Background: an optimization exercise with open tools, aiming at small area and a short achievable clock period. Do not read the settings as production practice.
RTL that was checked went through simulation tests only; none was proved equivalent to the original.
The series may have gaps, and a smaller design here may also do less where the tests do not look.
The RTL of runs 6 and 8 was laid out without a check of its function.

==> flow/design.v <==
module ALU(
        input               clk,
        input  logic [7:0]  number1,number2,
        input  logic [0:3]  opcode,
        output logic [15:0] resultant
    );
reg[15:0] stored_resultant;
always @(posedge clk) begin
    case (opcode)
        4'b0000:     
            stored_resultant <= number1 + number2;
        4'b0001:     
            stored_resultant <= number1 - number2;
        4'b0010:     
            stored_resultant <= number1 * number2;
        4'b0011:     
            stored_resultant <= (number2 == 8'd0) ? 16'hFFFF : number1 / number2;
        4'b0100:     
            stored_resultant <= (number2 == 8'd0) ? {8'd0, number1} : number1 % number2;
    endcase
    resultant <= stored_resultant;
end
endmodule
==> flow/run.sh <==
#!/bin/bash
# synth_recipe.tcl (not shown) runs the flow's synth.tcl, then flattens the netlist and writes it again
# the make line also repeats each setting of config.mk as NAME=value (left out here)
make -C /OpenROAD-flow-scripts/flow DESIGN_CONFIG=/design/flow/config.mk WORK_HOME=/design/flow/orfs CLKGATE_MAP_FILE= SYNTH_SCRIPT=/design/flow/synth_recipe.tcl finish
==> flow/config.mk <==
export PLATFORM = sky130hd
export DESIGN_NAME = ALU
export DESIGN_NICKNAME = ALU
export VERILOG_FILES = /design/flow/design.v
export SDC_FILE = /design/flow/constraint.sdc
export NUM_CORES = 4
export LEC_CHECK = 0
export CAP_MARGIN = 20
export CORE_MARGIN = 2
export CORE_UTILIZATION = 40
export SLEW_MARGIN = 20
==> flow/constraint.sdc <==
create_clock -name core_clock -period 38.0 [get_ports {clk}]
set_input_delay 7.6000 -clock core_clock [delete_from_list [all_inputs] [get_ports {clk}]]
set_output_delay 7.6000 -clock core_clock [all_outputs]
set_load 0.01 [all_outputs]
==> reports/metrics.cfg, run 1 <==
[floorplanning]
design.die.area_mm2=0.0262
rows=57
ios=37
core_mm2=0.0244

[cells_and_area]
final_area_mm2=0.0111
multi_input_area_mm2=0.00874
drive_gt1_frac=0.0853
area_growth_pct=11.0
fin_nets=1538
seq_area_um2=801

[clock_network]
clock_latency_ns=0.27
htreeDepth=2
cts_buffers=5
cts_tree=done

[placed_design]
placed_area_mm2=0.0108

[sta]
finalSetupTns_ns=0
hold_violations=0
rsz0062_at_grt=false
min_period_ns=35.82

[worst_setup_path]
critPathLaunch=number2[0]
crit_fanout=19
rr_startpoint=stored_resultant[9]$_DFFE_PP_
cp_top_family=compound AO/OA/AOI/OAI gates
cpPeakStageDelay_ns=0.46

[synth]
yosys.area.top_type=ha_1
synth_edf_count=16
synthCells=1278
synth_area_leaders=ha_1, fa_1, nor2_1
synth.avg_cell_area_um2=7.79
seq_area_frac_synth=0.0805
yosysTopAreaCellShare=0.194
yosys_warnings=1
async_reset_ff_frac=0

[grt]
overflow=0
grt_usage=0.221
grt_pass1_wl_um=47600

[routing]
wl_per_cell_um=17.7
drc_errors=0
antenna_left=0

[run_status]
outcome=finished clean

[min_path]
min_from=stored_resultant[4]$_DFFE_PP_
hold_path.class=reg2reg

==> run 1: kinds of logic after synthesis <==
| kind of cell | Yosys count | share of synthesized area |
|---|---|---|
| AOI/OAI and AO/OA | 381 | 0.271 |
| xor gates and xnor gates | 64 | 0.0563 |
| adders and majority gates | 193 | 0.272 |
| buffers and inverters | 130 | 0.0523 |
| DFF | 32 | 0.0805 |
| muxes | 49 | 0.0533 |
| other | 1 | 0.000377 |
| and+or+nand+nor | 428 | 0.215 |
==> run 1: cells in the mapped netlist (all sizes together) (19+ instances only) <==
| library cell | n |
|---|---|
| xnor2 | 35 |
| a21o | 31 |
| xor2 | 29 |
| ha | 154 |
| o21a | 51 |
| mux2i | 27 |
| nand2 | 102 |
| nor3 | 49 |
| nand3 | 22 |
| and2 | 20 |
| o21ai | 58 |
| o31ai | 19 |
| clkbuf | 27 |
| inv | 93 |
| a21oi | 87 |
| mux2 | 22 |
| fa | 39 |
| nor2 | 131 |
==> run 1: area by class of cell <==
class                           instances  area share
Clock buffer                            6      0.0117
Multi-Input combinational cell       1124       0.790
Sequential cell                        32      0.0725
Inverter                               94      0.0319
Tap cell                              324      0.0367
Timing Repair Buffer                   67      0.0537
Clock inverter                          2     0.00317
==> run 1: registers in the layout, indices dropped and copies added (netlist names) <==
name,count
stored_resultant,16
resultant,16
==> run 1: through the flow <==
step                      std cells   util
after detailed placement       1634  0.442
after CTS                      1642  0.448
after global placement         1634  0.442
after global routing           1649  0.453
after floorplan                1285      -
final                          1649  0.453
==> run 1: what timing repair did <==
item,4_1_cts,5_1_grt
setup endpoints to repair,0,16
setup buffers,0,6
gates resized for setup,0,15
==> run 1: layer usage <==
| metal | share of wire | vias to the layer above | track usage |
|---|---|---|---|
| met5 | 0 | - | 0 |
| li1 | - | 4812 | - |
| met1 | 0.47 | 4543 | 0.307 |
| met2 | 0.45 | 272 | 0.366 |
| met3 | 0.053 | 47 | 0.0174 |
| met4 | 0.034 | 0 | 0.0684 |
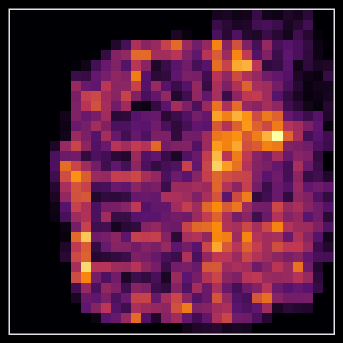
run_1/route_heat.png
Scale: 2 px per um. The die is cut into 32 by 32 equal tiles; black is low, pale yellow is high, scaled to the fullest tile. Values are wire area over tile area, all layers added.
emptiest ninth of the die	upper left
nearly empty tiles	26%
tiles over half the peak	14%
densest ninth of the die	middle right
fullest tile	0.71

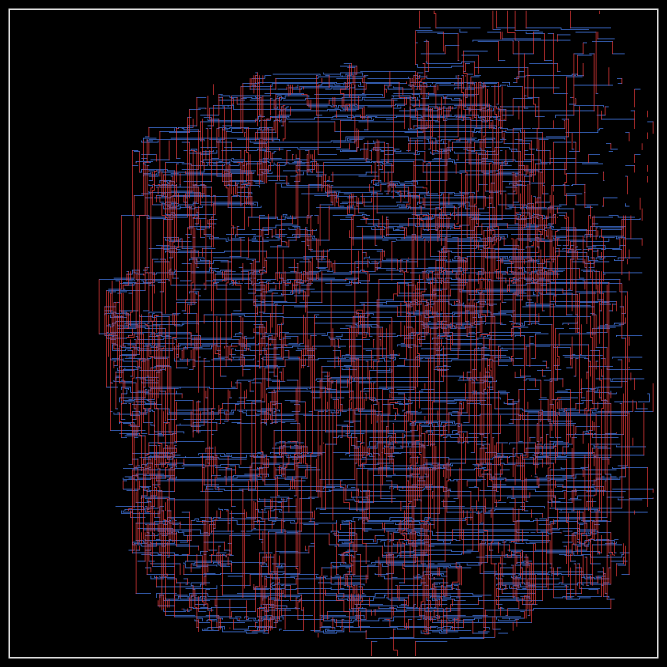
run_1/layers.png
Scale: 4 px per um. Two of the layers only.
color	layer	wire length
red	M2	13000 um
blue	M1	13600 um

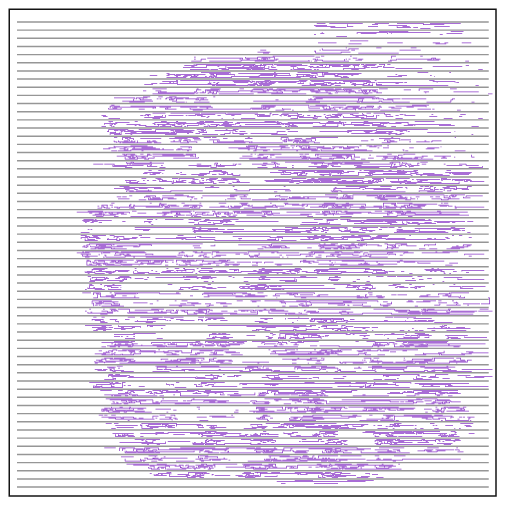
run_1/m1.png
Scale: 3 px per um. Supply wires on this layer in gray.
main direction	horizontal
longest straight run	46.9 um

==> run 1 -> run 2 <==
==> flow/design.v (replaced) <==
module ALU(
        input               clk,
        input  logic [7:0]  number1,number2,
        input  logic [0:3]  opcode,
        output logic [15:0] resultant
    );
reg [7:0] a, b;
reg [3:0] op;
always @(posedge clk) begin
    a  <= number1;
    b  <= number2;
    op <= opcode;
end
wire        sub = (op == 4'd1);
wire [8:0]  addsub = {1'b0, a} + {1'b0, b ^ {8{sub}}} + {8'd0, sub};
wire [15:0] prod = a * b;
wire [7:0] q;
wire [7:0] rem;
genvar k;
generate
    for (k = 0; k < 8; k = k + 1) begin : row
        wire [k:0] x;
        wire [k:0] r;
        wire [k+1:0] d = {1'b0, x} - {1'b0, b[k:0]};
        wire hz;
        if (k == 0) begin : first
            assign x = a[7];
        end else begin : next
            assign x = {row[k-1].r, a[7-k]};
        end
        if (k == 7) begin : top
            assign hz = 1'b1;
        end else begin : mid
            assign hz = ~|b[7:k+1];
        end
        assign q[7-k] = hz & ~d[k+1];
        assign r = q[7-k] ? d[k:0] : x;
    end
endgenerate
assign rem = row[7].r;
wire bz = (b == 8'd0);
always @(posedge clk) begin
    case (op)
        4'd0:    resultant <= {7'd0, addsub[8], addsub[7:0]};
        4'd1:    resultant <= {{8{~addsub[8]}}, addsub[7:0]};
        4'd2:    resultant <= prod;
        4'd3:    resultant <= {{8{bz}}, q};
        4'd4:    resultant <= {8'd0, rem};
        default: resultant <= resultant;
    endcase
end
endmodule
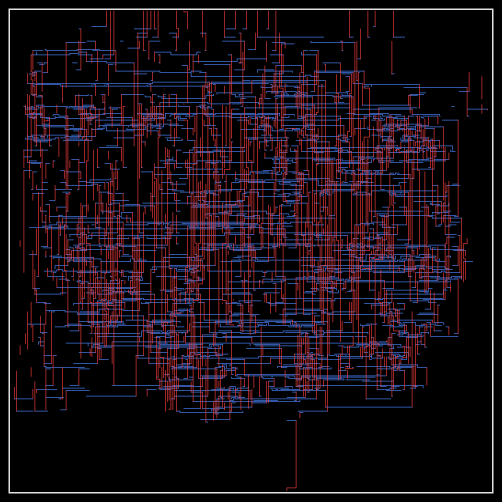
run_2/layers.png
Scale: 4 px per um. Two of the layers only.
color	layer	wire length
blue	M1	6120 um
red	M2	6940 um

==> run 2 against run 1 <==
Register-to-register slack worse by 12 ns. Critical endpoint is now resultant[6]$_DFFE_PP_. Synthesized area is 45% lower. First-iteration DRC count is 66% lower. Hold slack better by 0.53 ns. Utilization is 1.4 points higher. Count of clock-buffer cells in the layout stayed put. Critical path type is now reg2reg.
==> reports/metrics.cfg, run 2 <==
[synth]
seq_area_frac_synth=0.162  ; +0.0818
yosysMostFrequentCell=ha_1
synth_area_leaders=ha_1, fa_1, edfxtp_1
synth.avg_cell_area_um2=8.70  ; +12%
synth_edf_count=16  ; unchanged
yosys_warnings=1  ; unchanged
synthCells=624  ; -51%
yosys.area.top_type=ha_1

[floorplanning]
rows=42  ; -26%
ios=37  ; unchanged

[worst_setup_path]
cp_top_family=compound AO/OA/AOI/OAI gates
cpPeakStageDelay_ns=0.58  ; +0.12 ns

[cells_and_area]
top_regs=resultant: 16 flops, a: 8 flops, b: 8 flops
multi_input_area_mm2=0.00420  ; -52%
largest_reg_flops=16
area_growth_pct=13.8
drive_gt1_frac=0.0573  ; -0.0280
regMostFlops=resultant
fin_nets=813  ; -47%

[min_path]
hold_path.class=reg2reg

[grt]
grt_pass1_wl_um=23800  ; -50%
overflow=0  ; unchanged

[sta]
hold_violations=0  ; unchanged

[run_status]
outcome=finished clean

[routing]
wl_per_cell_um=16.8  ; -4.6%
drc_errors=0  ; unchanged

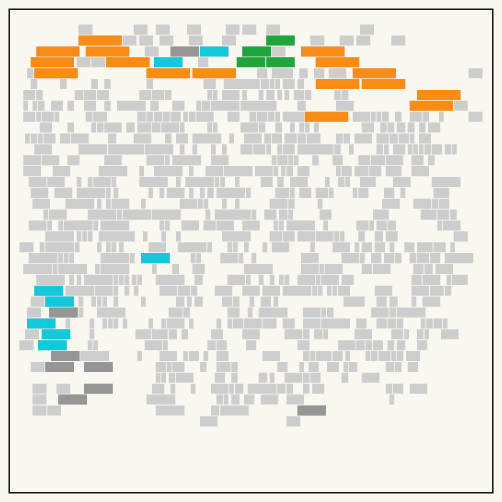
run_2/ff_map.png
Scale: 4 px per um. Other sequential cells in the stronger gray, the rest of the logic in the fainter gray.
color	name in the netlist	sequential cells
orange	`resultant`	16
cyan	`a`	8
green	`op`	4

[run 2: cell count changes in the layout (fill, tap and decap cells not counted), sizes merged, moves of 24 or more]
cell   previous run  this run
a21oi            87        25
ha              154        86
a21o             31         7
o21ai            58        30
nand2           102        52
o21a             51         9
buf              31         6
nor2            131        67
nor3             49        17
[run 2: final cells by class]
class                   count  share of cell area
clock inverters             2             0.00182
repair buffers             42              0.0656
inverters                  84              0.0510
flip-flops and latches     36               0.143
well taps                 176              0.0356
clock buffers               6              0.0243
multi-input cells         493               0.679
[run 2: metrics by stage]
step / util / std cells / hold WS [ns] / instance area, um^2
after floorplan: - / 624 / 0.690 / 5430
after global placement: 0.454 / 831 / 0.848 / 6010
after detailed placement: 0.454 / 831 / 0.864 / 6010
after CTS: 0.466 / 839 / 0.871 / 6170
after global routing: 0.467 / 839 / 0.941 / 6180
final: 0.467 / 839 / 0.864 / 6180
[run 2: layer usage]
layer	track usage	vias up	share of wire
met5	0	-	0
met4	0.0850	0	0.032
met3	0.0349	30	0.044
met2	0.361	121	0.49
met1	0.258	2224	0.43
li1	-	2226	-
[run 2: how the worst max path moves through the flow]
stage            startpoint                      to  slack (ns)  depth (start not counted)
2_1_floorplan  b[6]$_DFF_P_  resultant[6]$_DFFE_PP_       26.67                         47
3_3_place_gp   b[7]$_DFF_P_  resultant[6]$_DFFE_PP_       25.95                         46
3_5_place_dp   b[7]$_DFF_P_  resultant[6]$_DFFE_PP_       25.41                         47
4_1_cts        b[7]$_DFF_P_  resultant[6]$_DFFE_PP_       25.40                         47
5_1_grt        b[7]$_DFF_P_  resultant[6]$_DFFE_PP_       24.19                         46
6_report       b[7]$_DFF_P_  resultant[6]$_DFFE_PP_       25.29                         46
[run 2: cell families after synthesis]
logic type | Yosys count | share of synthesized area
buf+inv | 95 | 0.0671
simple gates | 187 | 0.159
flops | 36 | 0.162
fa+ha+maj | 130 | 0.360
compound gates | 124 | 0.161
mux | 15 | 0.0304
xor+xnor | 37 | 0.0597
--- run 3 (changed files replaced; the others as in run 2) ---
==> flow/design.v <==
module ALU(
        input               clk,
        input  logic [7:0]  number1,number2,
        input  logic [0:3]  opcode,
        output logic [15:0] resultant
    );
reg [7:0] a, b;
reg [3:0] op;
always @(posedge clk) begin
    a  <= number1;
    b  <= number2;
    op <= opcode;
end
wire        sub = (op == 4'd1);
wire [8:0]  addsub = {1'b0, a} + {1'b0, b ^ {8{sub}}} + {8'd0, sub};
wire [15:0] prod;
mul8 u_mul (.a(a), .b(b), .p(prod));
wire [7:0] q;
wire [7:0] rem;
wire [9:0] b1 = {2'b00, b};
wire [9:0] b2 = {1'b0, b, 1'b0};
wire [9:0] b3 = b1 + b2;
genvar j;
generate
    for (j = 0; j < 4; j = j + 1) begin : st
        localparam W = 2*j + 2;
        wire [W-1:0] x;
        wire [W-1:0] r;
        if (j == 0) begin : first
            assign x = a[7:6];
        end else begin : next
            assign x = {st[j-1].r, a[7-2*j:6-2*j]};
        end
        wire [W:0] d1 = {1'b0, x} - {1'b0, b1[W-1:0]};
        wire [W:0] d2 = {1'b0, x} - {1'b0, b2[W-1:0]};
        wire [W:0] d3 = {1'b0, x} - {1'b0, b3[W-1:0]};
        wire ge1, ge2, ge3;
        if (W >= 10) begin : full
            assign ge1 = ~d1[W]; assign ge2 = ~d2[W]; assign ge3 = ~d3[W];
        end else begin : part
            assign ge1 = ~d1[W] & ~|b1[9:W];
            assign ge2 = ~d2[W] & ~|b2[9:W];
            assign ge3 = ~d3[W] & ~|b3[9:W];
        end
        assign q[7-2*j] = ge2;
        assign q[6-2*j] = ge3 | (ge1 & ~ge2);
        assign r = ge3 ? d3[W-1:0] : ge2 ? d2[W-1:0] : ge1 ? d1[W-1:0] : x;
    end
endgenerate
assign rem = st[3].r;
wire bz = (b == 8'd0);
always @(posedge clk) begin
    case (op)
        4'd0:    resultant <= {7'd0, addsub[8], addsub[7:0]};
        4'd1:    resultant <= {{8{~addsub[8]}}, addsub[7:0]};
        4'd2:    resultant <= prod;
        4'd3:    resultant <= {{8{bz}}, q};
        4'd4:    resultant <= {8'd0, rem};
        default: resultant <= resultant;
    endcase
end
endmodule
module mul8(input [7:0] a, input [7:0] b, output [15:0] p);
wire [63:0] pp;
assign pp[0] = a[0] & b[0];
assign pp[1] = a[1] & b[0];
assign pp[2] = a[2] & b[0];
assign pp[3] = a[3] & b[0];
assign pp[4] = a[4] & b[0];
assign pp[5] = a[5] & b[0];
assign pp[6] = a[6] & b[0];
assign pp[7] = a[7] & b[0];
assign pp[8] = a[0] & b[1];
assign pp[9] = a[1] & b[1];
assign pp[10] = a[2] & b[1];
assign pp[11] = a[3] & b[1];
assign pp[12] = a[4] & b[1];
assign pp[13] = a[5] & b[1];
assign pp[14] = a[6] & b[1];
assign pp[15] = a[7] & b[1];
assign pp[16] = a[0] & b[2];
assign pp[17] = a[1] & b[2];
assign pp[18] = a[2] & b[2];
assign pp[19] = a[3] & b[2];
assign pp[20] = a[4] & b[2];
assign pp[21] = a[5] & b[2];
assign pp[22] = a[6] & b[2];
assign pp[23] = a[7] & b[2];
assign pp[24] = a[0] & b[3];
assign pp[25] = a[1] & b[3];
assign pp[26] = a[2] & b[3];
assign pp[27] = a[3] & b[3];
assign pp[28] = a[4] & b[3];
assign pp[29] = a[5] & b[3];
assign pp[30] = a[6] & b[3];
assign pp[31] = a[7] & b[3];
assign pp[32] = a[0] & b[4];
assign pp[33] = a[1] & b[4];
assign pp[34] = a[2] & b[4];
assign pp[35] = a[3] & b[4];
assign pp[36] = a[4] & b[4];
assign pp[37] = a[5] & b[4];
assign pp[38] = a[6] & b[4];
assign pp[39] = a[7] & b[4];
assign pp[40] = a[0] & b[5];
assign pp[41] = a[1] & b[5];
assign pp[42] = a[2] & b[5];
assign pp[43] = a[3] & b[5];
assign pp[44] = a[4] & b[5];
assign pp[45] = a[5] & b[5];
assign pp[46] = a[6] & b[5];
assign pp[47] = a[7] & b[5];
assign pp[48] = a[0] & b[6];
assign pp[49] = a[1] & b[6];
assign pp[50] = a[2] & b[6];
assign pp[51] = a[3] & b[6];
assign pp[52] = a[4] & b[6];
assign pp[53] = a[5] & b[6];
assign pp[54] = a[6] & b[6];
assign pp[55] = a[7] & b[6];
assign pp[56] = a[0] & b[7];
assign pp[57] = a[1] & b[7];
assign pp[58] = a[2] & b[7];
assign pp[59] = a[3] & b[7];
assign pp[60] = a[4] & b[7];
assign pp[61] = a[5] & b[7];
assign pp[62] = a[6] & b[7];
assign pp[63] = a[7] & b[7];
wire s0 = pp[6] ^ pp[13];
wire c0 = pp[6] & pp[13];
wire s1 = pp[7] ^ pp[14] ^ pp[21];
wire c1 = (pp[7] & pp[14]) | (pp[7] & pp[21]) | (pp[14] & pp[21]);
wire s2 = pp[28] ^ pp[35];
wire c2 = pp[28] & pp[35];
wire s3 = pp[15] ^ pp[22] ^ pp[29];
wire c3 = (pp[15] & pp[22]) | (pp[15] & pp[29]) | (pp[22] & pp[29]);
wire s4 = pp[36] ^ pp[43];
wire c4 = pp[36] & pp[43];
wire s5 = pp[23] ^ pp[30] ^ pp[37];
wire c5 = (pp[23] & pp[30]) | (pp[23] & pp[37]) | (pp[30] & pp[37]);
wire s6 = pp[4] ^ pp[11];
wire c6 = pp[4] & pp[11];
wire s7 = pp[5] ^ pp[12] ^ pp[19];
wire c7 = (pp[5] & pp[12]) | (pp[5] & pp[19]) | (pp[12] & pp[19]);
wire s8 = pp[26] ^ pp[33];
wire c8 = pp[26] & pp[33];
wire s9 = pp[20] ^ pp[27] ^ pp[34];
wire c9 = (pp[20] & pp[27]) | (pp[20] & pp[34]) | (pp[27] & pp[34]);
wire s10 = pp[41] ^ pp[48] ^ s0;
wire c10 = (pp[41] & pp[48]) | (pp[41] & s0) | (pp[48] & s0);
wire s11 = pp[42] ^ pp[49] ^ pp[56];
wire c11 = (pp[42] & pp[49]) | (pp[42] & pp[56]) | (pp[49] & pp[56]);
wire s12 = s1 ^ s2 ^ c0;
wire c12 = (s1 & s2) | (s1 & c0) | (s2 & c0);
wire s13 = pp[50] ^ pp[57] ^ s3;
wire c13 = (pp[50] & pp[57]) | (pp[50] & s3) | (pp[57] & s3);
wire s14 = s4 ^ c1 ^ c2;
wire c14 = (s4 & c1) | (s4 & c2) | (c1 & c2);
wire s15 = pp[44] ^ pp[51] ^ pp[58];
wire c15 = (pp[44] & pp[51]) | (pp[44] & pp[58]) | (pp[51] & pp[58]);
wire s16 = s5 ^ c3 ^ c4;
wire c16 = (s5 & c3) | (s5 & c4) | (c3 & c4);
wire s17 = pp[31] ^ pp[38] ^ pp[45];
wire c17 = (pp[31] & pp[38]) | (pp[31] & pp[45]) | (pp[38] & pp[45]);
wire s18 = pp[52] ^ pp[59] ^ c5;
wire c18 = (pp[52] & pp[59]) | (pp[52] & c5) | (pp[59] & c5);
wire s19 = pp[39] ^ pp[46] ^ pp[53];
wire c19 = (pp[39] & pp[46]) | (pp[39] & pp[53]) | (pp[46] & pp[53]);
wire s20 = pp[3] ^ pp[10];
wire c20 = pp[3] & pp[10];
wire s21 = pp[18] ^ pp[25] ^ pp[32];
wire c21 = (pp[18] & pp[25]) | (pp[18] & pp[32]) | (pp[25] & pp[32]);
wire s22 = pp[40] ^ s7 ^ s8;
wire c22 = (pp[40] & s7) | (pp[40] & s8) | (s7 & s8);
wire s23 = s9 ^ s10 ^ c7;
wire c23 = (s9 & s10) | (s9 & c7) | (s10 & c7);
wire s24 = s11 ^ s12 ^ c9;
wire c24 = (s11 & s12) | (s11 & c9) | (s12 & c9);
wire s25 = s13 ^ s14 ^ c11;
wire c25 = (s13 & s14) | (s13 & c11) | (s14 & c11);
wire s26 = s15 ^ s16 ^ c13;
wire c26 = (s15 & s16) | (s15 & c13) | (s16 & c13);
wire s27 = s17 ^ s18 ^ c15;
wire c27 = (s17 & s18) | (s17 & c15) | (s18 & c15);
wire s28 = pp[60] ^ s19 ^ c17;
wire c28 = (pp[60] & s19) | (pp[60] & c17) | (s19 & c17);
wire s29 = pp[47] ^ pp[54] ^ pp[61];
wire c29 = (pp[47] & pp[54]) | (pp[47] & pp[61]) | (pp[54] & pp[61]);
wire s30 = pp[2] ^ pp[9];
wire c30 = pp[2] & pp[9];
wire s31 = pp[17] ^ pp[24] ^ s20;
wire c31 = (pp[17] & pp[24]) | (pp[17] & s20) | (pp[24] & s20);
wire s32 = s6 ^ s21 ^ c20;
wire c32 = (s6 & s21) | (s6 & c20) | (s21 & c20);
wire s33 = c6 ^ s22 ^ c21;
wire c33 = (c6 & s22) | (c6 & c21) | (s22 & c21);
wire s34 = c8 ^ s23 ^ c22;
wire c34 = (c8 & s23) | (c8 & c22) | (s23 & c22);
wire s35 = c10 ^ s24 ^ c23;
wire c35 = (c10 & s24) | (c10 & c23) | (s24 & c23);
wire s36 = c12 ^ s25 ^ c24;
wire c36 = (c12 & s25) | (c12 & c24) | (s25 & c24);
wire s37 = c14 ^ s26 ^ c25;
wire c37 = (c14 & s26) | (c14 & c25) | (s26 & c25);
wire s38 = c16 ^ s27 ^ c26;
wire c38 = (c16 & s27) | (c16 & c26) | (s27 & c26);
wire s39 = c18 ^ s28 ^ c27;
wire c39 = (c18 & s28) | (c18 & c27) | (s28 & c27);
wire s40 = c19 ^ s29 ^ c28;
wire c40 = (c19 & s29) | (c19 & c28) | (s29 & c28);
wire s41 = pp[55] ^ pp[62] ^ c29;
wire c41 = (pp[55] & pp[62]) | (pp[55] & c29) | (pp[62] & c29);
wire [15:0] r0 = {1'b0, pp[63], s41, s40, s39, s38, s37, s36, s35, s34, s33, s32, s31, pp[16], pp[1], pp[0]};
wire [15:0] r1 = {1'b0, c41, c40, c39, c38, c37, c36, c35, c34, c33, c32, c31, c30, s30, pp[8], 1'b0};
wire [16:0] cc;
assign cc[0] = 1'b0;
genvar g;
generate for (g = 0; g < 16; g = g + 1) begin : cpa
  assign p[g] = r0[g] ^ r1[g] ^ cc[g];
  assign cc[g+1] = (r0[g] & r1[g]) | (r0[g] & cc[g]) | (r1[g] & cc[g]);
end endgenerate
endmodule
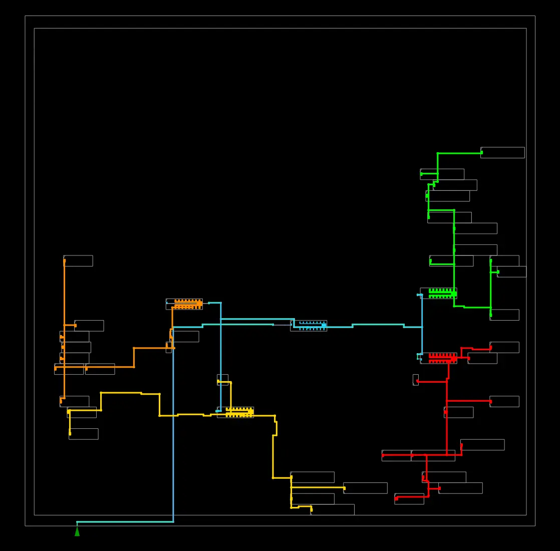
run_3/cts.png
CTS sink cnt: 36
Clock Tree Root: clkbuf_16
Max H-tree Level: 2

==> run 3 against run 2 <==
Clock skew decreased by 0.0068 ns. Via count increased by 13%. Final cell count increased by 9.5%. Sequential share of layout area decreased by 1.5 points. Utilization decreased by 1.0 points. Critical path type unchanged.
==> reports/metrics.cfg, run 3 <==
[run_status]
outcome=finished clean

[cells_and_area]
drive_gt1_frac=0.0465  ; -0.0108
regMostFlops=resultant
fin_nets=905  ; +11%
area_growth_pct=11.9
final_area_mm2=0.00691  ; +12%
top_regs=resultant: 16 flops, a: 8 flops, b: 8 flops
largest_reg_flops=16  ; unchanged

[routing]
drt-total-wl_um=17500
wl_per_cell_um=19.0  ; +13%

[synth]
synth.avg_cell_area_um2=8.95  ; +2.9%
synth_area_leaders=fa_1, ha_1, edfxtp_1
seq_area_frac_synth=0.143  ; -0.0196
yosys_warnings=1  ; unchanged
yosys.area.top_type=fa_1
synth_edf_count=16  ; unchanged
synthCells=690  ; +11%
yosysMostFrequentCell=ha_1

[placed_design]
placed_area_mm2=0.00677  ; +13%

[sta]
hold_violations=0  ; unchanged

[worst_setup_path]
cpPeakStageDelay_ns=0.69  ; +0.11 ns

[grt]
grt_pass1_wl_um=28400  ; +19%
overflow=0  ; unchanged

[floorplanning]
ios=37  ; unchanged

[min_path]
hold_path.class=reg2reg

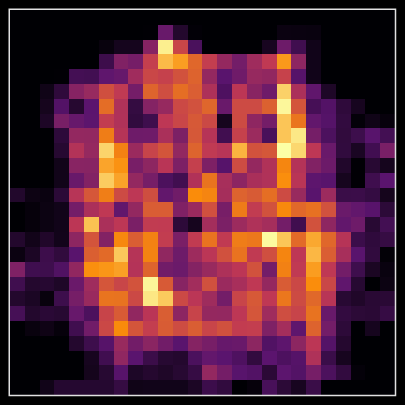
run_3/route_heat.png
Scale: 3 px per um. The die is cut into 26 by 26 equal tiles; black is low, pale yellow is high, scaled to the fullest tile. Values are wire area over tile area, all layers added.
fullest tile	0.59
tiles over half the peak	25%
mean over tiles	0.17
emptiest ninth of the die	upper left
densest ninth of the die	center

run 3: layout make-up:
cell class / instances / area (um^2) / area share
clock inverter: 2 / 11.3 / 0.00163
inverter: 97 / 364 / 0.0527
sequential: 36 / 881 / 0.127
multi-input combinational: 549 / 4890 / 0.708
timing repair buffer: 41 / 398 / 0.0576
clock buffer: 6 / 129 / 0.0186
tap: 188 / 235 / 0.0340
run 3: stage by stage:
stage | utilization | std cells | hold WS (ns)
floorplan | - | 690 | 0.658
detailed placement | 0.447 | 911 | 0.843
global placement | 0.447 | 911 | 0.837
finish | 0.456 | 919 | 0.854
global route | 0.456 | 919 | 0.896
CTS | 0.456 | 919 | 0.855
run 3: per-layer routing:
layer  share of wire  GRT usage  vias to the layer above
li1                -          -                     2450
met1            0.44      0.300                     2508
met2            0.46      0.371                      177
met3           0.061     0.0313                       42
met4           0.030     0.0750                        0
met5               0          0                        -
run 3: cells by family after synthesis:
| group | Yosys count | synth area share |
|---|---|---|
| compound gates | 152 | 0.175 |
| xor+xnor | 44 | 0.0624 |
| fa+ha+maj | 154 | 0.386 |
| buf+inv | 105 | 0.0658 |
| flops | 36 | 0.143 |
| mux | 20 | 0.0344 |
| simple gates | 179 | 0.133 |
run 3: how the worst max path moves through the flow:
stage	from	to	cells after the start
2_1_floorplan	b[1]$_DFF_P_	resultant[4]$_DFFE_PP_	34
3_3_place_gp	b[2]$_DFF_P_	resultant[4]$_DFFE_PP_	34
3_5_place_dp	b[2]$_DFF_P_	resultant[4]$_DFFE_PP_	34
4_1_cts	b[2]$_DFF_P_	resultant[4]$_DFFE_PP_	34
5_1_grt	b[2]$_DFF_P_	resultant[0]$_DFFE_PP_	34
6_report	b[2]$_DFF_P_	resultant[4]$_DFFE_PP_	34
run 3: worst max-delay path: cells and delay by family, from the launching register on:
| kind | cells | cell delay [ns] |
|---|---|---|
| AO/OA/AOI/OAI | 15 | 3.27 |
| AND/OR/NAND/NOR | 8 | 2.35 |
| adder cells (fa/ha/maj) | 4 | 1.71 |
| multiplexers | 3 | 1.25 |
| buffers and inverters | 3 | 0.79 |
| XOR/XNOR | 1 | 0.46 |
| flip-flops | 1 | 0.44 |
==> run 3 -> run 4 <==
--- a/flow/design.v
+++ b/flow/design.v
@@ -20,34 +20,51 @@
 wire [9:0] b1 = {2'b00, b};
 wire [9:0] b2 = {1'b0, b, 1'b0};
 wire [9:0] b3 = b1 + b2;
-genvar j;
-generate
-    for (j = 0; j < 4; j = j + 1) begin : st
-        localparam W = 2*j + 2;
-        wire [W-1:0] x;
-        wire [W-1:0] r;
-        if (j == 0) begin : first
-            assign x = a[7:6];
-        end else begin : next
-            assign x = {st[j-1].r, a[7-2*j:6-2*j]};
-        end
-        wire [W:0] d1 = {1'b0, x} - {1'b0, b1[W-1:0]};
-        wire [W:0] d2 = {1'b0, x} - {1'b0, b2[W-1:0]};
-        wire [W:0] d3 = {1'b0, x} - {1'b0, b3[W-1:0]};
-        wire ge1, ge2, ge3;
-        if (W >= 10) begin : full
-            assign ge1 = ~d1[W]; assign ge2 = ~d2[W]; assign ge3 = ~d3[W];
-        end else begin : part
-            assign ge1 = ~d1[W] & ~|b1[9:W];
-            assign ge2 = ~d2[W] & ~|b2[9:W];
-            assign ge3 = ~d3[W] & ~|b3[9:W];
-        end
-        assign q[7-2*j] = ge2;
-        assign q[6-2*j] = ge3 | (ge1 & ~ge2);
-        assign r = ge3 ? d3[W-1:0] : ge2 ? d2[W-1:0] : ge1 ? d1[W-1:0] : x;
-    end
-endgenerate
-assign rem = st[3].r;
+wire [1:0] x0 = a[7:6];
+wire [1:0] r0;
+wire [2:0] d1_0 = {1'b0, x0} - {1'b0, b1[1:0]};
+wire ge1_0 = ~d1_0[2] & ~|b1[9:2];
+wire [2:0] d2_0 = {1'b0, x0} - {1'b0, b2[1:0]};
+wire ge2_0 = ~d2_0[2] & ~|b2[9:2];
+wire [2:0] d3_0 = {1'b0, x0} - {1'b0, b3[1:0]};
+wire ge3_0 = ~d3_0[2] & ~|b3[9:2];
+assign q[7] = ge2_0;
+assign q[6] = ge3_0 | (ge1_0 & ~ge2_0);
+assign r0 = ge3_0 ? d3_0[1:0] : ge2_0 ? d2_0[1:0] : ge1_0 ? d1_0[1:0] : x0;
+wire [3:0] x1 = {r0, a[5:4]};
+wire [3:0] r1;
+wire [4:0] d1_1 = {1'b0, x1} - {1'b0, b1[3:0]};
+wire ge1_1 = ~d1_1[4] & ~|b1[9:4];
+wire [4:0] d2_1 = {1'b0, x1} - {1'b0, b2[3:0]};
+wire ge2_1 = ~d2_1[4] & ~|b2[9:4];
+wire [4:0] d3_1 = {1'b0, x1} - {1'b0, b3[3:0]};
+wire ge3_1 = ~d3_1[4] & ~|b3[9:4];
+assign q[5] = ge2_1;
+assign q[4] = ge3_1 | (ge1_1 & ~ge2_1);
+assign r1 = ge3_1 ? d3_1[3:0] : ge2_1 ? d2_1[3:0] : ge1_1 ? d1_1[3:0] : x1;
+wire [5:0] x2 = {r1, a[3:2]};
+wire [5:0] r2;
+wire [6:0] d1_2 = {1'b0, x2} - {1'b0, b1[5:0]};
+wire ge1_2 = ~d1_2[6] & ~|b1[9:6];
+wire [6:0] d2_2 = {1'b0, x2} - {1'b0, b2[5:0]};
+wire ge2_2 = ~d2_2[6] & ~|b2[9:6];
+wire [6:0] d3_2 = {1'b0, x2} - {1'b0, b3[5:0]};
+wire ge3_2 = ~d3_2[6] & ~|b3[9:6];
+assign q[3] = ge2_2;
+assign q[2] = ge3_2 | (ge1_2 & ~ge2_2);
+assign r2 = ge3_2 ? d3_2[5:0] : ge2_2 ? d2_2[5:0] : ge1_2 ? d1_2[5:0] : x2;
+wire [7:0] x3 = {r2, a[1:0]};
+wire [7:0] r3;
+wire [8:0] d1_3 = {1'b0, x3} - {1'b0, b1[7:0]};
+wire ge1_3 = ~d1_3[8] & ~|b1[9:8];
+wire [8:0] d2_3 = {1'b0, x3} - {1'b0, b2[7:0]};
+wire ge2_3 = ~d2_3[8] & ~|b2[9:8];
+wire [8:0] d3_3 = {1'b0, x3} - {1'b0, b3[7:0]};
+wire ge3_3 = ~d3_3[8] & ~|b3[9:8];
+assign q[1] = ge2_3;
+assign q[0] = ge3_3 | (ge1_3 & ~ge2_3);
+assign r3 = ge3_3 ? d3_3[7:0] : ge2_3 ? d2_3[7:0] : ge1_3 ? d1_3[7:0] : x3;
+assign rem = r3;
 wire bz = (b == 8'd0);
 always @(posedge clk) begin
     case (op)
--- a/flow/config.mk
+++ b/flow/config.mk
@@ -5,6 +5,7 @@
 export SDC_FILE = /design/flow/constraint.sdc
 export NUM_CORES = 4
 export LEC_CHECK = 0
+export ABC_AREA = 1
 export CAP_MARGIN = 20
 export CORE_MARGIN = 2
 export CORE_UTILIZATION = 40
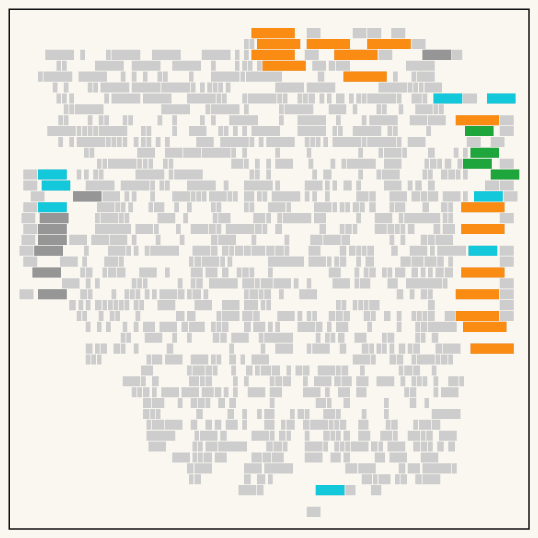
run_4/ff_map.png
Scale: 4 px per um. Other sequential cells in the stronger gray, the rest of the logic in the fainter gray.
color	name in the netlist	sequential cells
green	`op`	4
orange	`resultant`	16
cyan	`a`	8
not colored	8

==> run 4 against run 3 <==
Still clean on timing, DRC and antenna. Count of clock-buffer cells in the layout down 1. Global-route usage down 2.4 points. Worst setup slack better by 1.8 ns. Clock skew up 0.0023 ns. Routed wire length down 12%. Final cell count up 20%. Non-clock buffer count down 1. Sequential share of layout area down 0.25 points. Critical endpoint is now resultant[5]. Largest cell class unchanged. Highest routed layer unchanged.
==> reports/metrics.cfg, run 4 <==
[run_status]
outcome=finished clean

[cells_and_area]
area_growth_pct=11.9  ; about the same
largest_reg_flops=16  ; unchanged
regMostFlops=resultant
drive_gt1_frac=0.0337  ; -0.0128
fin_nets=1064  ; +18%
top_regs=resultant: 16 flops, a: 8 flops, b: 8 flops

[synth]
yosys_warnings=1  ; unchanged
synth_cell_types=34
synth_area_leaders=fa_1, ha_1, nand2_1
synthCells=855  ; +24%
synth.avg_cell_area_um2=7.37  ; -18%
seq_area_frac_synth=0.140  ; -0.00292
synthTopCellsByCount=nand2_1, inv_1, ha_1
yosysMostFrequentCell=nand2_1
yosys.area.top_type=fa_1

[routing]
drt-total-wl_um=15400  ; -12%
wl_met3_um=631  ; -41%
maxUsedRoutingLayer=met4
drt-met1-wl_um=7340  ; -5.7%
wl_per_cell_um=14.0  ; -27%
wl_met2_um=7110  ; -12%

[worst_setup_path]
critPathLaunch=resultant[5]$_DFFE_PP_
cpPeakStageDelay_ns=0.53  ; -0.16 ns
path_depth=1  ; -97%
critPathBufInv=1  ; -2
endpoint=resultant[5]
cp_top_family=buffers and inverters

[clock_network]
root_buffer=clkbuf_16
clock_latency_ns=0.29
cts.sinks=36  ; unchanged

[placed_design]
post-dp-hpwl_um=12500

[floorplanning]
ios=37  ; unchanged

[sta]
setup_viol=0
hold_violations=0  ; unchanged

[grt]
grt_pass1_wl_um=25800  ; -9.0%

[min_path]
hold_path.class=reg2reg

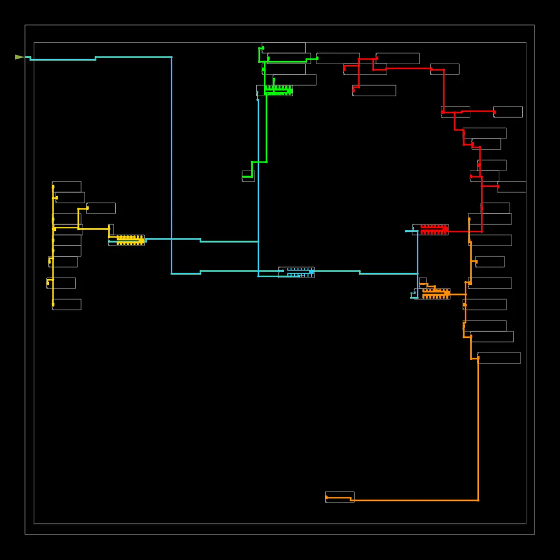
run_4/cts.png
FFs & Latches: 36
CTS Buf Count: 5

==> run 4: layout make-up <==
| class | instances | area, um^2 | share of cell area |
|---|---|---|---|
| multi-input cells | 613 | 4650 | 0.659 |
| well taps | 211 | 264 | 0.0374 |
| inverters | 193 | 724 | 0.103 |
| clock inverters | 3 | 17.5 | 0.00248 |
| flip-flops and latches | 36 | 881 | 0.125 |
| repair buffers | 40 | 390 | 0.0553 |
| clock buffers | 5 | 125 | 0.0177 |
==> run 4: cells by family after synthesis <==
group / after synthesis / share of synthesized area
compound gates: 112 / 0.102
simple gates: 313 / 0.210
flops: 36 / 0.140
xor+xnor: 34 / 0.0472
fa+ha+maj: 154 / 0.378
buf+inv: 206 / 0.123
==> run 4: through the flow <==
stage / util / hold WS [ns] / cell area (um^2) / std cells / setup slack (ns)
finish: 0.461 / 0.793 / 7050 / 1101 / 29.25
global route: 0.461 / 0.835 / 7050 / 1101 / 28.75
CTS: 0.461 / 0.801 / 7050 / 1101 / 29.23
detailed placement: 0.451 / 0.786 / 6910 / 1093 / 29.55
global placement: 0.451 / 0.800 / 6910 / 1093 / 29.56
floorplan: - / 0.683 / 6300 / 855 / 30.01
==> run 4: worst min path at each step <==
stage | startpoint | end | depth (start not counted)
after global placement | op[3]$_DFF_P_ | resultant[2]$_DFFE_PP_ | 3
after floorplan | op[3]$_DFF_P_ | resultant[3]$_DFFE_PP_ | 3
after detailed placement | op[2]$_DFF_P_ | resultant[2]$_DFFE_PP_ | 4
after global routing | op[3]$_DFF_P_ | resultant[2]$_DFFE_PP_ | 3
final | op[3]$_DFF_P_ | resultant[2]$_DFFE_PP_ | 3
after CTS | op[2]$_DFF_P_ | resultant[2]$_DFFE_PP_ | 4
==> run 4: metal layers <==
layer  GRT usage  up-vias
met4      0.0569        0
li1            -     2730
met5           0        -
met2       0.332      101
met3      0.0260       21
met1       0.273     2444
==> run 4 -> run 5 <==
==> flow/flow/run.sh (new file) <==
#!/bin/bash
# The standard layout, with plain buf_2 cells as the port buffers.
# The whole make output goes to standard.log in the work folder.
bash standard.sh BUFFER_PORTS_ARGS="-buffer_cell sky130_fd_sc_hd__buf_2" finish > standard.log 2>&1
==> flow/standard.sh (new file) <==
#!/bin/bash
# synth_recipe.tcl (not shown) runs the flow's synth.tcl, then flattens the netlist and writes it again
# the make line also repeats each setting of config.mk as NAME=value (left out here)
make -C /OpenROAD-flow-scripts/flow DESIGN_CONFIG=/design/flow/config.mk WORK_HOME=/design/flow/orfs CLKGATE_MAP_FILE= SYNTH_SCRIPT=/design/flow/synth_recipe.tcl "${@:-finish}"
--- a/flow/config.mk
+++ b/flow/config.mk
@@ -8,5 +8,6 @@
 export ABC_AREA = 1
 export CAP_MARGIN = 20
 export CORE_MARGIN = 2
-export CORE_UTILIZATION = 40
+export CORE_UTILIZATION = 60
+export CTS_BUF_LIST = sky130_fd_sc_hd__clkbuf_8
 export SLEW_MARGIN = 20
removed: flow/run.sh
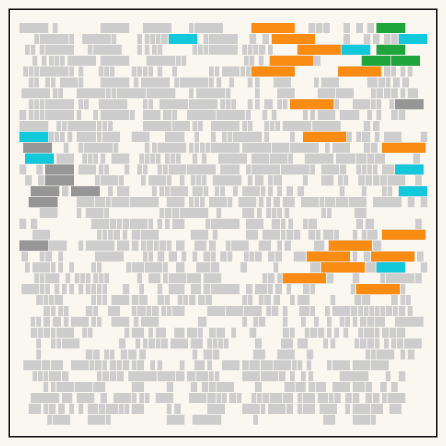
run_5/ff_map.png
Scale: 4 px per um. Other sequential cells in the stronger gray, the rest of the logic in the fainter gray.
color	name in the netlist	sequential cells
green	`op`	4
orange	`resultant`	16
cyan	`a`	8

==> run 5 against run 4 <==
Still clean on timing, DRC and antenna. Final cell count decreased by 6.8%. Clock skew increased by 0.0040 ns. Routed wire length increased by 8.6%.
==> reports/metrics.cfg, run 5 <==
[clock_network]
cts_buffers=5  ; unchanged
clock_latency_ns=0.30  ; about the same

[routing]
drt-total-wl_um=16700  ; +8.6%

[worst_setup_path]
critPathBufInv=1  ; unchanged
cpPeakStageDelay_ns=0.43  ; -0.10 ns
critPathLaunch=resultant[7]$_DFFE_PP_
endpoint=resultant[7]

[min_path]
hold_path_depth=3  ; unchanged

[synth]
synth.avg_cell_area_um2=7.37  ; unchanged
synth_area_leaders=fa_1, ha_1, nand2_1
synthTopCellsByCount=nand2_1, inv_1, ha_1
seq_area_frac_synth=0.140  ; unchanged
yosys.area.top_type=fa_1
synth_cell_types=34  ; unchanged

[cells_and_area]
area_growth_pct=6.57
seq_area_um2=881  ; unchanged
fin_util=0.654  ; +0.193
top_regs=resultant: 16 flops, a: 8 flops, b: 8 flops

[run_status]
outcome=finished clean

[placed_design]
place_ws_ns=29.84  ; +0.297 ns
post-dp-hpwl_um=13500  ; +7.8%

[grt]
grt_use_met1=0.418  ; +0.145
use_met2=0.520  ; +0.188
grt_pass1_wl_um=27000  ; +4.6%

[sta]
setup_viol=0  ; unchanged
fin_ws_ns=29.51  ; +0.259 ns

[floorplanning]
ios=37  ; unchanged

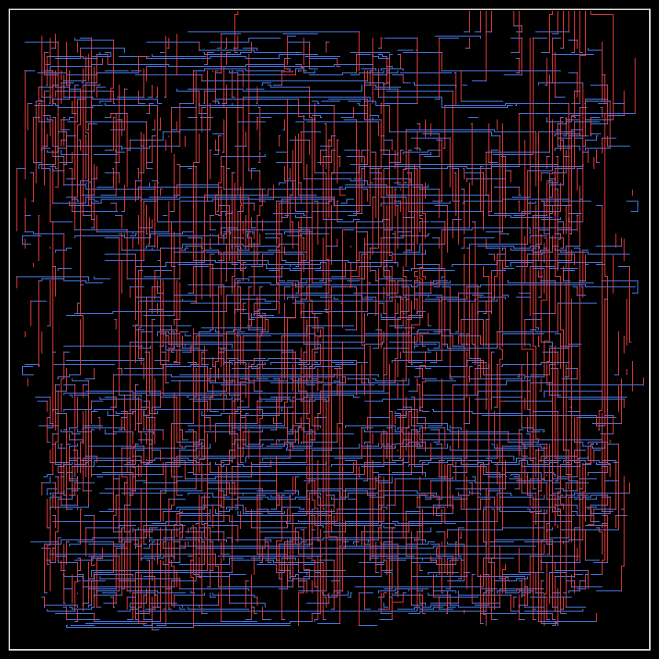
run_5/layers.png
Scale: 6 px per um. Two of the layers only.
color	layer	wire length
blue	M1	7250 um
red	M2	8030 um

[run 5: worst min-delay path by stage]
stage                        startpoint                endpoint
after floorplan           op[3]$_DFF_P_  resultant[3]$_DFFE_PP_
after global placement    op[3]$_DFF_P_  resultant[3]$_DFFE_PP_
after detailed placement  op[3]$_DFF_P_  resultant[2]$_DFFE_PP_
after CTS                 op[3]$_DFF_P_  resultant[3]$_DFFE_PP_
after global routing      op[3]$_DFF_P_  resultant[3]$_DFFE_PP_
final                     op[3]$_DFF_P_  resultant[2]$_DFFE_PP_
[run 5: area by class of cell]
class                   instances  share of cell area
flip-flops and latches         36               0.131
repair buffers                 40              0.0313
multi-input cells             613               0.692
inverters                     193               0.108
well taps                     136              0.0253
clock inverters                 3             0.00205
clock buffers                   5              0.0102
[run 5: kinds of logic after synthesis]
kind of cell	share of synthesized area
AO/OA/AOI/OAI	0.102
XOR/XNOR	0.0472
adder cells (fa/ha/maj)	0.378
buffers and inverters	0.123
flip-flops	0.140
AND/OR/NAND/NOR	0.210
[run 5: stage by stage]
step / cells / instance area, um^2
3_3_place_gp: 1018 / 6640
4_1_cts: 1026 / 6720
2_1_floorplan: 855 / 6300
6_report: 1026 / 6720
5_1_grt: 1026 / 6720
3_5_place_dp: 1018 / 6640
[run 5: layer usage]
layer / vias to the layer above / share of wire
met3: 23 / 0.071
met5: - / 0
met1: 2606 / 0.43
met2: 190 / 0.48
li1: 2725 / -
met4: 0 / 0.014
==> run 5 -> run 6 <==
--- a/flow/design.v
+++ b/flow/design.v
@@ -17,54 +17,65 @@
 mul8 u_mul (.a(a), .b(b), .p(prod));
 wire [7:0] q;
 wire [7:0] rem;
-wire [9:0] b1 = {2'b00, b};
-wire [9:0] b2 = {1'b0, b, 1'b0};
-wire [9:0] b3 = b1 + b2;
-wire [1:0] x0 = a[7:6];
-wire [1:0] r0;
-wire [2:0] d1_0 = {1'b0, x0} - {1'b0, b1[1:0]};
-wire ge1_0 = ~d1_0[2] & ~|b1[9:2];
-wire [2:0] d2_0 = {1'b0, x0} - {1'b0, b2[1:0]};
-wire ge2_0 = ~d2_0[2] & ~|b2[9:2];
-wire [2:0] d3_0 = {1'b0, x0} - {1'b0, b3[1:0]};
-wire ge3_0 = ~d3_0[2] & ~|b3[9:2];
-assign q[7] = ge2_0;
-assign q[6] = ge3_0 | (ge1_0 & ~ge2_0);
-assign r0 = ge3_0 ? d3_0[1:0] : ge2_0 ? d2_0[1:0] : ge1_0 ? d1_0[1:0] : x0;
-wire [3:0] x1 = {r0, a[5:4]};
-wire [3:0] r1;
-wire [4:0] d1_1 = {1'b0, x1} - {1'b0, b1[3:0]};
-wire ge1_1 = ~d1_1[4] & ~|b1[9:4];
-wire [4:0] d2_1 = {1'b0, x1} - {1'b0, b2[3:0]};
-wire ge2_1 = ~d2_1[4] & ~|b2[9:4];
-wire [4:0] d3_1 = {1'b0, x1} - {1'b0, b3[3:0]};
-wire ge3_1 = ~d3_1[4] & ~|b3[9:4];
-assign q[5] = ge2_1;
-assign q[4] = ge3_1 | (ge1_1 & ~ge2_1);
-assign r1 = ge3_1 ? d3_1[3:0] : ge2_1 ? d2_1[3:0] : ge1_1 ? d1_1[3:0] : x1;
-wire [5:0] x2 = {r1, a[3:2]};
-wire [5:0] r2;
-wire [6:0] d1_2 = {1'b0, x2} - {1'b0, b1[5:0]};
-wire ge1_2 = ~d1_2[6] & ~|b1[9:6];
-wire [6:0] d2_2 = {1'b0, x2} - {1'b0, b2[5:0]};
-wire ge2_2 = ~d2_2[6] & ~|b2[9:6];
-wire [6:0] d3_2 = {1'b0, x2} - {1'b0, b3[5:0]};
-wire ge3_2 = ~d3_2[6] & ~|b3[9:6];
-assign q[3] = ge2_2;
-assign q[2] = ge3_2 | (ge1_2 & ~ge2_2);
-assign r2 = ge3_2 ? d3_2[5:0] : ge2_2 ? d2_2[5:0] : ge1_2 ? d1_2[5:0] : x2;
-wire [7:0] x3 = {r2, a[1:0]};
-wire [7:0] r3;
-wire [8:0] d1_3 = {1'b0, x3} - {1'b0, b1[7:0]};
-wire ge1_3 = ~d1_3[8] & ~|b1[9:8];
-wire [8:0] d2_3 = {1'b0, x3} - {1'b0, b2[7:0]};
-wire ge2_3 = ~d2_3[8] & ~|b2[9:8];
-wire [8:0] d3_3 = {1'b0, x3} - {1'b0, b3[7:0]};
-wire ge3_3 = ~d3_3[8] & ~|b3[9:8];
-assign q[1] = ge2_3;
-assign q[0] = ge3_3 | (ge1_3 & ~ge2_3);
-assign r3 = ge3_3 ? d3_3[7:0] : ge2_3 ? d2_3[7:0] : ge1_3 ? d1_3[7:0] : x3;
-assign rem = r3;
+wire [9:0] b3 = {2'b00, b} + {1'b0, b, 1'b0};
+wire [0:0] x0 = a[7:7];
+wire [0:0] r0;
+wire [9:0] m1_0 = {2'b00, b};
+wire [1:0] d1_0 = {1'b0, x0} - {1'b0, m1_0[0:0]};
+wire ge1_0 = ~d1_0[1] & (b < 9'd2);
+wire [0:0] qd0 = ge1_0;
+assign r0 = ge1_0 ? d1_0[0:0] : x0;
+wire [1:0] x1 = {r0, a[6:6]};
+wire [1:0] r1;
+wire [9:0] m1_1 = {2'b00, b};
+wire [2:0] d1_1 = {1'b0, x1} - {1'b0, m1_1[1:0]};
+wire ge1_1 = ~d1_1[2] & (b < 9'd4);
+wire [0:0] qd1 = ge1_1;
+assign r1 = ge1_1 ? d1_1[1:0] : x1;
+wire [2:0] x2 = {r1, a[5:5]};
+wire [2:0] r2;
+wire [9:0] m1_2 = {2'b00, b};
+wire [3:0] d1_2 = {1'b0, x2} - {1'b0, m1_2[2:0]};
+wire ge1_2 = ~d1_2[3] & (b < 9'd8);
+wire [0:0] qd2 = ge1_2;
+assign r2 = ge1_2 ? d1_2[2:0] : x2;
+wire [3:0] x3 = {r2, a[4:4]};
+wire [3:0] r3;
+wire [9:0] m1_3 = {2'b00, b};
+wire [4:0] d1_3 = {1'b0, x3} - {1'b0, m1_3[3:0]};
+wire ge1_3 = ~d1_3[4] & (b < 9'd16);
+wire [0:0] qd3 = ge1_3;
+assign r3 = ge1_3 ? d1_3[3:0] : x3;
+wire [4:0] x4 = {r3, a[3:3]};
+wire [4:0] r4;
+wire [9:0] m1_4 = {2'b00, b};
+wire [5:0] d1_4 = {1'b0, x4} - {1'b0, m1_4[4:0]};
+wire ge1_4 = ~d1_4[5] & (b < 9'd32);
+wire [0:0] qd4 = ge1_4;
+assign r4 = ge1_4 ? d1_4[4:0] : x4;
+wire [5:0] x5 = {r4, a[2:2]};
+wire [5:0] r5;
+wire [9:0] m1_5 = {2'b00, b};
+wire [6:0] d1_5 = {1'b0, x5} - {1'b0, m1_5[5:0]};
+wire ge1_5 = ~d1_5[6] & (b < 9'd64);
+wire [0:0] qd5 = ge1_5;
+assign r5 = ge1_5 ? d1_5[5:0] : x5;
+wire [6:0] x6 = {r5, a[1:1]};
+wire [6:0] r6;
+wire [9:0] m1_6 = {2'b00, b};
+wire [7:0] d1_6 = {1'b0, x6} - {1'b0, m1_6[6:0]};
+wire ge1_6 = ~d1_6[7] & (b < 9'd128);
+wire [0:0] qd6 = ge1_6;
+assign r6 = ge1_6 ? d1_6[6:0] : x6;
+wire [7:0] x7 = {r6, a[0:0]};
+wire [7:0] r7;
+wire [9:0] m1_7 = {2'b00, b};
+wire [8:0] d1_7 = {1'b0, x7} - {1'b0, m1_7[7:0]};
+wire ge1_7 = ~d1_7[8];
+wire [0:0] qd7 = ge1_7;
+assign r7 = ge1_7 ? d1_7[7:0] : x7;
+assign q = {qd0, qd1, qd2, qd3, qd4, qd5, qd6, qd7};
+assign rem = r7;
 wire bz = (b == 8'd0);
 always @(posedge clk) begin
     case (op)
==> flow/flow/run.sh (replaced) <==
#!/bin/bash
# The standard layout, with plain buf_2 cells as the port buffers and
# timing repair aiming for 29.7 ns of setup slack.
# The whole make output goes to standard.log in the work folder.
bash standard.sh BUFFER_PORTS_ARGS="-buffer_cell sky130_fd_sc_hd__buf_2" SETUP_SLACK_MARGIN=29.7 finish > standard.log 2>&1
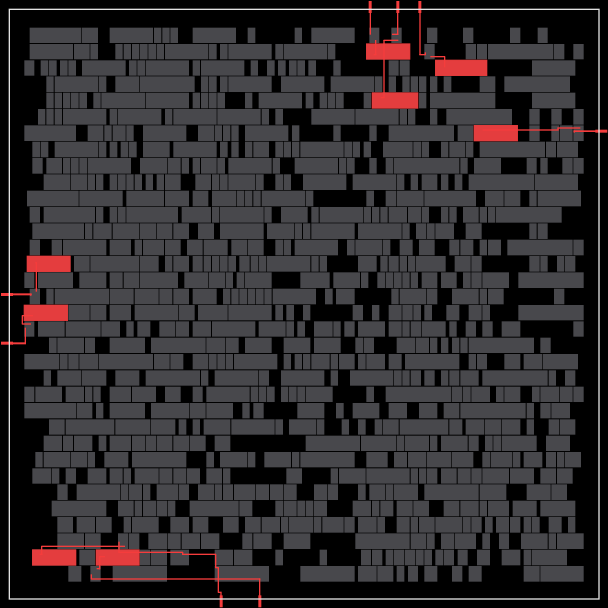
run_6/port_trees.png
Scale: 6 px per um.
color	port	direction	edge	end cells	wire
red	`number1`	input	3 top, 2 bottom, 2 left, 1 right	8	149 um

==> run 6 against run 5 <==
Highest routed layer unchanged. Register-to-register slack worse by 0.65 ns. Critical path type is now reg2reg. Hold slack improved by 0.079 ns. Count of clock-buffer cells in the layout stayed put. Die area fell by 15%. Via count down 12%.
==> reports/metrics.cfg, run 6 <==
[placed_design]
post-dp-hpwl_um=10400  ; -23%
dp.cells=817  ; -20%

[synth]
seq_area_frac_synth=0.166  ; +0.0262
synth_cell_types=41  ; +21%
yosys.area.top_type=fa_1
synth.avg_cell_area_um2=7.68  ; +4.2%
synthTopCellsByCount=nand2_1, inv_1, ha_1

[worst_setup_path]
cpPeakStageDelay_ns=0.37  ; -0.06 ns

[routing]
wl_met2_um=7660  ; -4.7%
maxUsedRoutingLayer=met4
wl_met3_um=1100  ; -7.4%
drt-total-wl_um=15900  ; -5.0%

[clock_network]
cts_buffers=5  ; unchanged
clock_latency_ns=0.31  ; about the same

[sta]
setup_viol=0  ; unchanged

[run_status]
outcome=finished clean

[cells_and_area]
top_regs=resultant: 16 flops, a: 8 flops, b: 8 flops
final_area_mm2=0.00684  ; +1.9%
area_growth_pct=28.9
final_cells=897  ; -13%

[floorplanning]
ios=37  ; unchanged

[grt]
grt_pass1_wl_um=24600  ; -8.8%

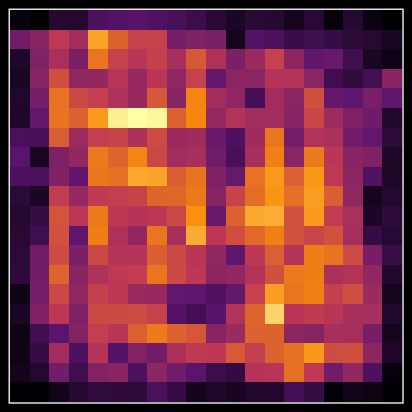
run_6/route_heat.png
Scale: 4 px per um. The die is cut into 20 by 20 equal tiles; black is low, pale yellow is high, scaled to the fullest tile. Values are wire area over tile area, all layers added.
nearly empty tiles	2.2%
tiles over half the peak	33%
mean over tiles	0.27
fullest tile	0.68
emptiest ninth of the die	upper right
densest ninth of the die	center

[run 6: cells by family (layout without fill, tap and decap cells)]
family	after synthesis	in the layout	synth area share
adder cells (fa/ha/maj)	114	114	0.348
AND/OR/NAND/NOR	259	259	0.228
XOR/XNOR	25	25	0.0413
AO/OA/AOI/OAI	74	74	0.0818
flip-flops	36	36	0.166
buffers and inverters	183	281	0.135
[run 6: worst paths after layout]
path / startpoint / to / slack (ns) / cells after the start
hold reg to reg: op[2]$_DFF_P_ / resultant[7]$_DFFE_PP_ / 0.89 / 6
hold / removal: op[2]$_DFF_P_ / resultant[7]$_DFFE_PP_ / 0.89 / 6
setup / recovery: b[3]$_DFF_P_ / resultant[4]$_DFFE_PP_ / 29.23 / 60
setup reg to reg: b[3]$_DFF_P_ / resultant[4]$_DFFE_PP_ / 29.23 / 60
[run 6: through the flow]
step                utilization  setup WS, ns
finish                    0.793         29.23
global route              0.793         28.79
CTS                       0.755         29.55
detailed placement        0.663         28.17
global placement          0.663         28.46
floorplan                     -         29.72
[run 6: final cells by class]
class	instances	area (um^2)
Multi-Input combinational cell	472	4280
Fill cell	577	1790
Sequential cell	36	916
Timing Repair Buffer	108	767
Inverter	164	651
Tap cell	108	135
Clock buffer	5	68.8
Clock inverter	3	18.8
Timing Repair inverter	1	7.51
[run 6: what timing repair did]
action | 4_1_cts | 5_1_grt
pin swaps | 48 | 51
cloned | 1 | 0
hold endpoints to repair | 0 | 0
resized for setup | 75 | 48
hold buffers | 0 | 0
endpoints found under the setup margin | 24 | 24
setup buffers | 55 | 16
[run 6: critical path, delay by kind of cell, from the launching register on]
family | cells | cell delay, ns
AO/OA/AOI/OAI | 13 | 1.68
XOR/XNOR | 1 | 0.15
adder cells (fa/ha/maj) | 7 | 2.04
buffers and inverters | 14 | 1.53
flip-flops | 1 | 0.37
AND/OR/NAND/NOR | 25 | 2.69
[run 6: metal layers]
layer	vias up	GRT usage
li1	2301	-
met1	2335	0.449
met2	216	0.547
met3	40	0.0573
met4	0	0.0737
met5	-	0
==> run 6 -> run 7 <==
--- a/flow/design.v
+++ b/flow/design.v
@@ -17,64 +17,57 @@
 mul8 u_mul (.a(a), .b(b), .p(prod));
 wire [7:0] q;
 wire [7:0] rem;
-wire [9:0] b3 = {2'b00, b} + {1'b0, b, 1'b0};
+wire [9:0] b1 = {2'b00, b};
+wire [9:0] b2 = {1'b0, b, 1'b0};
+wire [9:0] b3 = b1 + b2;
 wire [0:0] x0 = a[7:7];
 wire [0:0] r0;
-wire [9:0] m1_0 = {2'b00, b};
-wire [1:0] d1_0 = {1'b0, x0} - {1'b0, m1_0[0:0]};
-wire ge1_0 = ~d1_0[1] & (b < 9'd2);
-wire [0:0] qd0 = ge1_0;
+wire [1:0] d1_0 = {1'b0, x0} - {1'b0, b1[0:0]};
+wire ge1_0 = ~d1_0[1] & ~|b1[9:1];
+assign q[7] = ge1_0;
 assign r0 = ge1_0 ? d1_0[0:0] : x0;
 wire [1:0] x1 = {r0, a[6:6]};
 wire [1:0] r1;
-wire [9:0] m1_1 = {2'b00, b};
-wire [2:0] d1_1 = {1'b0, x1} - {1'b0, m1_1[1:0]};
-wire ge1_1 = ~d1_1[2] & (b < 9'd4);
-wire [0:0] qd1 = ge1_1;
+wire [2:0] d1_1 = {1'b0, x1} - {1'b0, b1[1:0]};
+wire ge1_1 = ~d1_1[2] & ~|b1[9:2];
+assign q[6] = ge1_1;
 assign r1 = ge1_1 ? d1_1[1:0] : x1;
 wire [2:0] x2 = {r1, a[5:5]};
 wire [2:0] r2;
-wire [9:0] m1_2 = {2'b00, b};
-wire [3:0] d1_2 = {1'b0, x2} - {1'b0, m1_2[2:0]};
-wire ge1_2 = ~d1_2[3] & (b < 9'd8);
-wire [0:0] qd2 = ge1_2;
+wire [3:0] d1_2 = {1'b0, x2} - {1'b0, b1[2:0]};
+wire ge1_2 = ~d1_2[3] & ~|b1[9:3];
+assign q[5] = ge1_2;
 assign r2 = ge1_2 ? d1_2[2:0] : x2;
 wire [3:0] x3 = {r2, a[4:4]};
 wire [3:0] r3;
-wire [9:0] m1_3 = {2'b00, b};
-wire [4:0] d1_3 = {1'b0, x3} - {1'b0, m1_3[3:0]};
-wire ge1_3 = ~d1_3[4] & (b < 9'd16);
-wire [0:0] qd3 = ge1_3;
+wire [4:0] d1_3 = {1'b0, x3} - {1'b0, b1[3:0]};
+wire ge1_3 = ~d1_3[4] & ~|b1[9:4];
+assign q[4] = ge1_3;
 assign r3 = ge1_3 ? d1_3[3:0] : x3;
 wire [4:0] x4 = {r3, a[3:3]};
 wire [4:0] r4;
-wire [9:0] m1_4 = {2'b00, b};
-wire [5:0] d1_4 = {1'b0, x4} - {1'b0, m1_4[4:0]};
-wire ge1_4 = ~d1_4[5] & (b < 9'd32);
-wire [0:0] qd4 = ge1_4;
+wire [5:0] d1_4 = {1'b0, x4} - {1'b0, b1[4:0]};
+wire ge1_4 = ~d1_4[5] & ~|b1[9:5];
+assign q[3] = ge1_4;
 assign r4 = ge1_4 ? d1_4[4:0] : x4;
 wire [5:0] x5 = {r4, a[2:2]};
 wire [5:0] r5;
-wire [9:0] m1_5 = {2'b00, b};
-wire [6:0] d1_5 = {1'b0, x5} - {1'b0, m1_5[5:0]};
-wire ge1_5 = ~d1_5[6] & (b < 9'd64);
-wire [0:0] qd5 = ge1_5;
+wire [6:0] d1_5 = {1'b0, x5} - {1'b0, b1[5:0]};
+wire ge1_5 = ~d1_5[6] & ~|b1[9:6];
+assign q[2] = ge1_5;
 assign r5 = ge1_5 ? d1_5[5:0] : x5;
 wire [6:0] x6 = {r5, a[1:1]};
 wire [6:0] r6;
-wire [9:0] m1_6 = {2'b00, b};
-wire [7:0] d1_6 = {1'b0, x6} - {1'b0, m1_6[6:0]};
-wire ge1_6 = ~d1_6[7] & (b < 9'd128);
-wire [0:0] qd6 = ge1_6;
+wire [7:0] d1_6 = {1'b0, x6} - {1'b0, b1[6:0]};
+wire ge1_6 = ~d1_6[7] & ~|b1[9:7];
+assign q[1] = ge1_6;
 assign r6 = ge1_6 ? d1_6[6:0] : x6;
 wire [7:0] x7 = {r6, a[0:0]};
 wire [7:0] r7;
-wire [9:0] m1_7 = {2'b00, b};
-wire [8:0] d1_7 = {1'b0, x7} - {1'b0, m1_7[7:0]};
-wire ge1_7 = ~d1_7[8];
-wire [0:0] qd7 = ge1_7;
+wire [8:0] d1_7 = {1'b0, x7} - {1'b0, b1[7:0]};
+wire ge1_7 = ~d1_7[8] & ~|b1[9:8];
+assign q[0] = ge1_7;
 assign r7 = ge1_7 ? d1_7[7:0] : x7;
-assign q = {qd0, qd1, qd2, qd3, qd4, qd5, qd6, qd7};
 assign rem = r7;
 wire bz = (b == 8'd0);
 always @(posedge clk) begin
==> flow/run.sh (new file) <==
#!/bin/bash
# synth_recipe.tcl (not shown) runs the flow's synth.tcl, then flattens the netlist and writes it again
# the make line also repeats each setting of config.mk as NAME=value (left out here)
make -C /OpenROAD-flow-scripts/flow DESIGN_CONFIG=/design/flow/config.mk WORK_HOME=/design/flow/orfs CLKGATE_MAP_FILE= SYNTH_SCRIPT=/design/flow/synth_recipe.tcl finish
--- a/flow/config.mk
+++ b/flow/config.mk
@@ -8,6 +8,5 @@
 export ABC_AREA = 1
 export CAP_MARGIN = 20
 export CORE_MARGIN = 2
-export CORE_UTILIZATION = 60
-export CTS_BUF_LIST = sky130_fd_sc_hd__clkbuf_8
+export CORE_UTILIZATION = 40
 export SLEW_MARGIN = 20
removed: flow/flow/run.sh
removed: flow/standard.sh
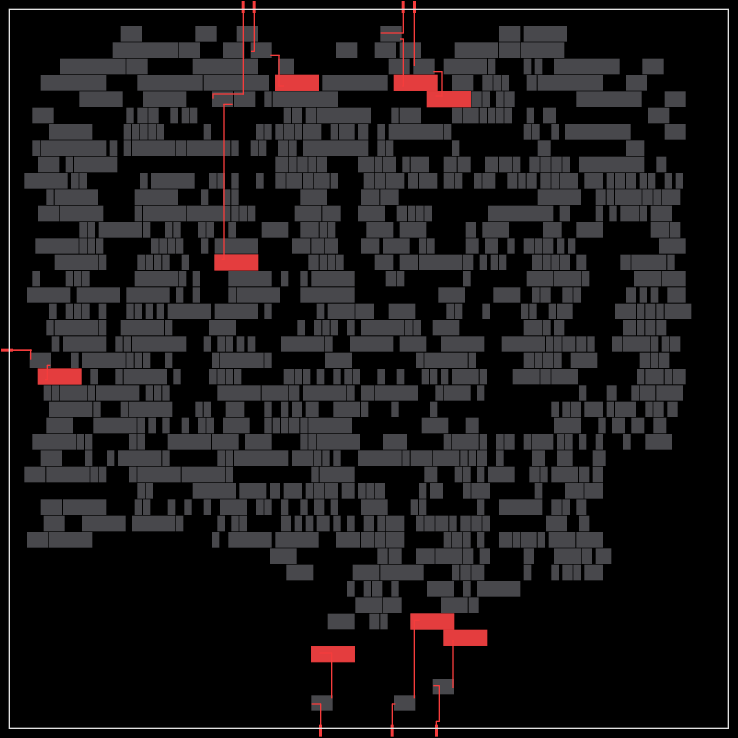
run_7/port_trees.png
Scale: 6 px per um.
color	port	direction	edge	end cells	wire
red	`number1`	input	4 top, 3 bottom, 1 left	8	148 um

==> run 7 against run 6 <==
Utilization down 34 points. Final cell count unchanged. Fmax down 14%. Flip-flop and latch count unchanged. Register-to-register slack worse by 1.5 ns. Synthesized area up 0.68%. Critical path depth up 3. Synthesized cell count up 0.43%. Sequential share of layout area up 1.4 points. Die area up 49%.
==> reports/metrics.cfg, run 7 <==
[routing]
drc_errors=0
drt-total-wl_um=13400  ; -16%
vias=4444
antenna_left=0

[cells_and_area]
regMostFlops=resultant
area_growth_pct=11.6
top_regs=resultant: 16 flops, a: 8 flops, b: 8 flops
antenna_cells=0
final_area_mm2=0.00596  ; -13%

[clock_network]
post_cts_buffers=0  ; -100%
cts_resized=0  ; -100%
clock_latency_ns=0.29  ; -0.02 ns
htreeDepth=2
path_clk_slew_ns=0.06
root_buffer=clkbuf_16
cts_buffers=5  ; unchanged
postCtsHoldBufs=0  ; unchanged

[synth]
synthFlopType=dfxtp_1
synthCells=694
yosys.area.top_type=fa_1
synth_area_leaders=fa_1, ha_1, nand2_1
synth_cell_types=43  ; +4.9%
synthTopCellsByCount=nand2_1, inv_1, ha_1
seq_area_frac_synth=0.165  ; -0.00113
yosysTopAreaCellShare=0.210
yosysMostFrequentCell=nand2_1
synth.avg_cell_area_um2=7.70  ; +0.25%

[sta]
fin_ws_ns=27.74  ; -1.49 ns
hold_violations=0
fin_skew_ns=0.00476
setup_viol=0  ; unchanged
min_period_ns=10.26

[floorplanning]
fp.dieH_um=120
rows=42
core_mm2=0.0131
ios=37  ; unchanged
design.die.area_mm2=0.0143

[grt]
grt_pass1_wl_um=22200  ; -9.9%
grt_pass1_vias=4503
grt_start_max_net_pins=20
antenna_found_initial=0
overflow=0
grt_usage=0.198

[worst_setup_path]
critical_path_required_ns=38.02
crit_slowest_cell=dfxtp_1
cpPeakStageDelay_ns=0.84  ; +0.47 ns
end_kind=flip-flop
crit_top_cell=nand2_1

[placed_design]
portBuffers=36
place_ws_ns=27.89  ; -0.273 ns
gp_congestion=0.899
post-dp-hpwl_um=10800  ; +4.7%

[run_status]
outcome=finished clean

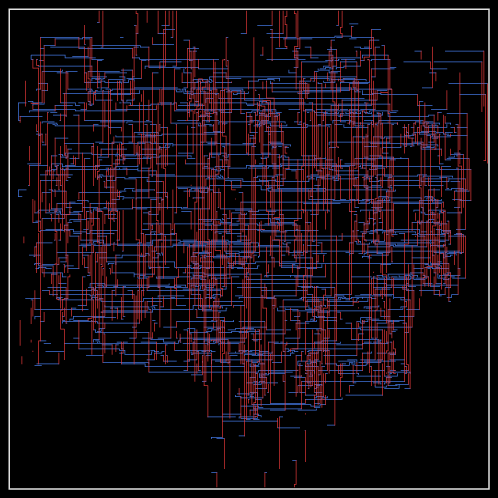
run_7/layers.png
Scale: 4 px per um. Two of the layers only.
color	layer	wire length
red	M2	6960 um
blue	M1	5750 um

==> run 7: critical path, delay by kind of cell, from the launching register on <==
kind	cells	cell delay (ns)
flops	1	0.84
fa+ha+maj	8	2.92
simple gates	29	2.92
compound gates	15	2.26
buf+inv	11	1.05
==> run 7: path summary, 6_finish.rpt <==
check,start,endpoint,slack [ns],cells after the start
worst max register to register,b[0]$_DFF_P_,resultant[1]$_DFFE_PP_,27.74,63
worst max-delay path,b[0]$_DFF_P_,resultant[1]$_DFFE_PP_,27.74,63
worst min register to register,op[3]$_DFF_P_,resultant[7]$_DFFE_PP_,0.85,5
worst min-delay path,op[3]$_DFF_P_,resultant[7]$_DFFE_PP_,0.85,5
==> run 7: area by class of cell <==
cell class,instances,area (um^2)
fillers,1337,7170
flip-flops and latches,36,881
multi-input cells,473,3730
inverters,167,627
clock inverters,3,17.5
repair buffers,37,368
well taps,176,220
clock buffers,5,125
==> run 7: kinds of logic (layout without fill, tap and decap cells) <==
family                     after synthesis  after routing  share of synthesized area
AOI/OAI and AO/OA                       79             79                     0.0904
and+or+nand+nor                        256            256                      0.222
adders and majority gates              114            114                      0.346
DFF                                     36             36                      0.165
buffers and inverters                  185            212                      0.138
xor gates and xnor gates                24             24                     0.0393
==> run 7: stage by stage <==
| stage | cells | utilization |
|---|---|---|
| after global routing | 897 | 0.454 |
| final | 897 | 0.454 |
| after global placement | 889 | 0.443 |
| after floorplan | 694 | - |
| after CTS | 897 | 0.454 |
| after detailed placement | 889 | 0.443 |
==> run 7: metal layers <==
metal  track usage  vias up  routed length [um]
met5             0        -                   0
met4        0.0566        0                 292
met3        0.0233       25                 388
met2         0.364       88                6960
met1         0.244     2151                5750
li1              -     2180                   -
==> run 7 -> run 8 <==
--- a/flow/design.v
+++ b/flow/design.v
@@ -17,58 +17,61 @@
 mul8 u_mul (.a(a), .b(b), .p(prod));
 wire [7:0] q;
 wire [7:0] rem;
-wire [9:0] b1 = {2'b00, b};
-wire [9:0] b2 = {1'b0, b, 1'b0};
-wire [9:0] b3 = b1 + b2;
-wire [0:0] x0 = a[7:7];
-wire [0:0] r0;
-wire [1:0] d1_0 = {1'b0, x0} - {1'b0, b1[0:0]};
-wire ge1_0 = ~d1_0[1] & ~|b1[9:1];
-assign q[7] = ge1_0;
-assign r0 = ge1_0 ? d1_0[0:0] : x0;
-wire [1:0] x1 = {r0, a[6:6]};
-wire [1:0] r1;
-wire [2:0] d1_1 = {1'b0, x1} - {1'b0, b1[1:0]};
-wire ge1_1 = ~d1_1[2] & ~|b1[9:2];
-assign q[6] = ge1_1;
-assign r1 = ge1_1 ? d1_1[1:0] : x1;
-wire [2:0] x2 = {r1, a[5:5]};
-wire [2:0] r2;
-wire [3:0] d1_2 = {1'b0, x2} - {1'b0, b1[2:0]};
-wire ge1_2 = ~d1_2[3] & ~|b1[9:3];
-assign q[5] = ge1_2;
-assign r2 = ge1_2 ? d1_2[2:0] : x2;
-wire [3:0] x3 = {r2, a[4:4]};
-wire [3:0] r3;
-wire [4:0] d1_3 = {1'b0, x3} - {1'b0, b1[3:0]};
-wire ge1_3 = ~d1_3[4] & ~|b1[9:4];
-assign q[4] = ge1_3;
-assign r3 = ge1_3 ? d1_3[3:0] : x3;
-wire [4:0] x4 = {r3, a[3:3]};
-wire [4:0] r4;
-wire [5:0] d1_4 = {1'b0, x4} - {1'b0, b1[4:0]};
-wire ge1_4 = ~d1_4[5] & ~|b1[9:5];
-assign q[3] = ge1_4;
-assign r4 = ge1_4 ? d1_4[4:0] : x4;
-wire [5:0] x5 = {r4, a[2:2]};
-wire [5:0] r5;
-wire [6:0] d1_5 = {1'b0, x5} - {1'b0, b1[5:0]};
-wire ge1_5 = ~d1_5[6] & ~|b1[9:6];
-assign q[2] = ge1_5;
-assign r5 = ge1_5 ? d1_5[5:0] : x5;
-wire [6:0] x6 = {r5, a[1:1]};
-wire [6:0] r6;
-wire [7:0] d1_6 = {1'b0, x6} - {1'b0, b1[6:0]};
-wire ge1_6 = ~d1_6[7] & ~|b1[9:7];
-assign q[1] = ge1_6;
-assign r6 = ge1_6 ? d1_6[6:0] : x6;
-wire [7:0] x7 = {r6, a[0:0]};
-wire [7:0] r7;
-wire [8:0] d1_7 = {1'b0, x7} - {1'b0, b1[7:0]};
-wire ge1_7 = ~d1_7[8] & ~|b1[9:8];
-assign q[0] = ge1_7;
-assign r7 = ge1_7 ? d1_7[7:0] : x7;
-assign rem = r7;
+wire [9:0] b3 = {2'b00, b} + {1'b0, b, 1'b0};
+wire [1:0] x0 = a[7:6];
+wire [1:0] r0;
+wire [9:0] m1_0 = {2'b00, b};
+wire [2:0] d1_0 = {1'b0, x0} - {1'b0, m1_0[1:0]};
+wire ge1_0 = ~d1_0[2] & (b < 9'd4);
+wire [9:0] m2_0 = {1'b0, b, 1'b0};
+wire [2:0] d2_0 = {1'b0, x0} - {1'b0, m2_0[1:0]};
+wire ge2_0 = ~d2_0[2] & (b < 9'd2);
+wire [9:0] m3_0 = b3;
+wire [2:0] d3_0 = {1'b0, x0} - {1'b0, m3_0[1:0]};
+wire ge3_0 = ~d3_0[2] & (b < 9'd2);
+wire [1:0] qd0 = {ge2_0, ge3_0 | (ge1_0 & ~ge2_0)};
+assign r0 = ge3_0 ? d3_0[1:0] : ge2_0 ? d2_0[1:0] : ge1_0 ? d1_0[1:0] : x0;
+wire [3:0] x1 = {r0, a[5:4]};
+wire [3:0] r1;
+wire [9:0] m1_1 = {2'b00, b};
+wire [4:0] d1_1 = {1'b0, x1} - {1'b0, m1_1[3:0]};
+wire ge1_1 = ~d1_1[4] & (b < 9'd16);
+wire [9:0] m2_1 = {1'b0, b, 1'b0};
+wire [4:0] d2_1 = {1'b0, x1} - {1'b0, m2_1[3:0]};
+wire ge2_1 = ~d2_1[4] & (b < 9'd8);
+wire [9:0] m3_1 = b3;
+wire [4:0] d3_1 = {1'b0, x1} - {1'b0, m3_1[3:0]};
+wire ge3_1 = ~d3_1[4] & (b < 9'd6);
+wire [1:0] qd1 = {ge2_1, ge3_1 | (ge1_1 & ~ge2_1)};
+assign r1 = ge3_1 ? d3_1[3:0] : ge2_1 ? d2_1[3:0] : ge1_1 ? d1_1[3:0] : x1;
+wire [5:0] x2 = {r1, a[3:2]};
+wire [5:0] r2;
+wire [9:0] m1_2 = {2'b00, b};
+wire [6:0] d1_2 = {1'b0, x2} - {1'b0, m1_2[5:0]};
+wire ge1_2 = ~d1_2[6] & (b < 9'd64);
+wire [9:0] m2_2 = {1'b0, b, 1'b0};
+wire [6:0] d2_2 = {1'b0, x2} - {1'b0, m2_2[5:0]};
+wire ge2_2 = ~d2_2[6] & (b < 9'd32);
+wire [9:0] m3_2 = b3;
+wire [6:0] d3_2 = {1'b0, x2} - {1'b0, m3_2[5:0]};
+wire ge3_2 = ~d3_2[6] & (b < 9'd22);
+wire [1:0] qd2 = {ge2_2, ge3_2 | (ge1_2 & ~ge2_2)};
+assign r2 = ge3_2 ? d3_2[5:0] : ge2_2 ? d2_2[5:0] : ge1_2 ? d1_2[5:0] : x2;
+wire [7:0] x3 = {r2, a[1:0]};
+wire [7:0] r3;
+wire [9:0] m1_3 = {2'b00, b};
+wire [8:0] d1_3 = {1'b0, x3} - {1'b0, m1_3[7:0]};
+wire ge1_3 = ~d1_3[8];
+wire [9:0] m2_3 = {1'b0, b, 1'b0};
+wire [8:0] d2_3 = {1'b0, x3} - {1'b0, m2_3[7:0]};
+wire ge2_3 = ~d2_3[8] & (b < 9'd128);
+wire [9:0] m3_3 = b3;
+wire [8:0] d3_3 = {1'b0, x3} - {1'b0, m3_3[7:0]};
+wire ge3_3 = ~d3_3[8] & (b < 9'd86);
+wire [1:0] qd3 = {ge2_3, ge3_3 | (ge1_3 & ~ge2_3)};
+assign r3 = ge3_3 ? d3_3[7:0] : ge2_3 ? d2_3[7:0] : ge1_3 ? d1_3[7:0] : x3;
+assign q = {qd0, qd1, qd2, qd3};
+assign rem = r3;
 wire bz = (b == 8'd0);
 always @(posedge clk) begin
     case (op)
==> flow/flow/run.sh (new file) <==
#!/bin/bash
# The standard layout, with plain buf_2 cells as the port buffers and
# timing repair aiming for 29.7 ns of setup slack.
# The whole make output goes to standard.log in the work folder.
bash standard.sh BUFFER_PORTS_ARGS="-buffer_cell sky130_fd_sc_hd__buf_2" SETUP_SLACK_MARGIN=29.7 finish > standard.log 2>&1
==> flow/standard.sh (new file) <==
#!/bin/bash
# synth_recipe.tcl (not shown) runs the flow's synth.tcl, then flattens the netlist and writes it again
# the make line also repeats each setting of config.mk as NAME=value (left out here)
make -C /OpenROAD-flow-scripts/flow DESIGN_CONFIG=/design/flow/config.mk WORK_HOME=/design/flow/orfs CLKGATE_MAP_FILE= SYNTH_SCRIPT=/design/flow/synth_recipe.tcl "${@:-finish}"
--- a/flow/config.mk
+++ b/flow/config.mk
@@ -8,5 +8,6 @@
 export ABC_AREA = 1
 export CAP_MARGIN = 20
 export CORE_MARGIN = 2
-export CORE_UTILIZATION = 40
+export CORE_UTILIZATION = 60
+export CTS_BUF_LIST = sky130_fd_sc_hd__clkbuf_8
 export SLEW_MARGIN = 20
removed: flow/run.sh
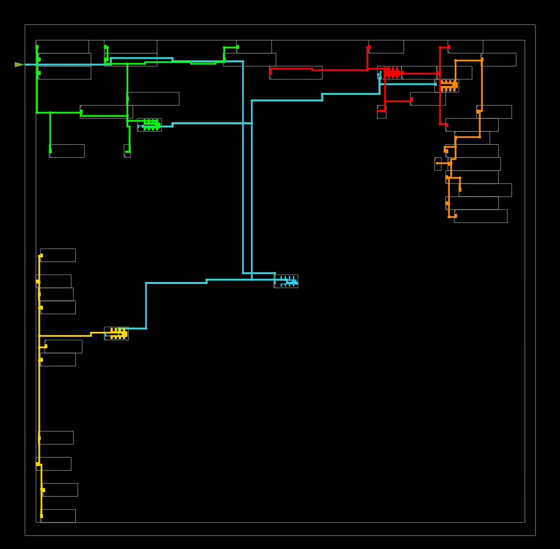
run_8/cts.png
Clock Tree Root: clkbuf_8

==> run 8 against run 7 <==
Synthesized cell count is 23% higher. Non-clock buffer count grew 11. Clock skew up 0.0050 ns. Fmax rose by 22%. Critical path depth down 62. Synthesized area grew 18%. Hold slack lost 0.055 ns. Global-route usage grew 11 points. Utilization grew 21 points. Final cell count grew 15%.
==> reports/metrics.cfg, run 8 <==
[sta]
fin_ws_ns=29.57  ; +1.83 ns
hold_violations=0  ; unchanged
setup_viol=0  ; unchanged
min_period_ns=8.43  ; -1.83 ns

[worst_setup_path]
worstReg2RegEnd=resultant[0]$_DFFE_PP_
critPathLaunch=resultant[12]$_DFFE_PP_
path_depth=1  ; -98%
end_kind=output pin
critical_path_required_ns=30.40  ; -7.62 ns
worst-r2r-setup-slack_ns=30.15  ; +2.41 ns
r2r_cells=40  ; -37%
endpoint=resultant[12]
cp_top_family=flip-flops

[synth]
seq_area_frac_synth=0.139  ; -0.0254
yosys.area.top_type=fa_1
yosysMostFrequentCell=nand2_1
synth_xor_xnor_area_share=0.0513  ; +0.0120
synth_cell_types=36  ; -16%
yosysTopAreaCellShare=0.193  ; -0.0165
synth_mux_area_frac=0  ; unchanged
synthFlopType=dfxtp_1
synth-compound-area-share=0.100  ; +0.00982

[clock_network]
postCtsHoldBufs=0  ; unchanged
htreeDepth=2  ; unchanged
path_clk_slew_ns=0.08  ; +0.02 ns
clock_latency_ns=0.31  ; +0.02 ns

[grt]
grt_usage=0.305  ; +0.107
antenna_found_initial=0  ; unchanged
grt_pass1_vias=5591  ; +24%
overflow=0  ; unchanged
grt_pass1_wl_um=26700  ; +20%

[min_path]
min_from=op[3]$_DFF_P_

[routing]
drt-total-wl_um=16100  ; +20%
drc_errors=0  ; unchanged
antenna_left=0  ; unchanged

[cells_and_area]
antenna_cells=0  ; unchanged
fillers=949  ; -29%
seq_area_um2=882  ; +0.14%
final_cells=1032  ; +15%

[floorplanning]
fp.dieH_um=107  ; -11%

[placed_design]
post-dp-hpwl_um=12800  ; +18%
dp.cells=1017  ; +14%
portBuffers=36  ; unchanged
gp_congestion=0.951  ; +5.7%

[run_status]
outcome=finished clean

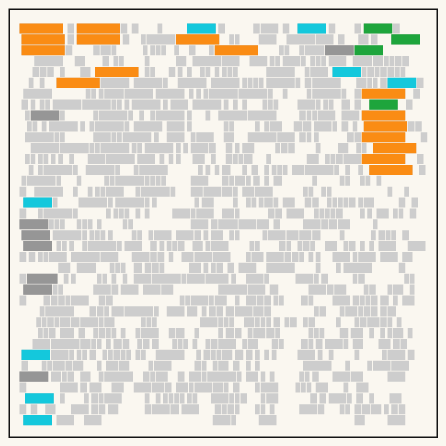
run_8/ff_map.png
Scale: 4 px per um. Other sequential cells in the stronger gray, the rest of the logic in the fainter gray.
color	name in the netlist	sequential cells
orange	`resultant`	16
green	`op`	4
cyan	`a`	8

-- run 8: cell type report --
cell class | count | share of cell area
Clock buffer | 5 | 0.0101
Clock inverter | 3 | 0.00185
Inverter | 192 | 0.107
Multi-Input combinational cell | 612 | 0.686
Sequential cell | 36 | 0.130
Tap cell | 136 | 0.0251
Timing Repair Buffer | 48 | 0.0399
-- run 8: how the worst min path moves through the flow --
stage	endpoint	slack [ns]	cells after the start
global placement	resultant[0]$_DFFE_PP_	0.77	2
finish	resultant[8]$_DFFE_PP_	0.80	2
detailed placement	resultant[3]$_DFFE_PP_	0.78	2
global route	resultant[8]$_DFFE_PP_	0.83	2
floorplan	resultant[0]$_DFFE_PP_	0.65	3
CTS	resultant[8]$_DFFE_PP_	0.79	2
-- run 8: worst register-to-register path: cells and delay by family (launching register included) --
family                   cells  cell delay, ns
AND/OR/NAND/NOR             19            2.53
adder cells (fa/ha/maj)      5            1.94
AO/OA/AOI/OAI               10            1.61
buffers and inverters        6            1.20
flip-flops                   1            0.31
-- run 8: per-layer routing --
layer,part of all wire,routed length (um),up-vias,track usage
met5,0,0,-,0
met4,0.023,363,0,0.0965
met3,0.055,882,29,0.0578
met2,0.49,7810,158,0.522
met1,0.44,7050,2635,0.390
li1,-,-,2740,-
-- run 8: cell families (layout without fill, tap and decap cells) --
family | count (synthesis) | count (layout)
and+or+nand+nor | 313 | 313
buffers and inverters | 207 | 248
adders and majority gates | 154 | 154
AOI/OAI and AO/OA | 108 | 108
xor gates and xnor gates | 37 | 37
DFF | 36 | 36
-- run 8: per-stage QoR --
step | cell area (um^2) | hold WS (ns) | util
CTS | 6720 | 0.792 | 0.654
finish | 6780 | 0.796 | 0.660
global placement | 6640 | 0.771 | 0.646
detailed placement | 6640 | 0.781 | 0.646
global route | 6780 | 0.830 | 0.660
floorplan | 6320 | 0.646 | -
## Run 9: files that changed since run 8, shown whole
==> flow/design.v <==
module ALU(
        input               clk,
        input  logic [7:0]  number1,number2,
        input  logic [0:3]  opcode,
        output logic [15:0] resultant
    );
reg [2:0] pre_r, pre_q;
always @(*) begin
    if (number2 >= 8'd8) begin
        pre_q = 3'd0;
        pre_r = number1[7:5];
    end else begin
        case ({number2[2:0], number1[7:5]})
            6'd0: begin pre_q = 3'd7; pre_r = 3'd0; end
            6'd1: begin pre_q = 3'd7; pre_r = 3'd1; end
            6'd2: begin pre_q = 3'd7; pre_r = 3'd2; end
            6'd3: begin pre_q = 3'd7; pre_r = 3'd3; end
            6'd4: begin pre_q = 3'd7; pre_r = 3'd4; end
            6'd5: begin pre_q = 3'd7; pre_r = 3'd5; end
            6'd6: begin pre_q = 3'd7; pre_r = 3'd6; end
            6'd7: begin pre_q = 3'd7; pre_r = 3'd7; end
            6'd8: begin pre_q = 3'd0; pre_r = 3'd0; end
            6'd9: begin pre_q = 3'd1; pre_r = 3'd0; end
            6'd10: begin pre_q = 3'd2; pre_r = 3'd0; end
            6'd11: begin pre_q = 3'd3; pre_r = 3'd0; end
            6'd12: begin pre_q = 3'd4; pre_r = 3'd0; end
            6'd13: begin pre_q = 3'd5; pre_r = 3'd0; end
            6'd14: begin pre_q = 3'd6; pre_r = 3'd0; end
            6'd15: begin pre_q = 3'd7; pre_r = 3'd0; end
            6'd16: begin pre_q = 3'd0; pre_r = 3'd0; end
            6'd17: begin pre_q = 3'd0; pre_r = 3'd1; end
            6'd18: begin pre_q = 3'd1; pre_r = 3'd0; end
            6'd19: begin pre_q = 3'd1; pre_r = 3'd1; end
            6'd20: begin pre_q = 3'd2; pre_r = 3'd0; end
            6'd21: begin pre_q = 3'd2; pre_r = 3'd1; end
            6'd22: begin pre_q = 3'd3; pre_r = 3'd0; end
            6'd23: begin pre_q = 3'd3; pre_r = 3'd1; end
            6'd24: begin pre_q = 3'd0; pre_r = 3'd0; end
            6'd25: begin pre_q = 3'd0; pre_r = 3'd1; end
            6'd26: begin pre_q = 3'd0; pre_r = 3'd2; end
            6'd27: begin pre_q = 3'd1; pre_r = 3'd0; end
            6'd28: begin pre_q = 3'd1; pre_r = 3'd1; end
            6'd29: begin pre_q = 3'd1; pre_r = 3'd2; end
            6'd30: begin pre_q = 3'd2; pre_r = 3'd0; end
            6'd31: begin pre_q = 3'd2; pre_r = 3'd1; end
            6'd32: begin pre_q = 3'd0; pre_r = 3'd0; end
            6'd33: begin pre_q = 3'd0; pre_r = 3'd1; end
            6'd34: begin pre_q = 3'd0; pre_r = 3'd2; end
            6'd35: begin pre_q = 3'd0; pre_r = 3'd3; end
            6'd36: begin pre_q = 3'd1; pre_r = 3'd0; end
            6'd37: begin pre_q = 3'd1; pre_r = 3'd1; end
            6'd38: begin pre_q = 3'd1; pre_r = 3'd2; end
            6'd39: begin pre_q = 3'd1; pre_r = 3'd3; end
            6'd40: begin pre_q = 3'd0; pre_r = 3'd0; end
            6'd41: begin pre_q = 3'd0; pre_r = 3'd1; end
            6'd42: begin pre_q = 3'd0; pre_r = 3'd2; end
            6'd43: begin pre_q = 3'd0; pre_r = 3'd3; end
            6'd44: begin pre_q = 3'd0; pre_r = 3'd4; end
            6'd45: begin pre_q = 3'd1; pre_r = 3'd0; end
            6'd46: begin pre_q = 3'd1; pre_r = 3'd1; end
            6'd47: begin pre_q = 3'd1; pre_r = 3'd2; end
            6'd48: begin pre_q = 3'd0; pre_r = 3'd0; end
            6'd49: begin pre_q = 3'd0; pre_r = 3'd1; end
            6'd50: begin pre_q = 3'd0; pre_r = 3'd2; end
            6'd51: begin pre_q = 3'd0; pre_r = 3'd3; end
            6'd52: begin pre_q = 3'd0; pre_r = 3'd4; end
            6'd53: begin pre_q = 3'd0; pre_r = 3'd5; end
            6'd54: begin pre_q = 3'd1; pre_r = 3'd0; end
            6'd55: begin pre_q = 3'd1; pre_r = 3'd1; end
            6'd56: begin pre_q = 3'd0; pre_r = 3'd0; end
            6'd57: begin pre_q = 3'd0; pre_r = 3'd1; end
            6'd58: begin pre_q = 3'd0; pre_r = 3'd2; end
            6'd59: begin pre_q = 3'd0; pre_r = 3'd3; end
            6'd60: begin pre_q = 3'd0; pre_r = 3'd4; end
            6'd61: begin pre_q = 3'd0; pre_r = 3'd5; end
            6'd62: begin pre_q = 3'd0; pre_r = 3'd6; end
            6'd63: begin pre_q = 3'd1; pre_r = 3'd0; end
            default: begin pre_q = 3'd0; pre_r = 3'd0; end
        endcase
    end
end
reg [7:0] a, b;
reg [3:0] op;
reg [2:0] r_pre, q_pre;
always @(posedge clk) begin
    a  <= number1;
    b  <= number2;
    op <= opcode;
    r_pre <= pre_r;
    q_pre <= pre_q;
end
wire        sub = (op == 1);
wire [8:0]  addsub = {1'b0, a} + {1'b0, b ^ {8{sub}}} + {8'd0, sub};
wire [15:0] prod;
mul8 u_mul (.a(a), .b(b), .p(prod));
wire [7:0] q;
wire [7:0] rem;
wire [9:0] b3 = {2'b00, b} + {1'b0, b, 1'b0};
wire [3:0] x3 = {r_pre, a[4:4]};
wire [3:0] r3;
wire [9:0] m1_3 = {2'b00, b};
wire [4:0] d1_3 = {1'b0, x3} - {1'b0, m1_3[3:0]};
wire ge1_3 = ~d1_3[4] & (b < 9'd16);
wire [0:0] qd3 = ge1_3;
assign r3 = ge1_3 ? d1_3[3:0] : x3;
wire [4:0] x4 = {r3, a[3:3]};
wire [4:0] r4;
wire [9:0] m1_4 = {2'b00, b};
wire [5:0] d1_4 = {1'b0, x4} - {1'b0, m1_4[4:0]};
wire ge1_4 = ~d1_4[5] & (b < 9'd32);
wire [0:0] qd4 = ge1_4;
assign r4 = ge1_4 ? d1_4[4:0] : x4;
wire [5:0] x5 = {r4, a[2:2]};
wire [5:0] r5;
wire [9:0] m1_5 = {2'b00, b};
wire [6:0] d1_5 = {1'b0, x5} - {1'b0, m1_5[5:0]};
wire ge1_5 = ~d1_5[6] & (b < 9'd64);
wire [0:0] qd5 = ge1_5;
assign r5 = ge1_5 ? d1_5[5:0] : x5;
wire [6:0] x6 = {r5, a[1:1]};
wire [6:0] r6;
wire [9:0] m1_6 = {2'b00, b};
wire [7:0] d1_6 = {1'b0, x6} - {1'b0, m1_6[6:0]};
wire ge1_6 = ~d1_6[7] & (b < 9'd128);
wire [0:0] qd6 = ge1_6;
assign r6 = ge1_6 ? d1_6[6:0] : x6;
wire [7:0] x7 = {r6, a[0:0]};
wire [7:0] r7;
wire [9:0] m1_7 = {2'b00, b};
wire [8:0] d1_7 = {1'b0, x7} - {1'b0, m1_7[7:0]};
wire ge1_7 = ~d1_7[8];
wire [0:0] qd7 = ge1_7;
assign r7 = ge1_7 ? d1_7[7:0] : x7;
assign q = {q_pre, qd3, qd4, qd5, qd6, qd7};
assign rem = r7;
wire bz = (b == 8'd0);
always @(posedge clk) begin
    case (op)
        4'd0:    resultant <= {7'd0, addsub[8], addsub[7:0]};
        4'd1:    resultant <= {{8{~addsub[8]}}, addsub[7:0]};
        4'd2:    resultant <= prod;
        4'd3:    resultant <= {{8{bz}}, q};
        4'd4:    resultant <= {8'd0, rem};
        default: resultant <= resultant;
    endcase
end
endmodule
module mul8(input [7:0] a, input [7:0] b, output [15:0] p);
wire [63:0] pp;
assign pp[0] = a[0] & b[0];
assign pp[1] = a[1] & b[0];
assign pp[2] = a[2] & b[0];
assign pp[3] = a[3] & b[0];
assign pp[4] = a[4] & b[0];
assign pp[5] = a[5] & b[0];
assign pp[6] = a[6] & b[0];
assign pp[7] = a[7] & b[0];
assign pp[8] = a[0] & b[1];
assign pp[9] = a[1] & b[1];
assign pp[10] = a[2] & b[1];
assign pp[11] = a[3] & b[1];
assign pp[12] = a[4] & b[1];
assign pp[13] = a[5] & b[1];
assign pp[14] = a[6] & b[1];
assign pp[15] = a[7] & b[1];
assign pp[16] = a[0] & b[2];
assign pp[17] = a[1] & b[2];
assign pp[18] = a[2] & b[2];
assign pp[19] = a[3] & b[2];
assign pp[20] = a[4] & b[2];
assign pp[21] = a[5] & b[2];
assign pp[22] = a[6] & b[2];
assign pp[23] = a[7] & b[2];
assign pp[24] = a[0] & b[3];
assign pp[25] = a[1] & b[3];
assign pp[26] = a[2] & b[3];
assign pp[27] = a[3] & b[3];
assign pp[28] = a[4] & b[3];
assign pp[29] = a[5] & b[3];
assign pp[30] = a[6] & b[3];
assign pp[31] = a[7] & b[3];
assign pp[32] = a[0] & b[4];
assign pp[33] = a[1] & b[4];
assign pp[34] = a[2] & b[4];
assign pp[35] = a[3] & b[4];
assign pp[36] = a[4] & b[4];
assign pp[37] = a[5] & b[4];
assign pp[38] = a[6] & b[4];
assign pp[39] = a[7] & b[4];
assign pp[40] = a[0] & b[5];
assign pp[41] = a[1] & b[5];
assign pp[42] = a[2] & b[5];
assign pp[43] = a[3] & b[5];
assign pp[44] = a[4] & b[5];
assign pp[45] = a[5] & b[5];
assign pp[46] = a[6] & b[5];
assign pp[47] = a[7] & b[5];
assign pp[48] = a[0] & b[6];
assign pp[49] = a[1] & b[6];
assign pp[50] = a[2] & b[6];
assign pp[51] = a[3] & b[6];
assign pp[52] = a[4] & b[6];
assign pp[53] = a[5] & b[6];
assign pp[54] = a[6] & b[6];
assign pp[55] = a[7] & b[6];
assign pp[56] = a[0] & b[7];
assign pp[57] = a[1] & b[7];
assign pp[58] = a[2] & b[7];
assign pp[59] = a[3] & b[7];
assign pp[60] = a[4] & b[7];
assign pp[61] = a[5] & b[7];
assign pp[62] = a[6] & b[7];
assign pp[63] = a[7] & b[7];
wire s0 = pp[6] ^ pp[13];
wire c0 = pp[6] & pp[13];
wire s1 = pp[7] ^ pp[14] ^ pp[21];
wire c1 = (pp[7] & pp[14]) | (pp[7] & pp[21]) | (pp[14] & pp[21]);
wire s2 = pp[28] ^ pp[35];
wire c2 = pp[28] & pp[35];
wire s3 = pp[15] ^ pp[22] ^ pp[29];
wire c3 = (pp[15] & pp[22]) | (pp[15] & pp[29]) | (pp[22] & pp[29]);
wire s4 = pp[36] ^ pp[43];
wire c4 = pp[36] & pp[43];
wire s5 = pp[23] ^ pp[30] ^ pp[37];
wire c5 = (pp[23] & pp[30]) | (pp[23] & pp[37]) | (pp[30] & pp[37]);
wire s6 = pp[4] ^ pp[11];
wire c6 = pp[4] & pp[11];
wire s7 = pp[5] ^ pp[12] ^ pp[19];
wire c7 = (pp[5] & pp[12]) | (pp[5] & pp[19]) | (pp[12] & pp[19]);
wire s8 = pp[26] ^ pp[33];
wire c8 = pp[26] & pp[33];
wire s9 = pp[20] ^ pp[27] ^ pp[34];
wire c9 = (pp[20] & pp[27]) | (pp[20] & pp[34]) | (pp[27] & pp[34]);
wire s10 = pp[41] ^ pp[48] ^ s0;
wire c10 = (pp[41] & pp[48]) | (pp[41] & s0) | (pp[48] & s0);
wire s11 = pp[42] ^ pp[49] ^ pp[56];
wire c11 = (pp[42] & pp[49]) | (pp[42] & pp[56]) | (pp[49] & pp[56]);
wire s12 = s1 ^ s2 ^ c0;
wire c12 = (s1 & s2) | (s1 & c0) | (s2 & c0);
wire s13 = pp[50] ^ pp[57] ^ s3;
wire c13 = (pp[50] & pp[57]) | (pp[50] & s3) | (pp[57] & s3);
wire s14 = s4 ^ c1 ^ c2;
wire c14 = (s4 & c1) | (s4 & c2) | (c1 & c2);
wire s15 = pp[44] ^ pp[51] ^ pp[58];
wire c15 = (pp[44] & pp[51]) | (pp[44] & pp[58]) | (pp[51] & pp[58]);
wire s16 = s5 ^ c3 ^ c4;
wire c16 = (s5 & c3) | (s5 & c4) | (c3 & c4);
wire s17 = pp[31] ^ pp[38] ^ pp[45];
wire c17 = (pp[31] & pp[38]) | (pp[31] & pp[45]) | (pp[38] & pp[45]);
wire s18 = pp[52] ^ pp[59] ^ c5;
wire c18 = (pp[52] & pp[59]) | (pp[52] & c5) | (pp[59] & c5);
wire s19 = pp[39] ^ pp[46] ^ pp[53];
wire c19 = (pp[39] & pp[46]) | (pp[39] & pp[53]) | (pp[46] & pp[53]);
wire s20 = pp[3] ^ pp[10];
wire c20 = pp[3] & pp[10];
wire s21 = pp[18] ^ pp[25] ^ pp[32];
wire c21 = (pp[18] & pp[25]) | (pp[18] & pp[32]) | (pp[25] & pp[32]);
wire s22 = pp[40] ^ s7 ^ s8;
wire c22 = (pp[40] & s7) | (pp[40] & s8) | (s7 & s8);
wire s23 = s9 ^ s10 ^ c7;
wire c23 = (s9 & s10) | (s9 & c7) | (s10 & c7);
wire s24 = s11 ^ s12 ^ c9;
wire c24 = (s11 & s12) | (s11 & c9) | (s12 & c9);
wire s25 = s13 ^ s14 ^ c11;
wire c25 = (s13 & s14) | (s13 & c11) | (s14 & c11);
wire s26 = s15 ^ s16 ^ c13;
wire c26 = (s15 & s16) | (s15 & c13) | (s16 & c13);
wire s27 = s17 ^ s18 ^ c15;
wire c27 = (s17 & s18) | (s17 & c15) | (s18 & c15);
wire s28 = pp[60] ^ s19 ^ c17;
wire c28 = (pp[60] & s19) | (pp[60] & c17) | (s19 & c17);
wire s29 = pp[47] ^ pp[54] ^ pp[61];
wire c29 = (pp[47] & pp[54]) | (pp[47] & pp[61]) | (pp[54] & pp[61]);
wire s30 = pp[2] ^ pp[9];
wire c30 = pp[2] & pp[9];
wire s31 = pp[17] ^ pp[24] ^ s20;
wire c31 = (pp[17] & pp[24]) | (pp[17] & s20) | (pp[24] & s20);
wire s32 = s6 ^ s21 ^ c20;
wire c32 = (s6 & s21) | (s6 & c20) | (s21 & c20);
wire s33 = c6 ^ s22 ^ c21;
wire c33 = (c6 & s22) | (c6 & c21) | (s22 & c21);
wire s34 = c8 ^ s23 ^ c22;
wire c34 = (c8 & s23) | (c8 & c22) | (s23 & c22);
wire s35 = c10 ^ s24 ^ c23;
wire c35 = (c10 & s24) | (c10 & c23) | (s24 & c23);
wire s36 = c12 ^ s25 ^ c24;
wire c36 = (c12 & s25) | (c12 & c24) | (s25 & c24);
wire s37 = c14 ^ s26 ^ c25;
wire c37 = (c14 & s26) | (c14 & c25) | (s26 & c25);
wire s38 = c16 ^ s27 ^ c26;
wire c38 = (c16 & s27) | (c16 & c26) | (s27 & c26);
wire s39 = c18 ^ s28 ^ c27;
wire c39 = (c18 & s28) | (c18 & c27) | (s28 & c27);
wire s40 = c19 ^ s29 ^ c28;
wire c40 = (c19 & s29) | (c19 & c28) | (s29 & c28);
wire s41 = pp[55] ^ pp[62] ^ c29;
wire c41 = (pp[55] & pp[62]) | (pp[55] & c29) | (pp[62] & c29);
wire [15:0] r0 = {1'b0, pp[63], s41, s40, s39, s38, s37, s36, s35, s34, s33, s32, s31, pp[16], pp[1], pp[0]};
wire [15:0] r1 = {1'b0, c41, c40, c39, c38, c37, c36, c35, c34, c33, c32, c31, c30, s30, pp[8], 1'b0};
wire [16:0] cc;
assign cc[0] = 1'b0;
genvar g;
generate for (g = 0; g < 16; g = g + 1) begin : cpa
  assign p[g] = r0[g] ^ r1[g] ^ cc[g];
  assign cc[g+1] = (r0[g] & r1[g]) | (r0[g] & cc[g]) | (r1[g] & cc[g]);
end endgenerate
endmodule
==> flow/flow/run.sh <==
#!/bin/bash
# The standard layout, with plain buf_2 cells as the port buffers.
# The whole make output goes to standard.log in the work folder.
bash standard.sh BUFFER_PORTS_ARGS="-buffer_cell sky130_fd_sc_hd__buf_2" finish > standard.log 2>&1
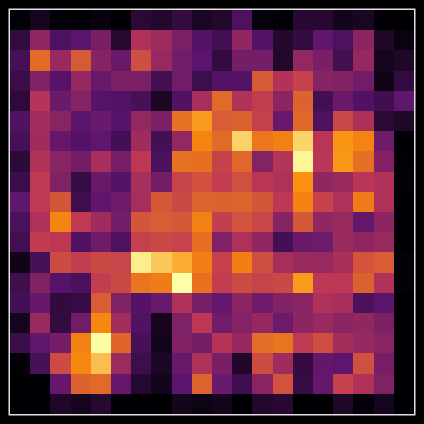
run_9/route_heat.png
Scale: 4 px per um. The die is cut into 20 by 20 equal tiles; black is low, pale yellow is high, scaled to the fullest tile. Values are wire area over tile area, all layers added.
tiles over half the peak	27%
mean over tiles	0.20
nearly empty tiles	8.3%
densest ninth of the die	center
fullest tile	0.57

==> run 9 against run 8 <==
Critical endpoint is now resultant[11]. Register-to-register slack improved by 0.12 ns. Die area decreased by 10%. Flip-flop and latch count increased by 6. Highest routed layer unchanged. Utilization decreased by 1.0 points. Final cell count decreased by 14%. Still clean.
==> reports/metrics.cfg, run 9 <==
[grt]
overflow=0  ; unchanged
grt_use_met1=0.338  ; -0.0527
busiest_layer=met2
grt_usage=0.273  ; -0.0319

[min_path]
hold_path_depth=2  ; unchanged

[routing]
antenna_left=0  ; unchanged
drc_errors=0  ; unchanged

[clock_network]
clock_latency_ns=0.30  ; about the same
path_clk_slew_ns=0.09  ; about the same
htreeDepth=2  ; unchanged
root_buffer=clkbuf_8

[worst_setup_path]
cp_top_family=flip-flops
end_kind=output pin
critical_path_required_ns=30.40  ; about the same

[placed_design]
post-dp-hpwl_um=10300  ; -20%
dp.cells=875  ; -14%
gp_congestion=0.885  ; -6.9%

[sta]
hold_violations=0  ; unchanged
min_period_ns=8.42  ; -0.0108 ns
setup_viol=0  ; unchanged

[synth]
yosysMostFrequentCell=nand2_1
synth_cell_types=47  ; +31%
seq_area_frac_synth=0.177  ; +0.0379

[cells_and_area]
final_area_mm2=0.00597  ; -12%

[floorplanning]
fp.dieH_um=101  ; -5.3%

[run_status]
outcome=finished clean

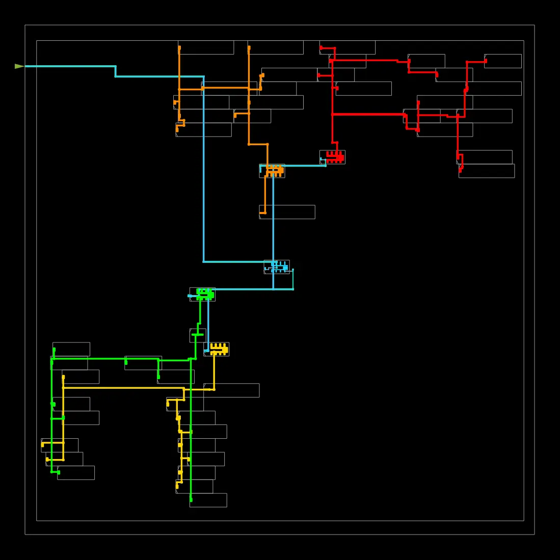
run_9/cts.png
FFs & Latches: 42
CTS sink cnt: 42

==> run 9: routing by layer <==
metal,vias up,share of wire,wire length (um)
li1,2333,-,-
met1,2202,0.43,5490
met2,113,0.49,6310
met3,33,0.043,555
met4,0,0.036,455
met5,-,0,0
==> run 9: worst paths after layout <==
kind	from	end	slack [ns]
worst max register to register	b[1]$_DFF_P_	resultant[0]$_DFFE_PP_	30.27
worst min-delay path	q_pre[2]$_SDFF_PP0_	resultant[7]$_DFFE_PP_	0.75
worst max-delay path	resultant[11]$_DFFE_PP_	resultant[11]	29.58
worst min register to register	q_pre[2]$_SDFF_PP0_	resultant[7]$_DFFE_PP_	0.75
==> run 9: kinds of logic (layout without fill, tap and decap cells) <==
group / count (synthesis) / after routing / share of synthesized area
buffers and inverters: 193 / 220 / 0.142
adders and majority gates: 109 / 109 / 0.313
DFF: 42 / 42 / 0.177
xor gates and xnor gates: 28 / 28 / 0.0434
AOI/OAI and AO/OA: 72 / 72 / 0.0773
and+or+nand+nor: 301 / 301 / 0.247
==> run 9: through the flow <==
step / utilization
6_report: 0.650
3_5_place_dp: 0.635
3_3_place_gp: 0.635
2_1_floorplan: -
5_1_grt: 0.650
4_1_cts: 0.650
==> run 9: worst min-delay path, stage by stage, from the launching register on <==
cell and delay, ns:
dfxtp_1 0.34, a22o_1 0.14, nand3b_1 0.15
==> run 9: layout make-up <==
cell class	instances	area [um^2]
Inverter	175	663
Sequential cell	42	1000
Clock buffer	5	68.8
Timing Repair Buffer	37	188
Clock inverter	3	68.8
Fill cell	862	3220
Multi-Input combinational cell	510	3850
Tap cell	111	139
==> run 9 -> run 10 <==
--- a/flow/design.v
+++ b/flow/design.v
@@ -147,88 +147,88 @@
 endmodule
 module mul8(input [7:0] a, input [7:0] b, output [15:0] p);
 wire [63:0] pp;
-assign pp[0] = a[0] & b[0];
-assign pp[1] = a[1] & b[0];
-assign pp[2] = a[2] & b[0];
-assign pp[3] = a[3] & b[0];
-assign pp[4] = a[4] & b[0];
-assign pp[5] = a[5] & b[0];
-assign pp[6] = a[6] & b[0];
-assign pp[7] = a[7] & b[0];
-assign pp[8] = a[0] & b[1];
-assign pp[9] = a[1] & b[1];
-assign pp[10] = a[2] & b[1];
-assign pp[11] = a[3] & b[1];
-assign pp[12] = a[4] & b[1];
-assign pp[13] = a[5] & b[1];
-assign pp[14] = a[6] & b[1];
-assign pp[15] = a[7] & b[1];
-assign pp[16] = a[0] & b[2];
-assign pp[17] = a[1] & b[2];
-assign pp[18] = a[2] & b[2];
-assign pp[19] = a[3] & b[2];
-assign pp[20] = a[4] & b[2];
-assign pp[21] = a[5] & b[2];
-assign pp[22] = a[6] & b[2];
-assign pp[23] = a[7] & b[2];
-assign pp[24] = a[0] & b[3];
-assign pp[25] = a[1] & b[3];
-assign pp[26] = a[2] & b[3];
-assign pp[27] = a[3] & b[3];
-assign pp[28] = a[4] & b[3];
-assign pp[29] = a[5] & b[3];
-assign pp[30] = a[6] & b[3];
-assign pp[31] = a[7] & b[3];
-assign pp[32] = a[0] & b[4];
-assign pp[33] = a[1] & b[4];
-assign pp[34] = a[2] & b[4];
-assign pp[35] = a[3] & b[4];
-assign pp[36] = a[4] & b[4];
-assign pp[37] = a[5] & b[4];
-assign pp[38] = a[6] & b[4];
-assign pp[39] = a[7] & b[4];
-assign pp[40] = a[0] & b[5];
-assign pp[41] = a[1] & b[5];
-assign pp[42] = a[2] & b[5];
-assign pp[43] = a[3] & b[5];
-assign pp[44] = a[4] & b[5];
-assign pp[45] = a[5] & b[5];
-assign pp[46] = a[6] & b[5];
-assign pp[47] = a[7] & b[5];
-assign pp[48] = a[0] & b[6];
-assign pp[49] = a[1] & b[6];
-assign pp[50] = a[2] & b[6];
-assign pp[51] = a[3] & b[6];
-assign pp[52] = a[4] & b[6];
-assign pp[53] = a[5] & b[6];
-assign pp[54] = a[6] & b[6];
-assign pp[55] = a[7] & b[6];
-assign pp[56] = a[0] & b[7];
-assign pp[57] = a[1] & b[7];
-assign pp[58] = a[2] & b[7];
-assign pp[59] = a[3] & b[7];
-assign pp[60] = a[4] & b[7];
-assign pp[61] = a[5] & b[7];
-assign pp[62] = a[6] & b[7];
-assign pp[63] = a[7] & b[7];
-wire s0 = pp[6] ^ pp[13];
-wire c0 = pp[6] & pp[13];
+assign pp[0] = ~(a[0] & b[0]);
+assign pp[1] = ~(a[1] & b[0]);
+assign pp[2] = ~(a[2] & b[0]);
+assign pp[3] = ~(a[3] & b[0]);
+assign pp[4] = ~(a[4] & b[0]);
+assign pp[5] = ~(a[5] & b[0]);
+assign pp[6] = ~(a[6] & b[0]);
+assign pp[7] = ~(a[7] & b[0]);
+assign pp[8] = ~(a[0] & b[1]);
+assign pp[9] = ~(a[1] & b[1]);
+assign pp[10] = ~(a[2] & b[1]);
+assign pp[11] = ~(a[3] & b[1]);
+assign pp[12] = ~(a[4] & b[1]);
+assign pp[13] = ~(a[5] & b[1]);
+assign pp[14] = ~(a[6] & b[1]);
+assign pp[15] = ~(a[7] & b[1]);
+assign pp[16] = ~(a[0] & b[2]);
+assign pp[17] = ~(a[1] & b[2]);
+assign pp[18] = ~(a[2] & b[2]);
+assign pp[19] = ~(a[3] & b[2]);
+assign pp[20] = ~(a[4] & b[2]);
+assign pp[21] = ~(a[5] & b[2]);
+assign pp[22] = ~(a[6] & b[2]);
+assign pp[23] = ~(a[7] & b[2]);
+assign pp[24] = ~(a[0] & b[3]);
+assign pp[25] = ~(a[1] & b[3]);
+assign pp[26] = ~(a[2] & b[3]);
+assign pp[27] = ~(a[3] & b[3]);
+assign pp[28] = ~(a[4] & b[3]);
+assign pp[29] = ~(a[5] & b[3]);
+assign pp[30] = ~(a[6] & b[3]);
+assign pp[31] = ~(a[7] & b[3]);
+assign pp[32] = ~(a[0] & b[4]);
+assign pp[33] = ~(a[1] & b[4]);
+assign pp[34] = ~(a[2] & b[4]);
+assign pp[35] = ~(a[3] & b[4]);
+assign pp[36] = ~(a[4] & b[4]);
+assign pp[37] = ~(a[5] & b[4]);
+assign pp[38] = ~(a[6] & b[4]);
+assign pp[39] = ~(a[7] & b[4]);
+assign pp[40] = ~(a[0] & b[5]);
+assign pp[41] = ~(a[1] & b[5]);
+assign pp[42] = ~(a[2] & b[5]);
+assign pp[43] = ~(a[3] & b[5]);
+assign pp[44] = ~(a[4] & b[5]);
+assign pp[45] = ~(a[5] & b[5]);
+assign pp[46] = ~(a[6] & b[5]);
+assign pp[47] = ~(a[7] & b[5]);
+assign pp[48] = ~(a[0] & b[6]);
+assign pp[49] = ~(a[1] & b[6]);
+assign pp[50] = ~(a[2] & b[6]);
+assign pp[51] = ~(a[3] & b[6]);
+assign pp[52] = ~(a[4] & b[6]);
+assign pp[53] = ~(a[5] & b[6]);
+assign pp[54] = ~(a[6] & b[6]);
+assign pp[55] = ~(a[7] & b[6]);
+assign pp[56] = ~(a[0] & b[7]);
+assign pp[57] = ~(a[1] & b[7]);
+assign pp[58] = ~(a[2] & b[7]);
+assign pp[59] = ~(a[3] & b[7]);
+assign pp[60] = ~(a[4] & b[7]);
+assign pp[61] = ~(a[5] & b[7]);
+assign pp[62] = ~(a[6] & b[7]);
+assign pp[63] = ~(a[7] & b[7]);
+wire s0 = ~(pp[6] ^ pp[13]);
+wire c0 = pp[6] | pp[13];
 wire s1 = pp[7] ^ pp[14] ^ pp[21];
 wire c1 = (pp[7] & pp[14]) | (pp[7] & pp[21]) | (pp[14] & pp[21]);
-wire s2 = pp[28] ^ pp[35];
-wire c2 = pp[28] & pp[35];
+wire s2 = ~(pp[28] ^ pp[35]);
+wire c2 = pp[28] | pp[35];
 wire s3 = pp[15] ^ pp[22] ^ pp[29];
 wire c3 = (pp[15] & pp[22]) | (pp[15] & pp[29]) | (pp[22] & pp[29]);
-wire s4 = pp[36] ^ pp[43];
-wire c4 = pp[36] & pp[43];
+wire s4 = ~(pp[36] ^ pp[43]);
+wire c4 = pp[36] | pp[43];
 wire s5 = pp[23] ^ pp[30] ^ pp[37];
 wire c5 = (pp[23] & pp[30]) | (pp[23] & pp[37]) | (pp[30] & pp[37]);
-wire s6 = pp[4] ^ pp[11];
-wire c6 = pp[4] & pp[11];
+wire s6 = ~(pp[4] ^ pp[11]);
+wire c6 = pp[4] | pp[11];
 wire s7 = pp[5] ^ pp[12] ^ pp[19];
 wire c7 = (pp[5] & pp[12]) | (pp[5] & pp[19]) | (pp[12] & pp[19]);
-wire s8 = pp[26] ^ pp[33];
-wire c8 = pp[26] & pp[33];
+wire s8 = ~(pp[26] ^ pp[33]);
+wire c8 = pp[26] | pp[33];
 wire s9 = pp[20] ^ pp[27] ^ pp[34];
 wire c9 = (pp[20] & pp[27]) | (pp[20] & pp[34]) | (pp[27] & pp[34]);
 wire s10 = pp[41] ^ pp[48] ^ s0;
@@ -251,8 +251,8 @@
 wire c18 = (pp[52] & pp[59]) | (pp[52] & c5) | (pp[59] & c5);
 wire s19 = pp[39] ^ pp[46] ^ pp[53];
 wire c19 = (pp[39] & pp[46]) | (pp[39] & pp[53]) | (pp[46] & pp[53]);
-wire s20 = pp[3] ^ pp[10];
-wire c20 = pp[3] & pp[10];
+wire s20 = ~(pp[3] ^ pp[10]);
+wire c20 = pp[3] | pp[10];
 wire s21 = pp[18] ^ pp[25] ^ pp[32];
 wire c21 = (pp[18] & pp[25]) | (pp[18] & pp[32]) | (pp[25] & pp[32]);
 wire s22 = pp[40] ^ s7 ^ s8;
@@ -271,8 +271,8 @@
 wire c28 = (pp[60] & s19) | (pp[60] & c17) | (s19 & c17);
 wire s29 = pp[47] ^ pp[54] ^ pp[61];
 wire c29 = (pp[47] & pp[54]) | (pp[47] & pp[61]) | (pp[54] & pp[61]);
-wire s30 = pp[2] ^ pp[9];
-wire c30 = pp[2] & pp[9];
+wire s30 = ~(pp[2] ^ pp[9]);
+wire c30 = pp[2] | pp[9];
 wire s31 = pp[17] ^ pp[24] ^ s20;
 wire c31 = (pp[17] & pp[24]) | (pp[17] & s20) | (pp[24] & s20);
 wire s32 = s6 ^ s21 ^ c20;
@@ -295,13 +295,15 @@
 wire c40 = (c19 & s29) | (c19 & c28) | (s29 & c28);
 wire s41 = pp[55] ^ pp[62] ^ c29;
 wire c41 = (pp[55] & pp[62]) | (pp[55] & c29) | (pp[62] & c29);
-wire [15:0] r0 = {1'b0, pp[63], s41, s40, s39, s38, s37, s36, s35, s34, s33, s32, s31, pp[16], pp[1], pp[0]};
-wire [15:0] r1 = {1'b0, c41, c40, c39, c38, c37, c36, c35, c34, c33, c32, c31, c30, s30, pp[8], 1'b0};
+wire [15:0] r0 = {1'b1, pp[63], s41, s40, s39, s38, s37, s36, s35, s34, s33, s32, s31, pp[16], pp[1], pp[0]};
+wire [15:0] r1 = {1'b1, c41, c40, c39, c38, c37, c36, c35, c34, c33, c32, c31, c30, s30, pp[8], 1'b1};
+wire [15:0] np;
 wire [16:0] cc;
-assign cc[0] = 1'b0;
+assign cc[0] = 1'b1;
 genvar g;
 generate for (g = 0; g < 16; g = g + 1) begin : cpa
-  assign p[g] = r0[g] ^ r1[g] ^ cc[g];
+  assign np[g] = r0[g] ^ r1[g] ^ cc[g];
   assign cc[g+1] = (r0[g] & r1[g]) | (r0[g] & cc[g]) | (r1[g] & cc[g]);
 end endgenerate
+assign p = ~np;
 endmodule
--- a/flow/config.mk
+++ b/flow/config.mk
@@ -9,5 +9,7 @@
 export CAP_MARGIN = 20
 export CORE_MARGIN = 2
 export CORE_UTILIZATION = 60
-export CTS_BUF_LIST = sky130_fd_sc_hd__clkbuf_8
+export CTS_BUF_LIST = sky130_fd_sc_hd__clkbuf_16
+export CTS_CLUSTER_DIAMETER = 200
+export CTS_CLUSTER_SIZE = 40
 export SLEW_MARGIN = 20
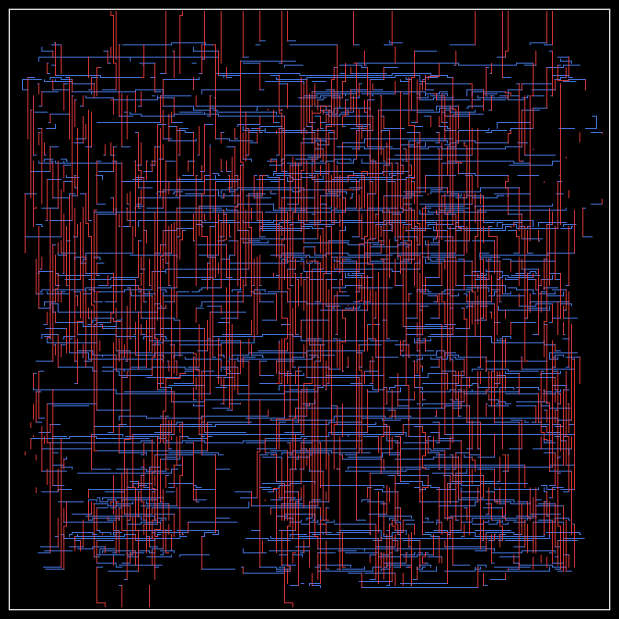
run_10/layers.png
Scale: 6 px per um. Two of the layers only.
color	layer	wire length
red	M2	6300 um
blue	M1	5380 um

==> run 10 against run 9 <==
Clock skew about the same. Final area down 0.73%. Global-route usage down 0.53 points. Fmax down 0.54%. Routed wire length down 3.5%. Critical endpoint is now r_pre[0]$_DFF_P_. Via count down 1.7%.
==> reports/metrics.cfg, run 10 <==
[run_status]
outcome=finished clean

[sta]
fin_skew_ns=0.00844
maxSlewViolCount=0
min_period_ns=8.46  ; +0.0455 ns
hold_violations=0  ; unchanged
rsz0062_at_grt=false
setup_viol=0  ; unchanged
fin_ws_ns=29.54

[grt]
antenna_found_initial=0
grtUsageMet3=0.0341
grt_use_met1=0.330  ; -0.00822
overflow=0  ; unchanged
grt_usage=0.268  ; -0.00526
busiest_layer=met2

[synth]
seq_area_frac_synth=0.182  ; +0.00439
synth_cell_types=46  ; -2.1%
synthFlopType=dfxtp_1
yosysMostFrequentCell=nand2_1

[worst_setup_path]
worst-r2r-setup-slack_ns=30.36  ; +0.09 ns
critical_path_required_ns=38.23  ; +7.83 ns
worstReg2RegEnd=resultant[0]$_DFFE_PP_
rr_startpoint=b[1]$_DFF_P_
r2r_cells=43
cp_top_family=compound AO/OA/AOI/OAI gates
end_kind=flip-flop

[cells_and_area]
drive_gt1_frac=0.0957
layout_common_cells=nand2_1, inv_1, ha_1
fin_util=0.673  ; +0.0238
final_common_cell=nand2_1
fin_nets=892

[routing]
wl_per_cell_um=14.2
drc_errors=0  ; unchanged
antenna_left=0  ; unchanged
via_per_inst=5.28

[min_path]
holdPathEnd=resultant[6]$_DFFE_PP_
min_from=q_pre[1]$_SDFF_PP0_
hold_path_depth=4  ; +2

[clock_network]
clock_latency_ns=0.29  ; about the same
root_buffer=clkbuf_16
cts.sinks=42  ; unchanged
htreeDepth=2  ; unchanged
path_clk_slew_ns=0.06  ; -0.03 ns
cts_resized=0

[floorplanning]
design.die.area_mm2=0.00997
fp.dieH_um=99.8  ; -1.2%
fp.dieW_um=99.8

[placed_design]
post-dp-hpwl_um=9900  ; -3.8%
gp_congestion=0.886  ; +0.11%

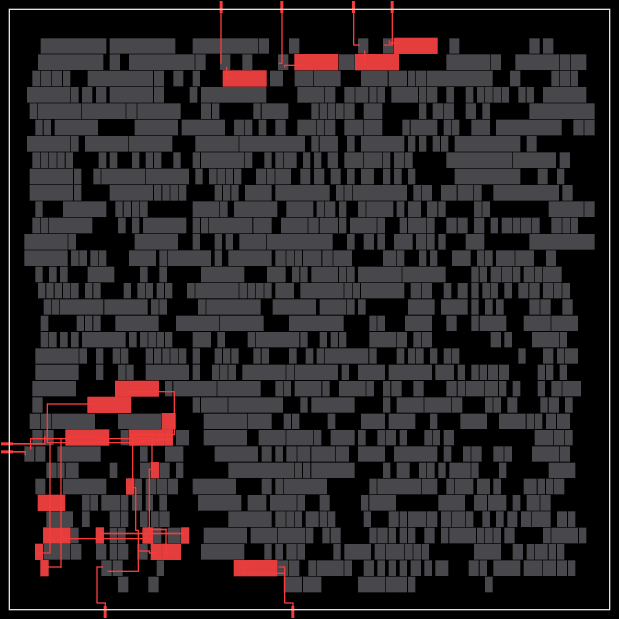
run_10/port_trees.png
Scale: 6 px per um.
color	port	direction	edge	end cells	wire
red	`number1`	input	4 top, 2 bottom, 2 left	23	288 um

==> run 10: area by class of cell <==
type | instances | area (um^2)
multi-input combinational | 505 | 3760
fill | 787 | 2880
sequential | 42 | 1000
inverter | 171 | 654
timing repair buffer | 37 | 188
tap | 108 | 135
clock buffer | 5 | 125
clock inverter | 3 | 68.8
==> run 10: how the worst max path moves through the flow <==
| stage | from | to | slack (ns) |
|---|---|---|---|
| final | number1[5] | r_pre[0]$_DFF_P_ | 29.54 |
| after global routing | number2[5] | q_pre[1]$_SDFF_PP0_ | 29.42 |
| after CTS | number1[5] | r_pre[0]$_DFF_P_ | 29.55 |
| after detailed placement | number1[5] | r_pre[0]$_DFF_P_ | 29.27 |
| after global placement | number1[5] | r_pre[0]$_DFF_P_ | 29.29 |
| after floorplan | number1[5] | r_pre[0]$_DFF_P_ | 29.58 |
==> run 10: per-stage QoR <==
step	instances	cell area, um^2
after floorplan	735	5510
after global placement	863	5740
after detailed placement	863	5740
after CTS	871	5930
after global routing	871	5930
final	871	5930
==> run 10: worst min-delay path: cells and delay by family (launching register included) <==
kind            cells  cell delay (ns)
compound gates      1             0.07
flops               1             0.34
simple gates        2             0.14
buf+inv             1             0.05
==> run 10: logic make-up (layout without fill, tap and decap cells) <==
kind of cell,after synthesis,after routing,synth area share
buffers and inverters,188,216,0.136
XOR/XNOR,28,28,0.0445
adder cells (fa/ha/maj),109,109,0.321
AND/OR/NAND/NOR,293,293,0.236
flip-flops,42,42,0.182
AO/OA/AOI/OAI,75,75,0.0804
==> run 10: layer usage <==
layer	vias to the layer above	share of wire
met5	-	0
met4	0	0.024
met3	25	0.030
met2	84	0.51
met1	2169	0.44
li1	2322	-

[port drivers added, routing unchanged]
The results above use ideal ports. As a check the final layouts listed here were re-extracted and re-timed, cells and wires unchanged. Step 1, drivers: a clkbuf_16 drives clk and a buf_2 each remaining input, both assumed. Step 2, shift: input delay + t, output delay - t, t = (earliest + latest rising clock arrival at the registers) / 2. This alone moves slack from input paths to output paths. Three values: no drivers, after step 1, after step 2; two values: the first two.
run | shift t [ns] | setup WS [ns] | worst data-port slew with drivers (ns)
run 1 | 0.294 | 2.181 / 2.185 / 1.890 | 0.04
run 2 | 0.330 | 25.285 / 25.285 / 25.285 | 0.03
run 3 | 0.326 | 27.463 / 27.463 / 27.463 | 0.04
run 4 | 0.332 | 29.250 / 29.208 / 29.540 | 0.04
run 5 | 0.327 | 29.509 / 29.474 / 29.801 | 0.04
run 6 | 0.341 | 29.230 / 29.230 / 29.230 | 0.05
run 7 | 0.322 | 27.744 / 27.744 / 27.744 | 0.04
run 8 | 0.346 | 29.571 / 29.535 / 29.881 | 0.03
run 9 | 0.330 | 29.582 / 29.549 / 29.282 | 0.03
run 10 | 0.322 | 29.537 / 29.535 / 29.229 | 0.03
After both steps every run listed still meets setup and hold. The setup slack of run 10, which loses most, moves by -0.002 ns with the drivers and by -0.308 ns with both steps.
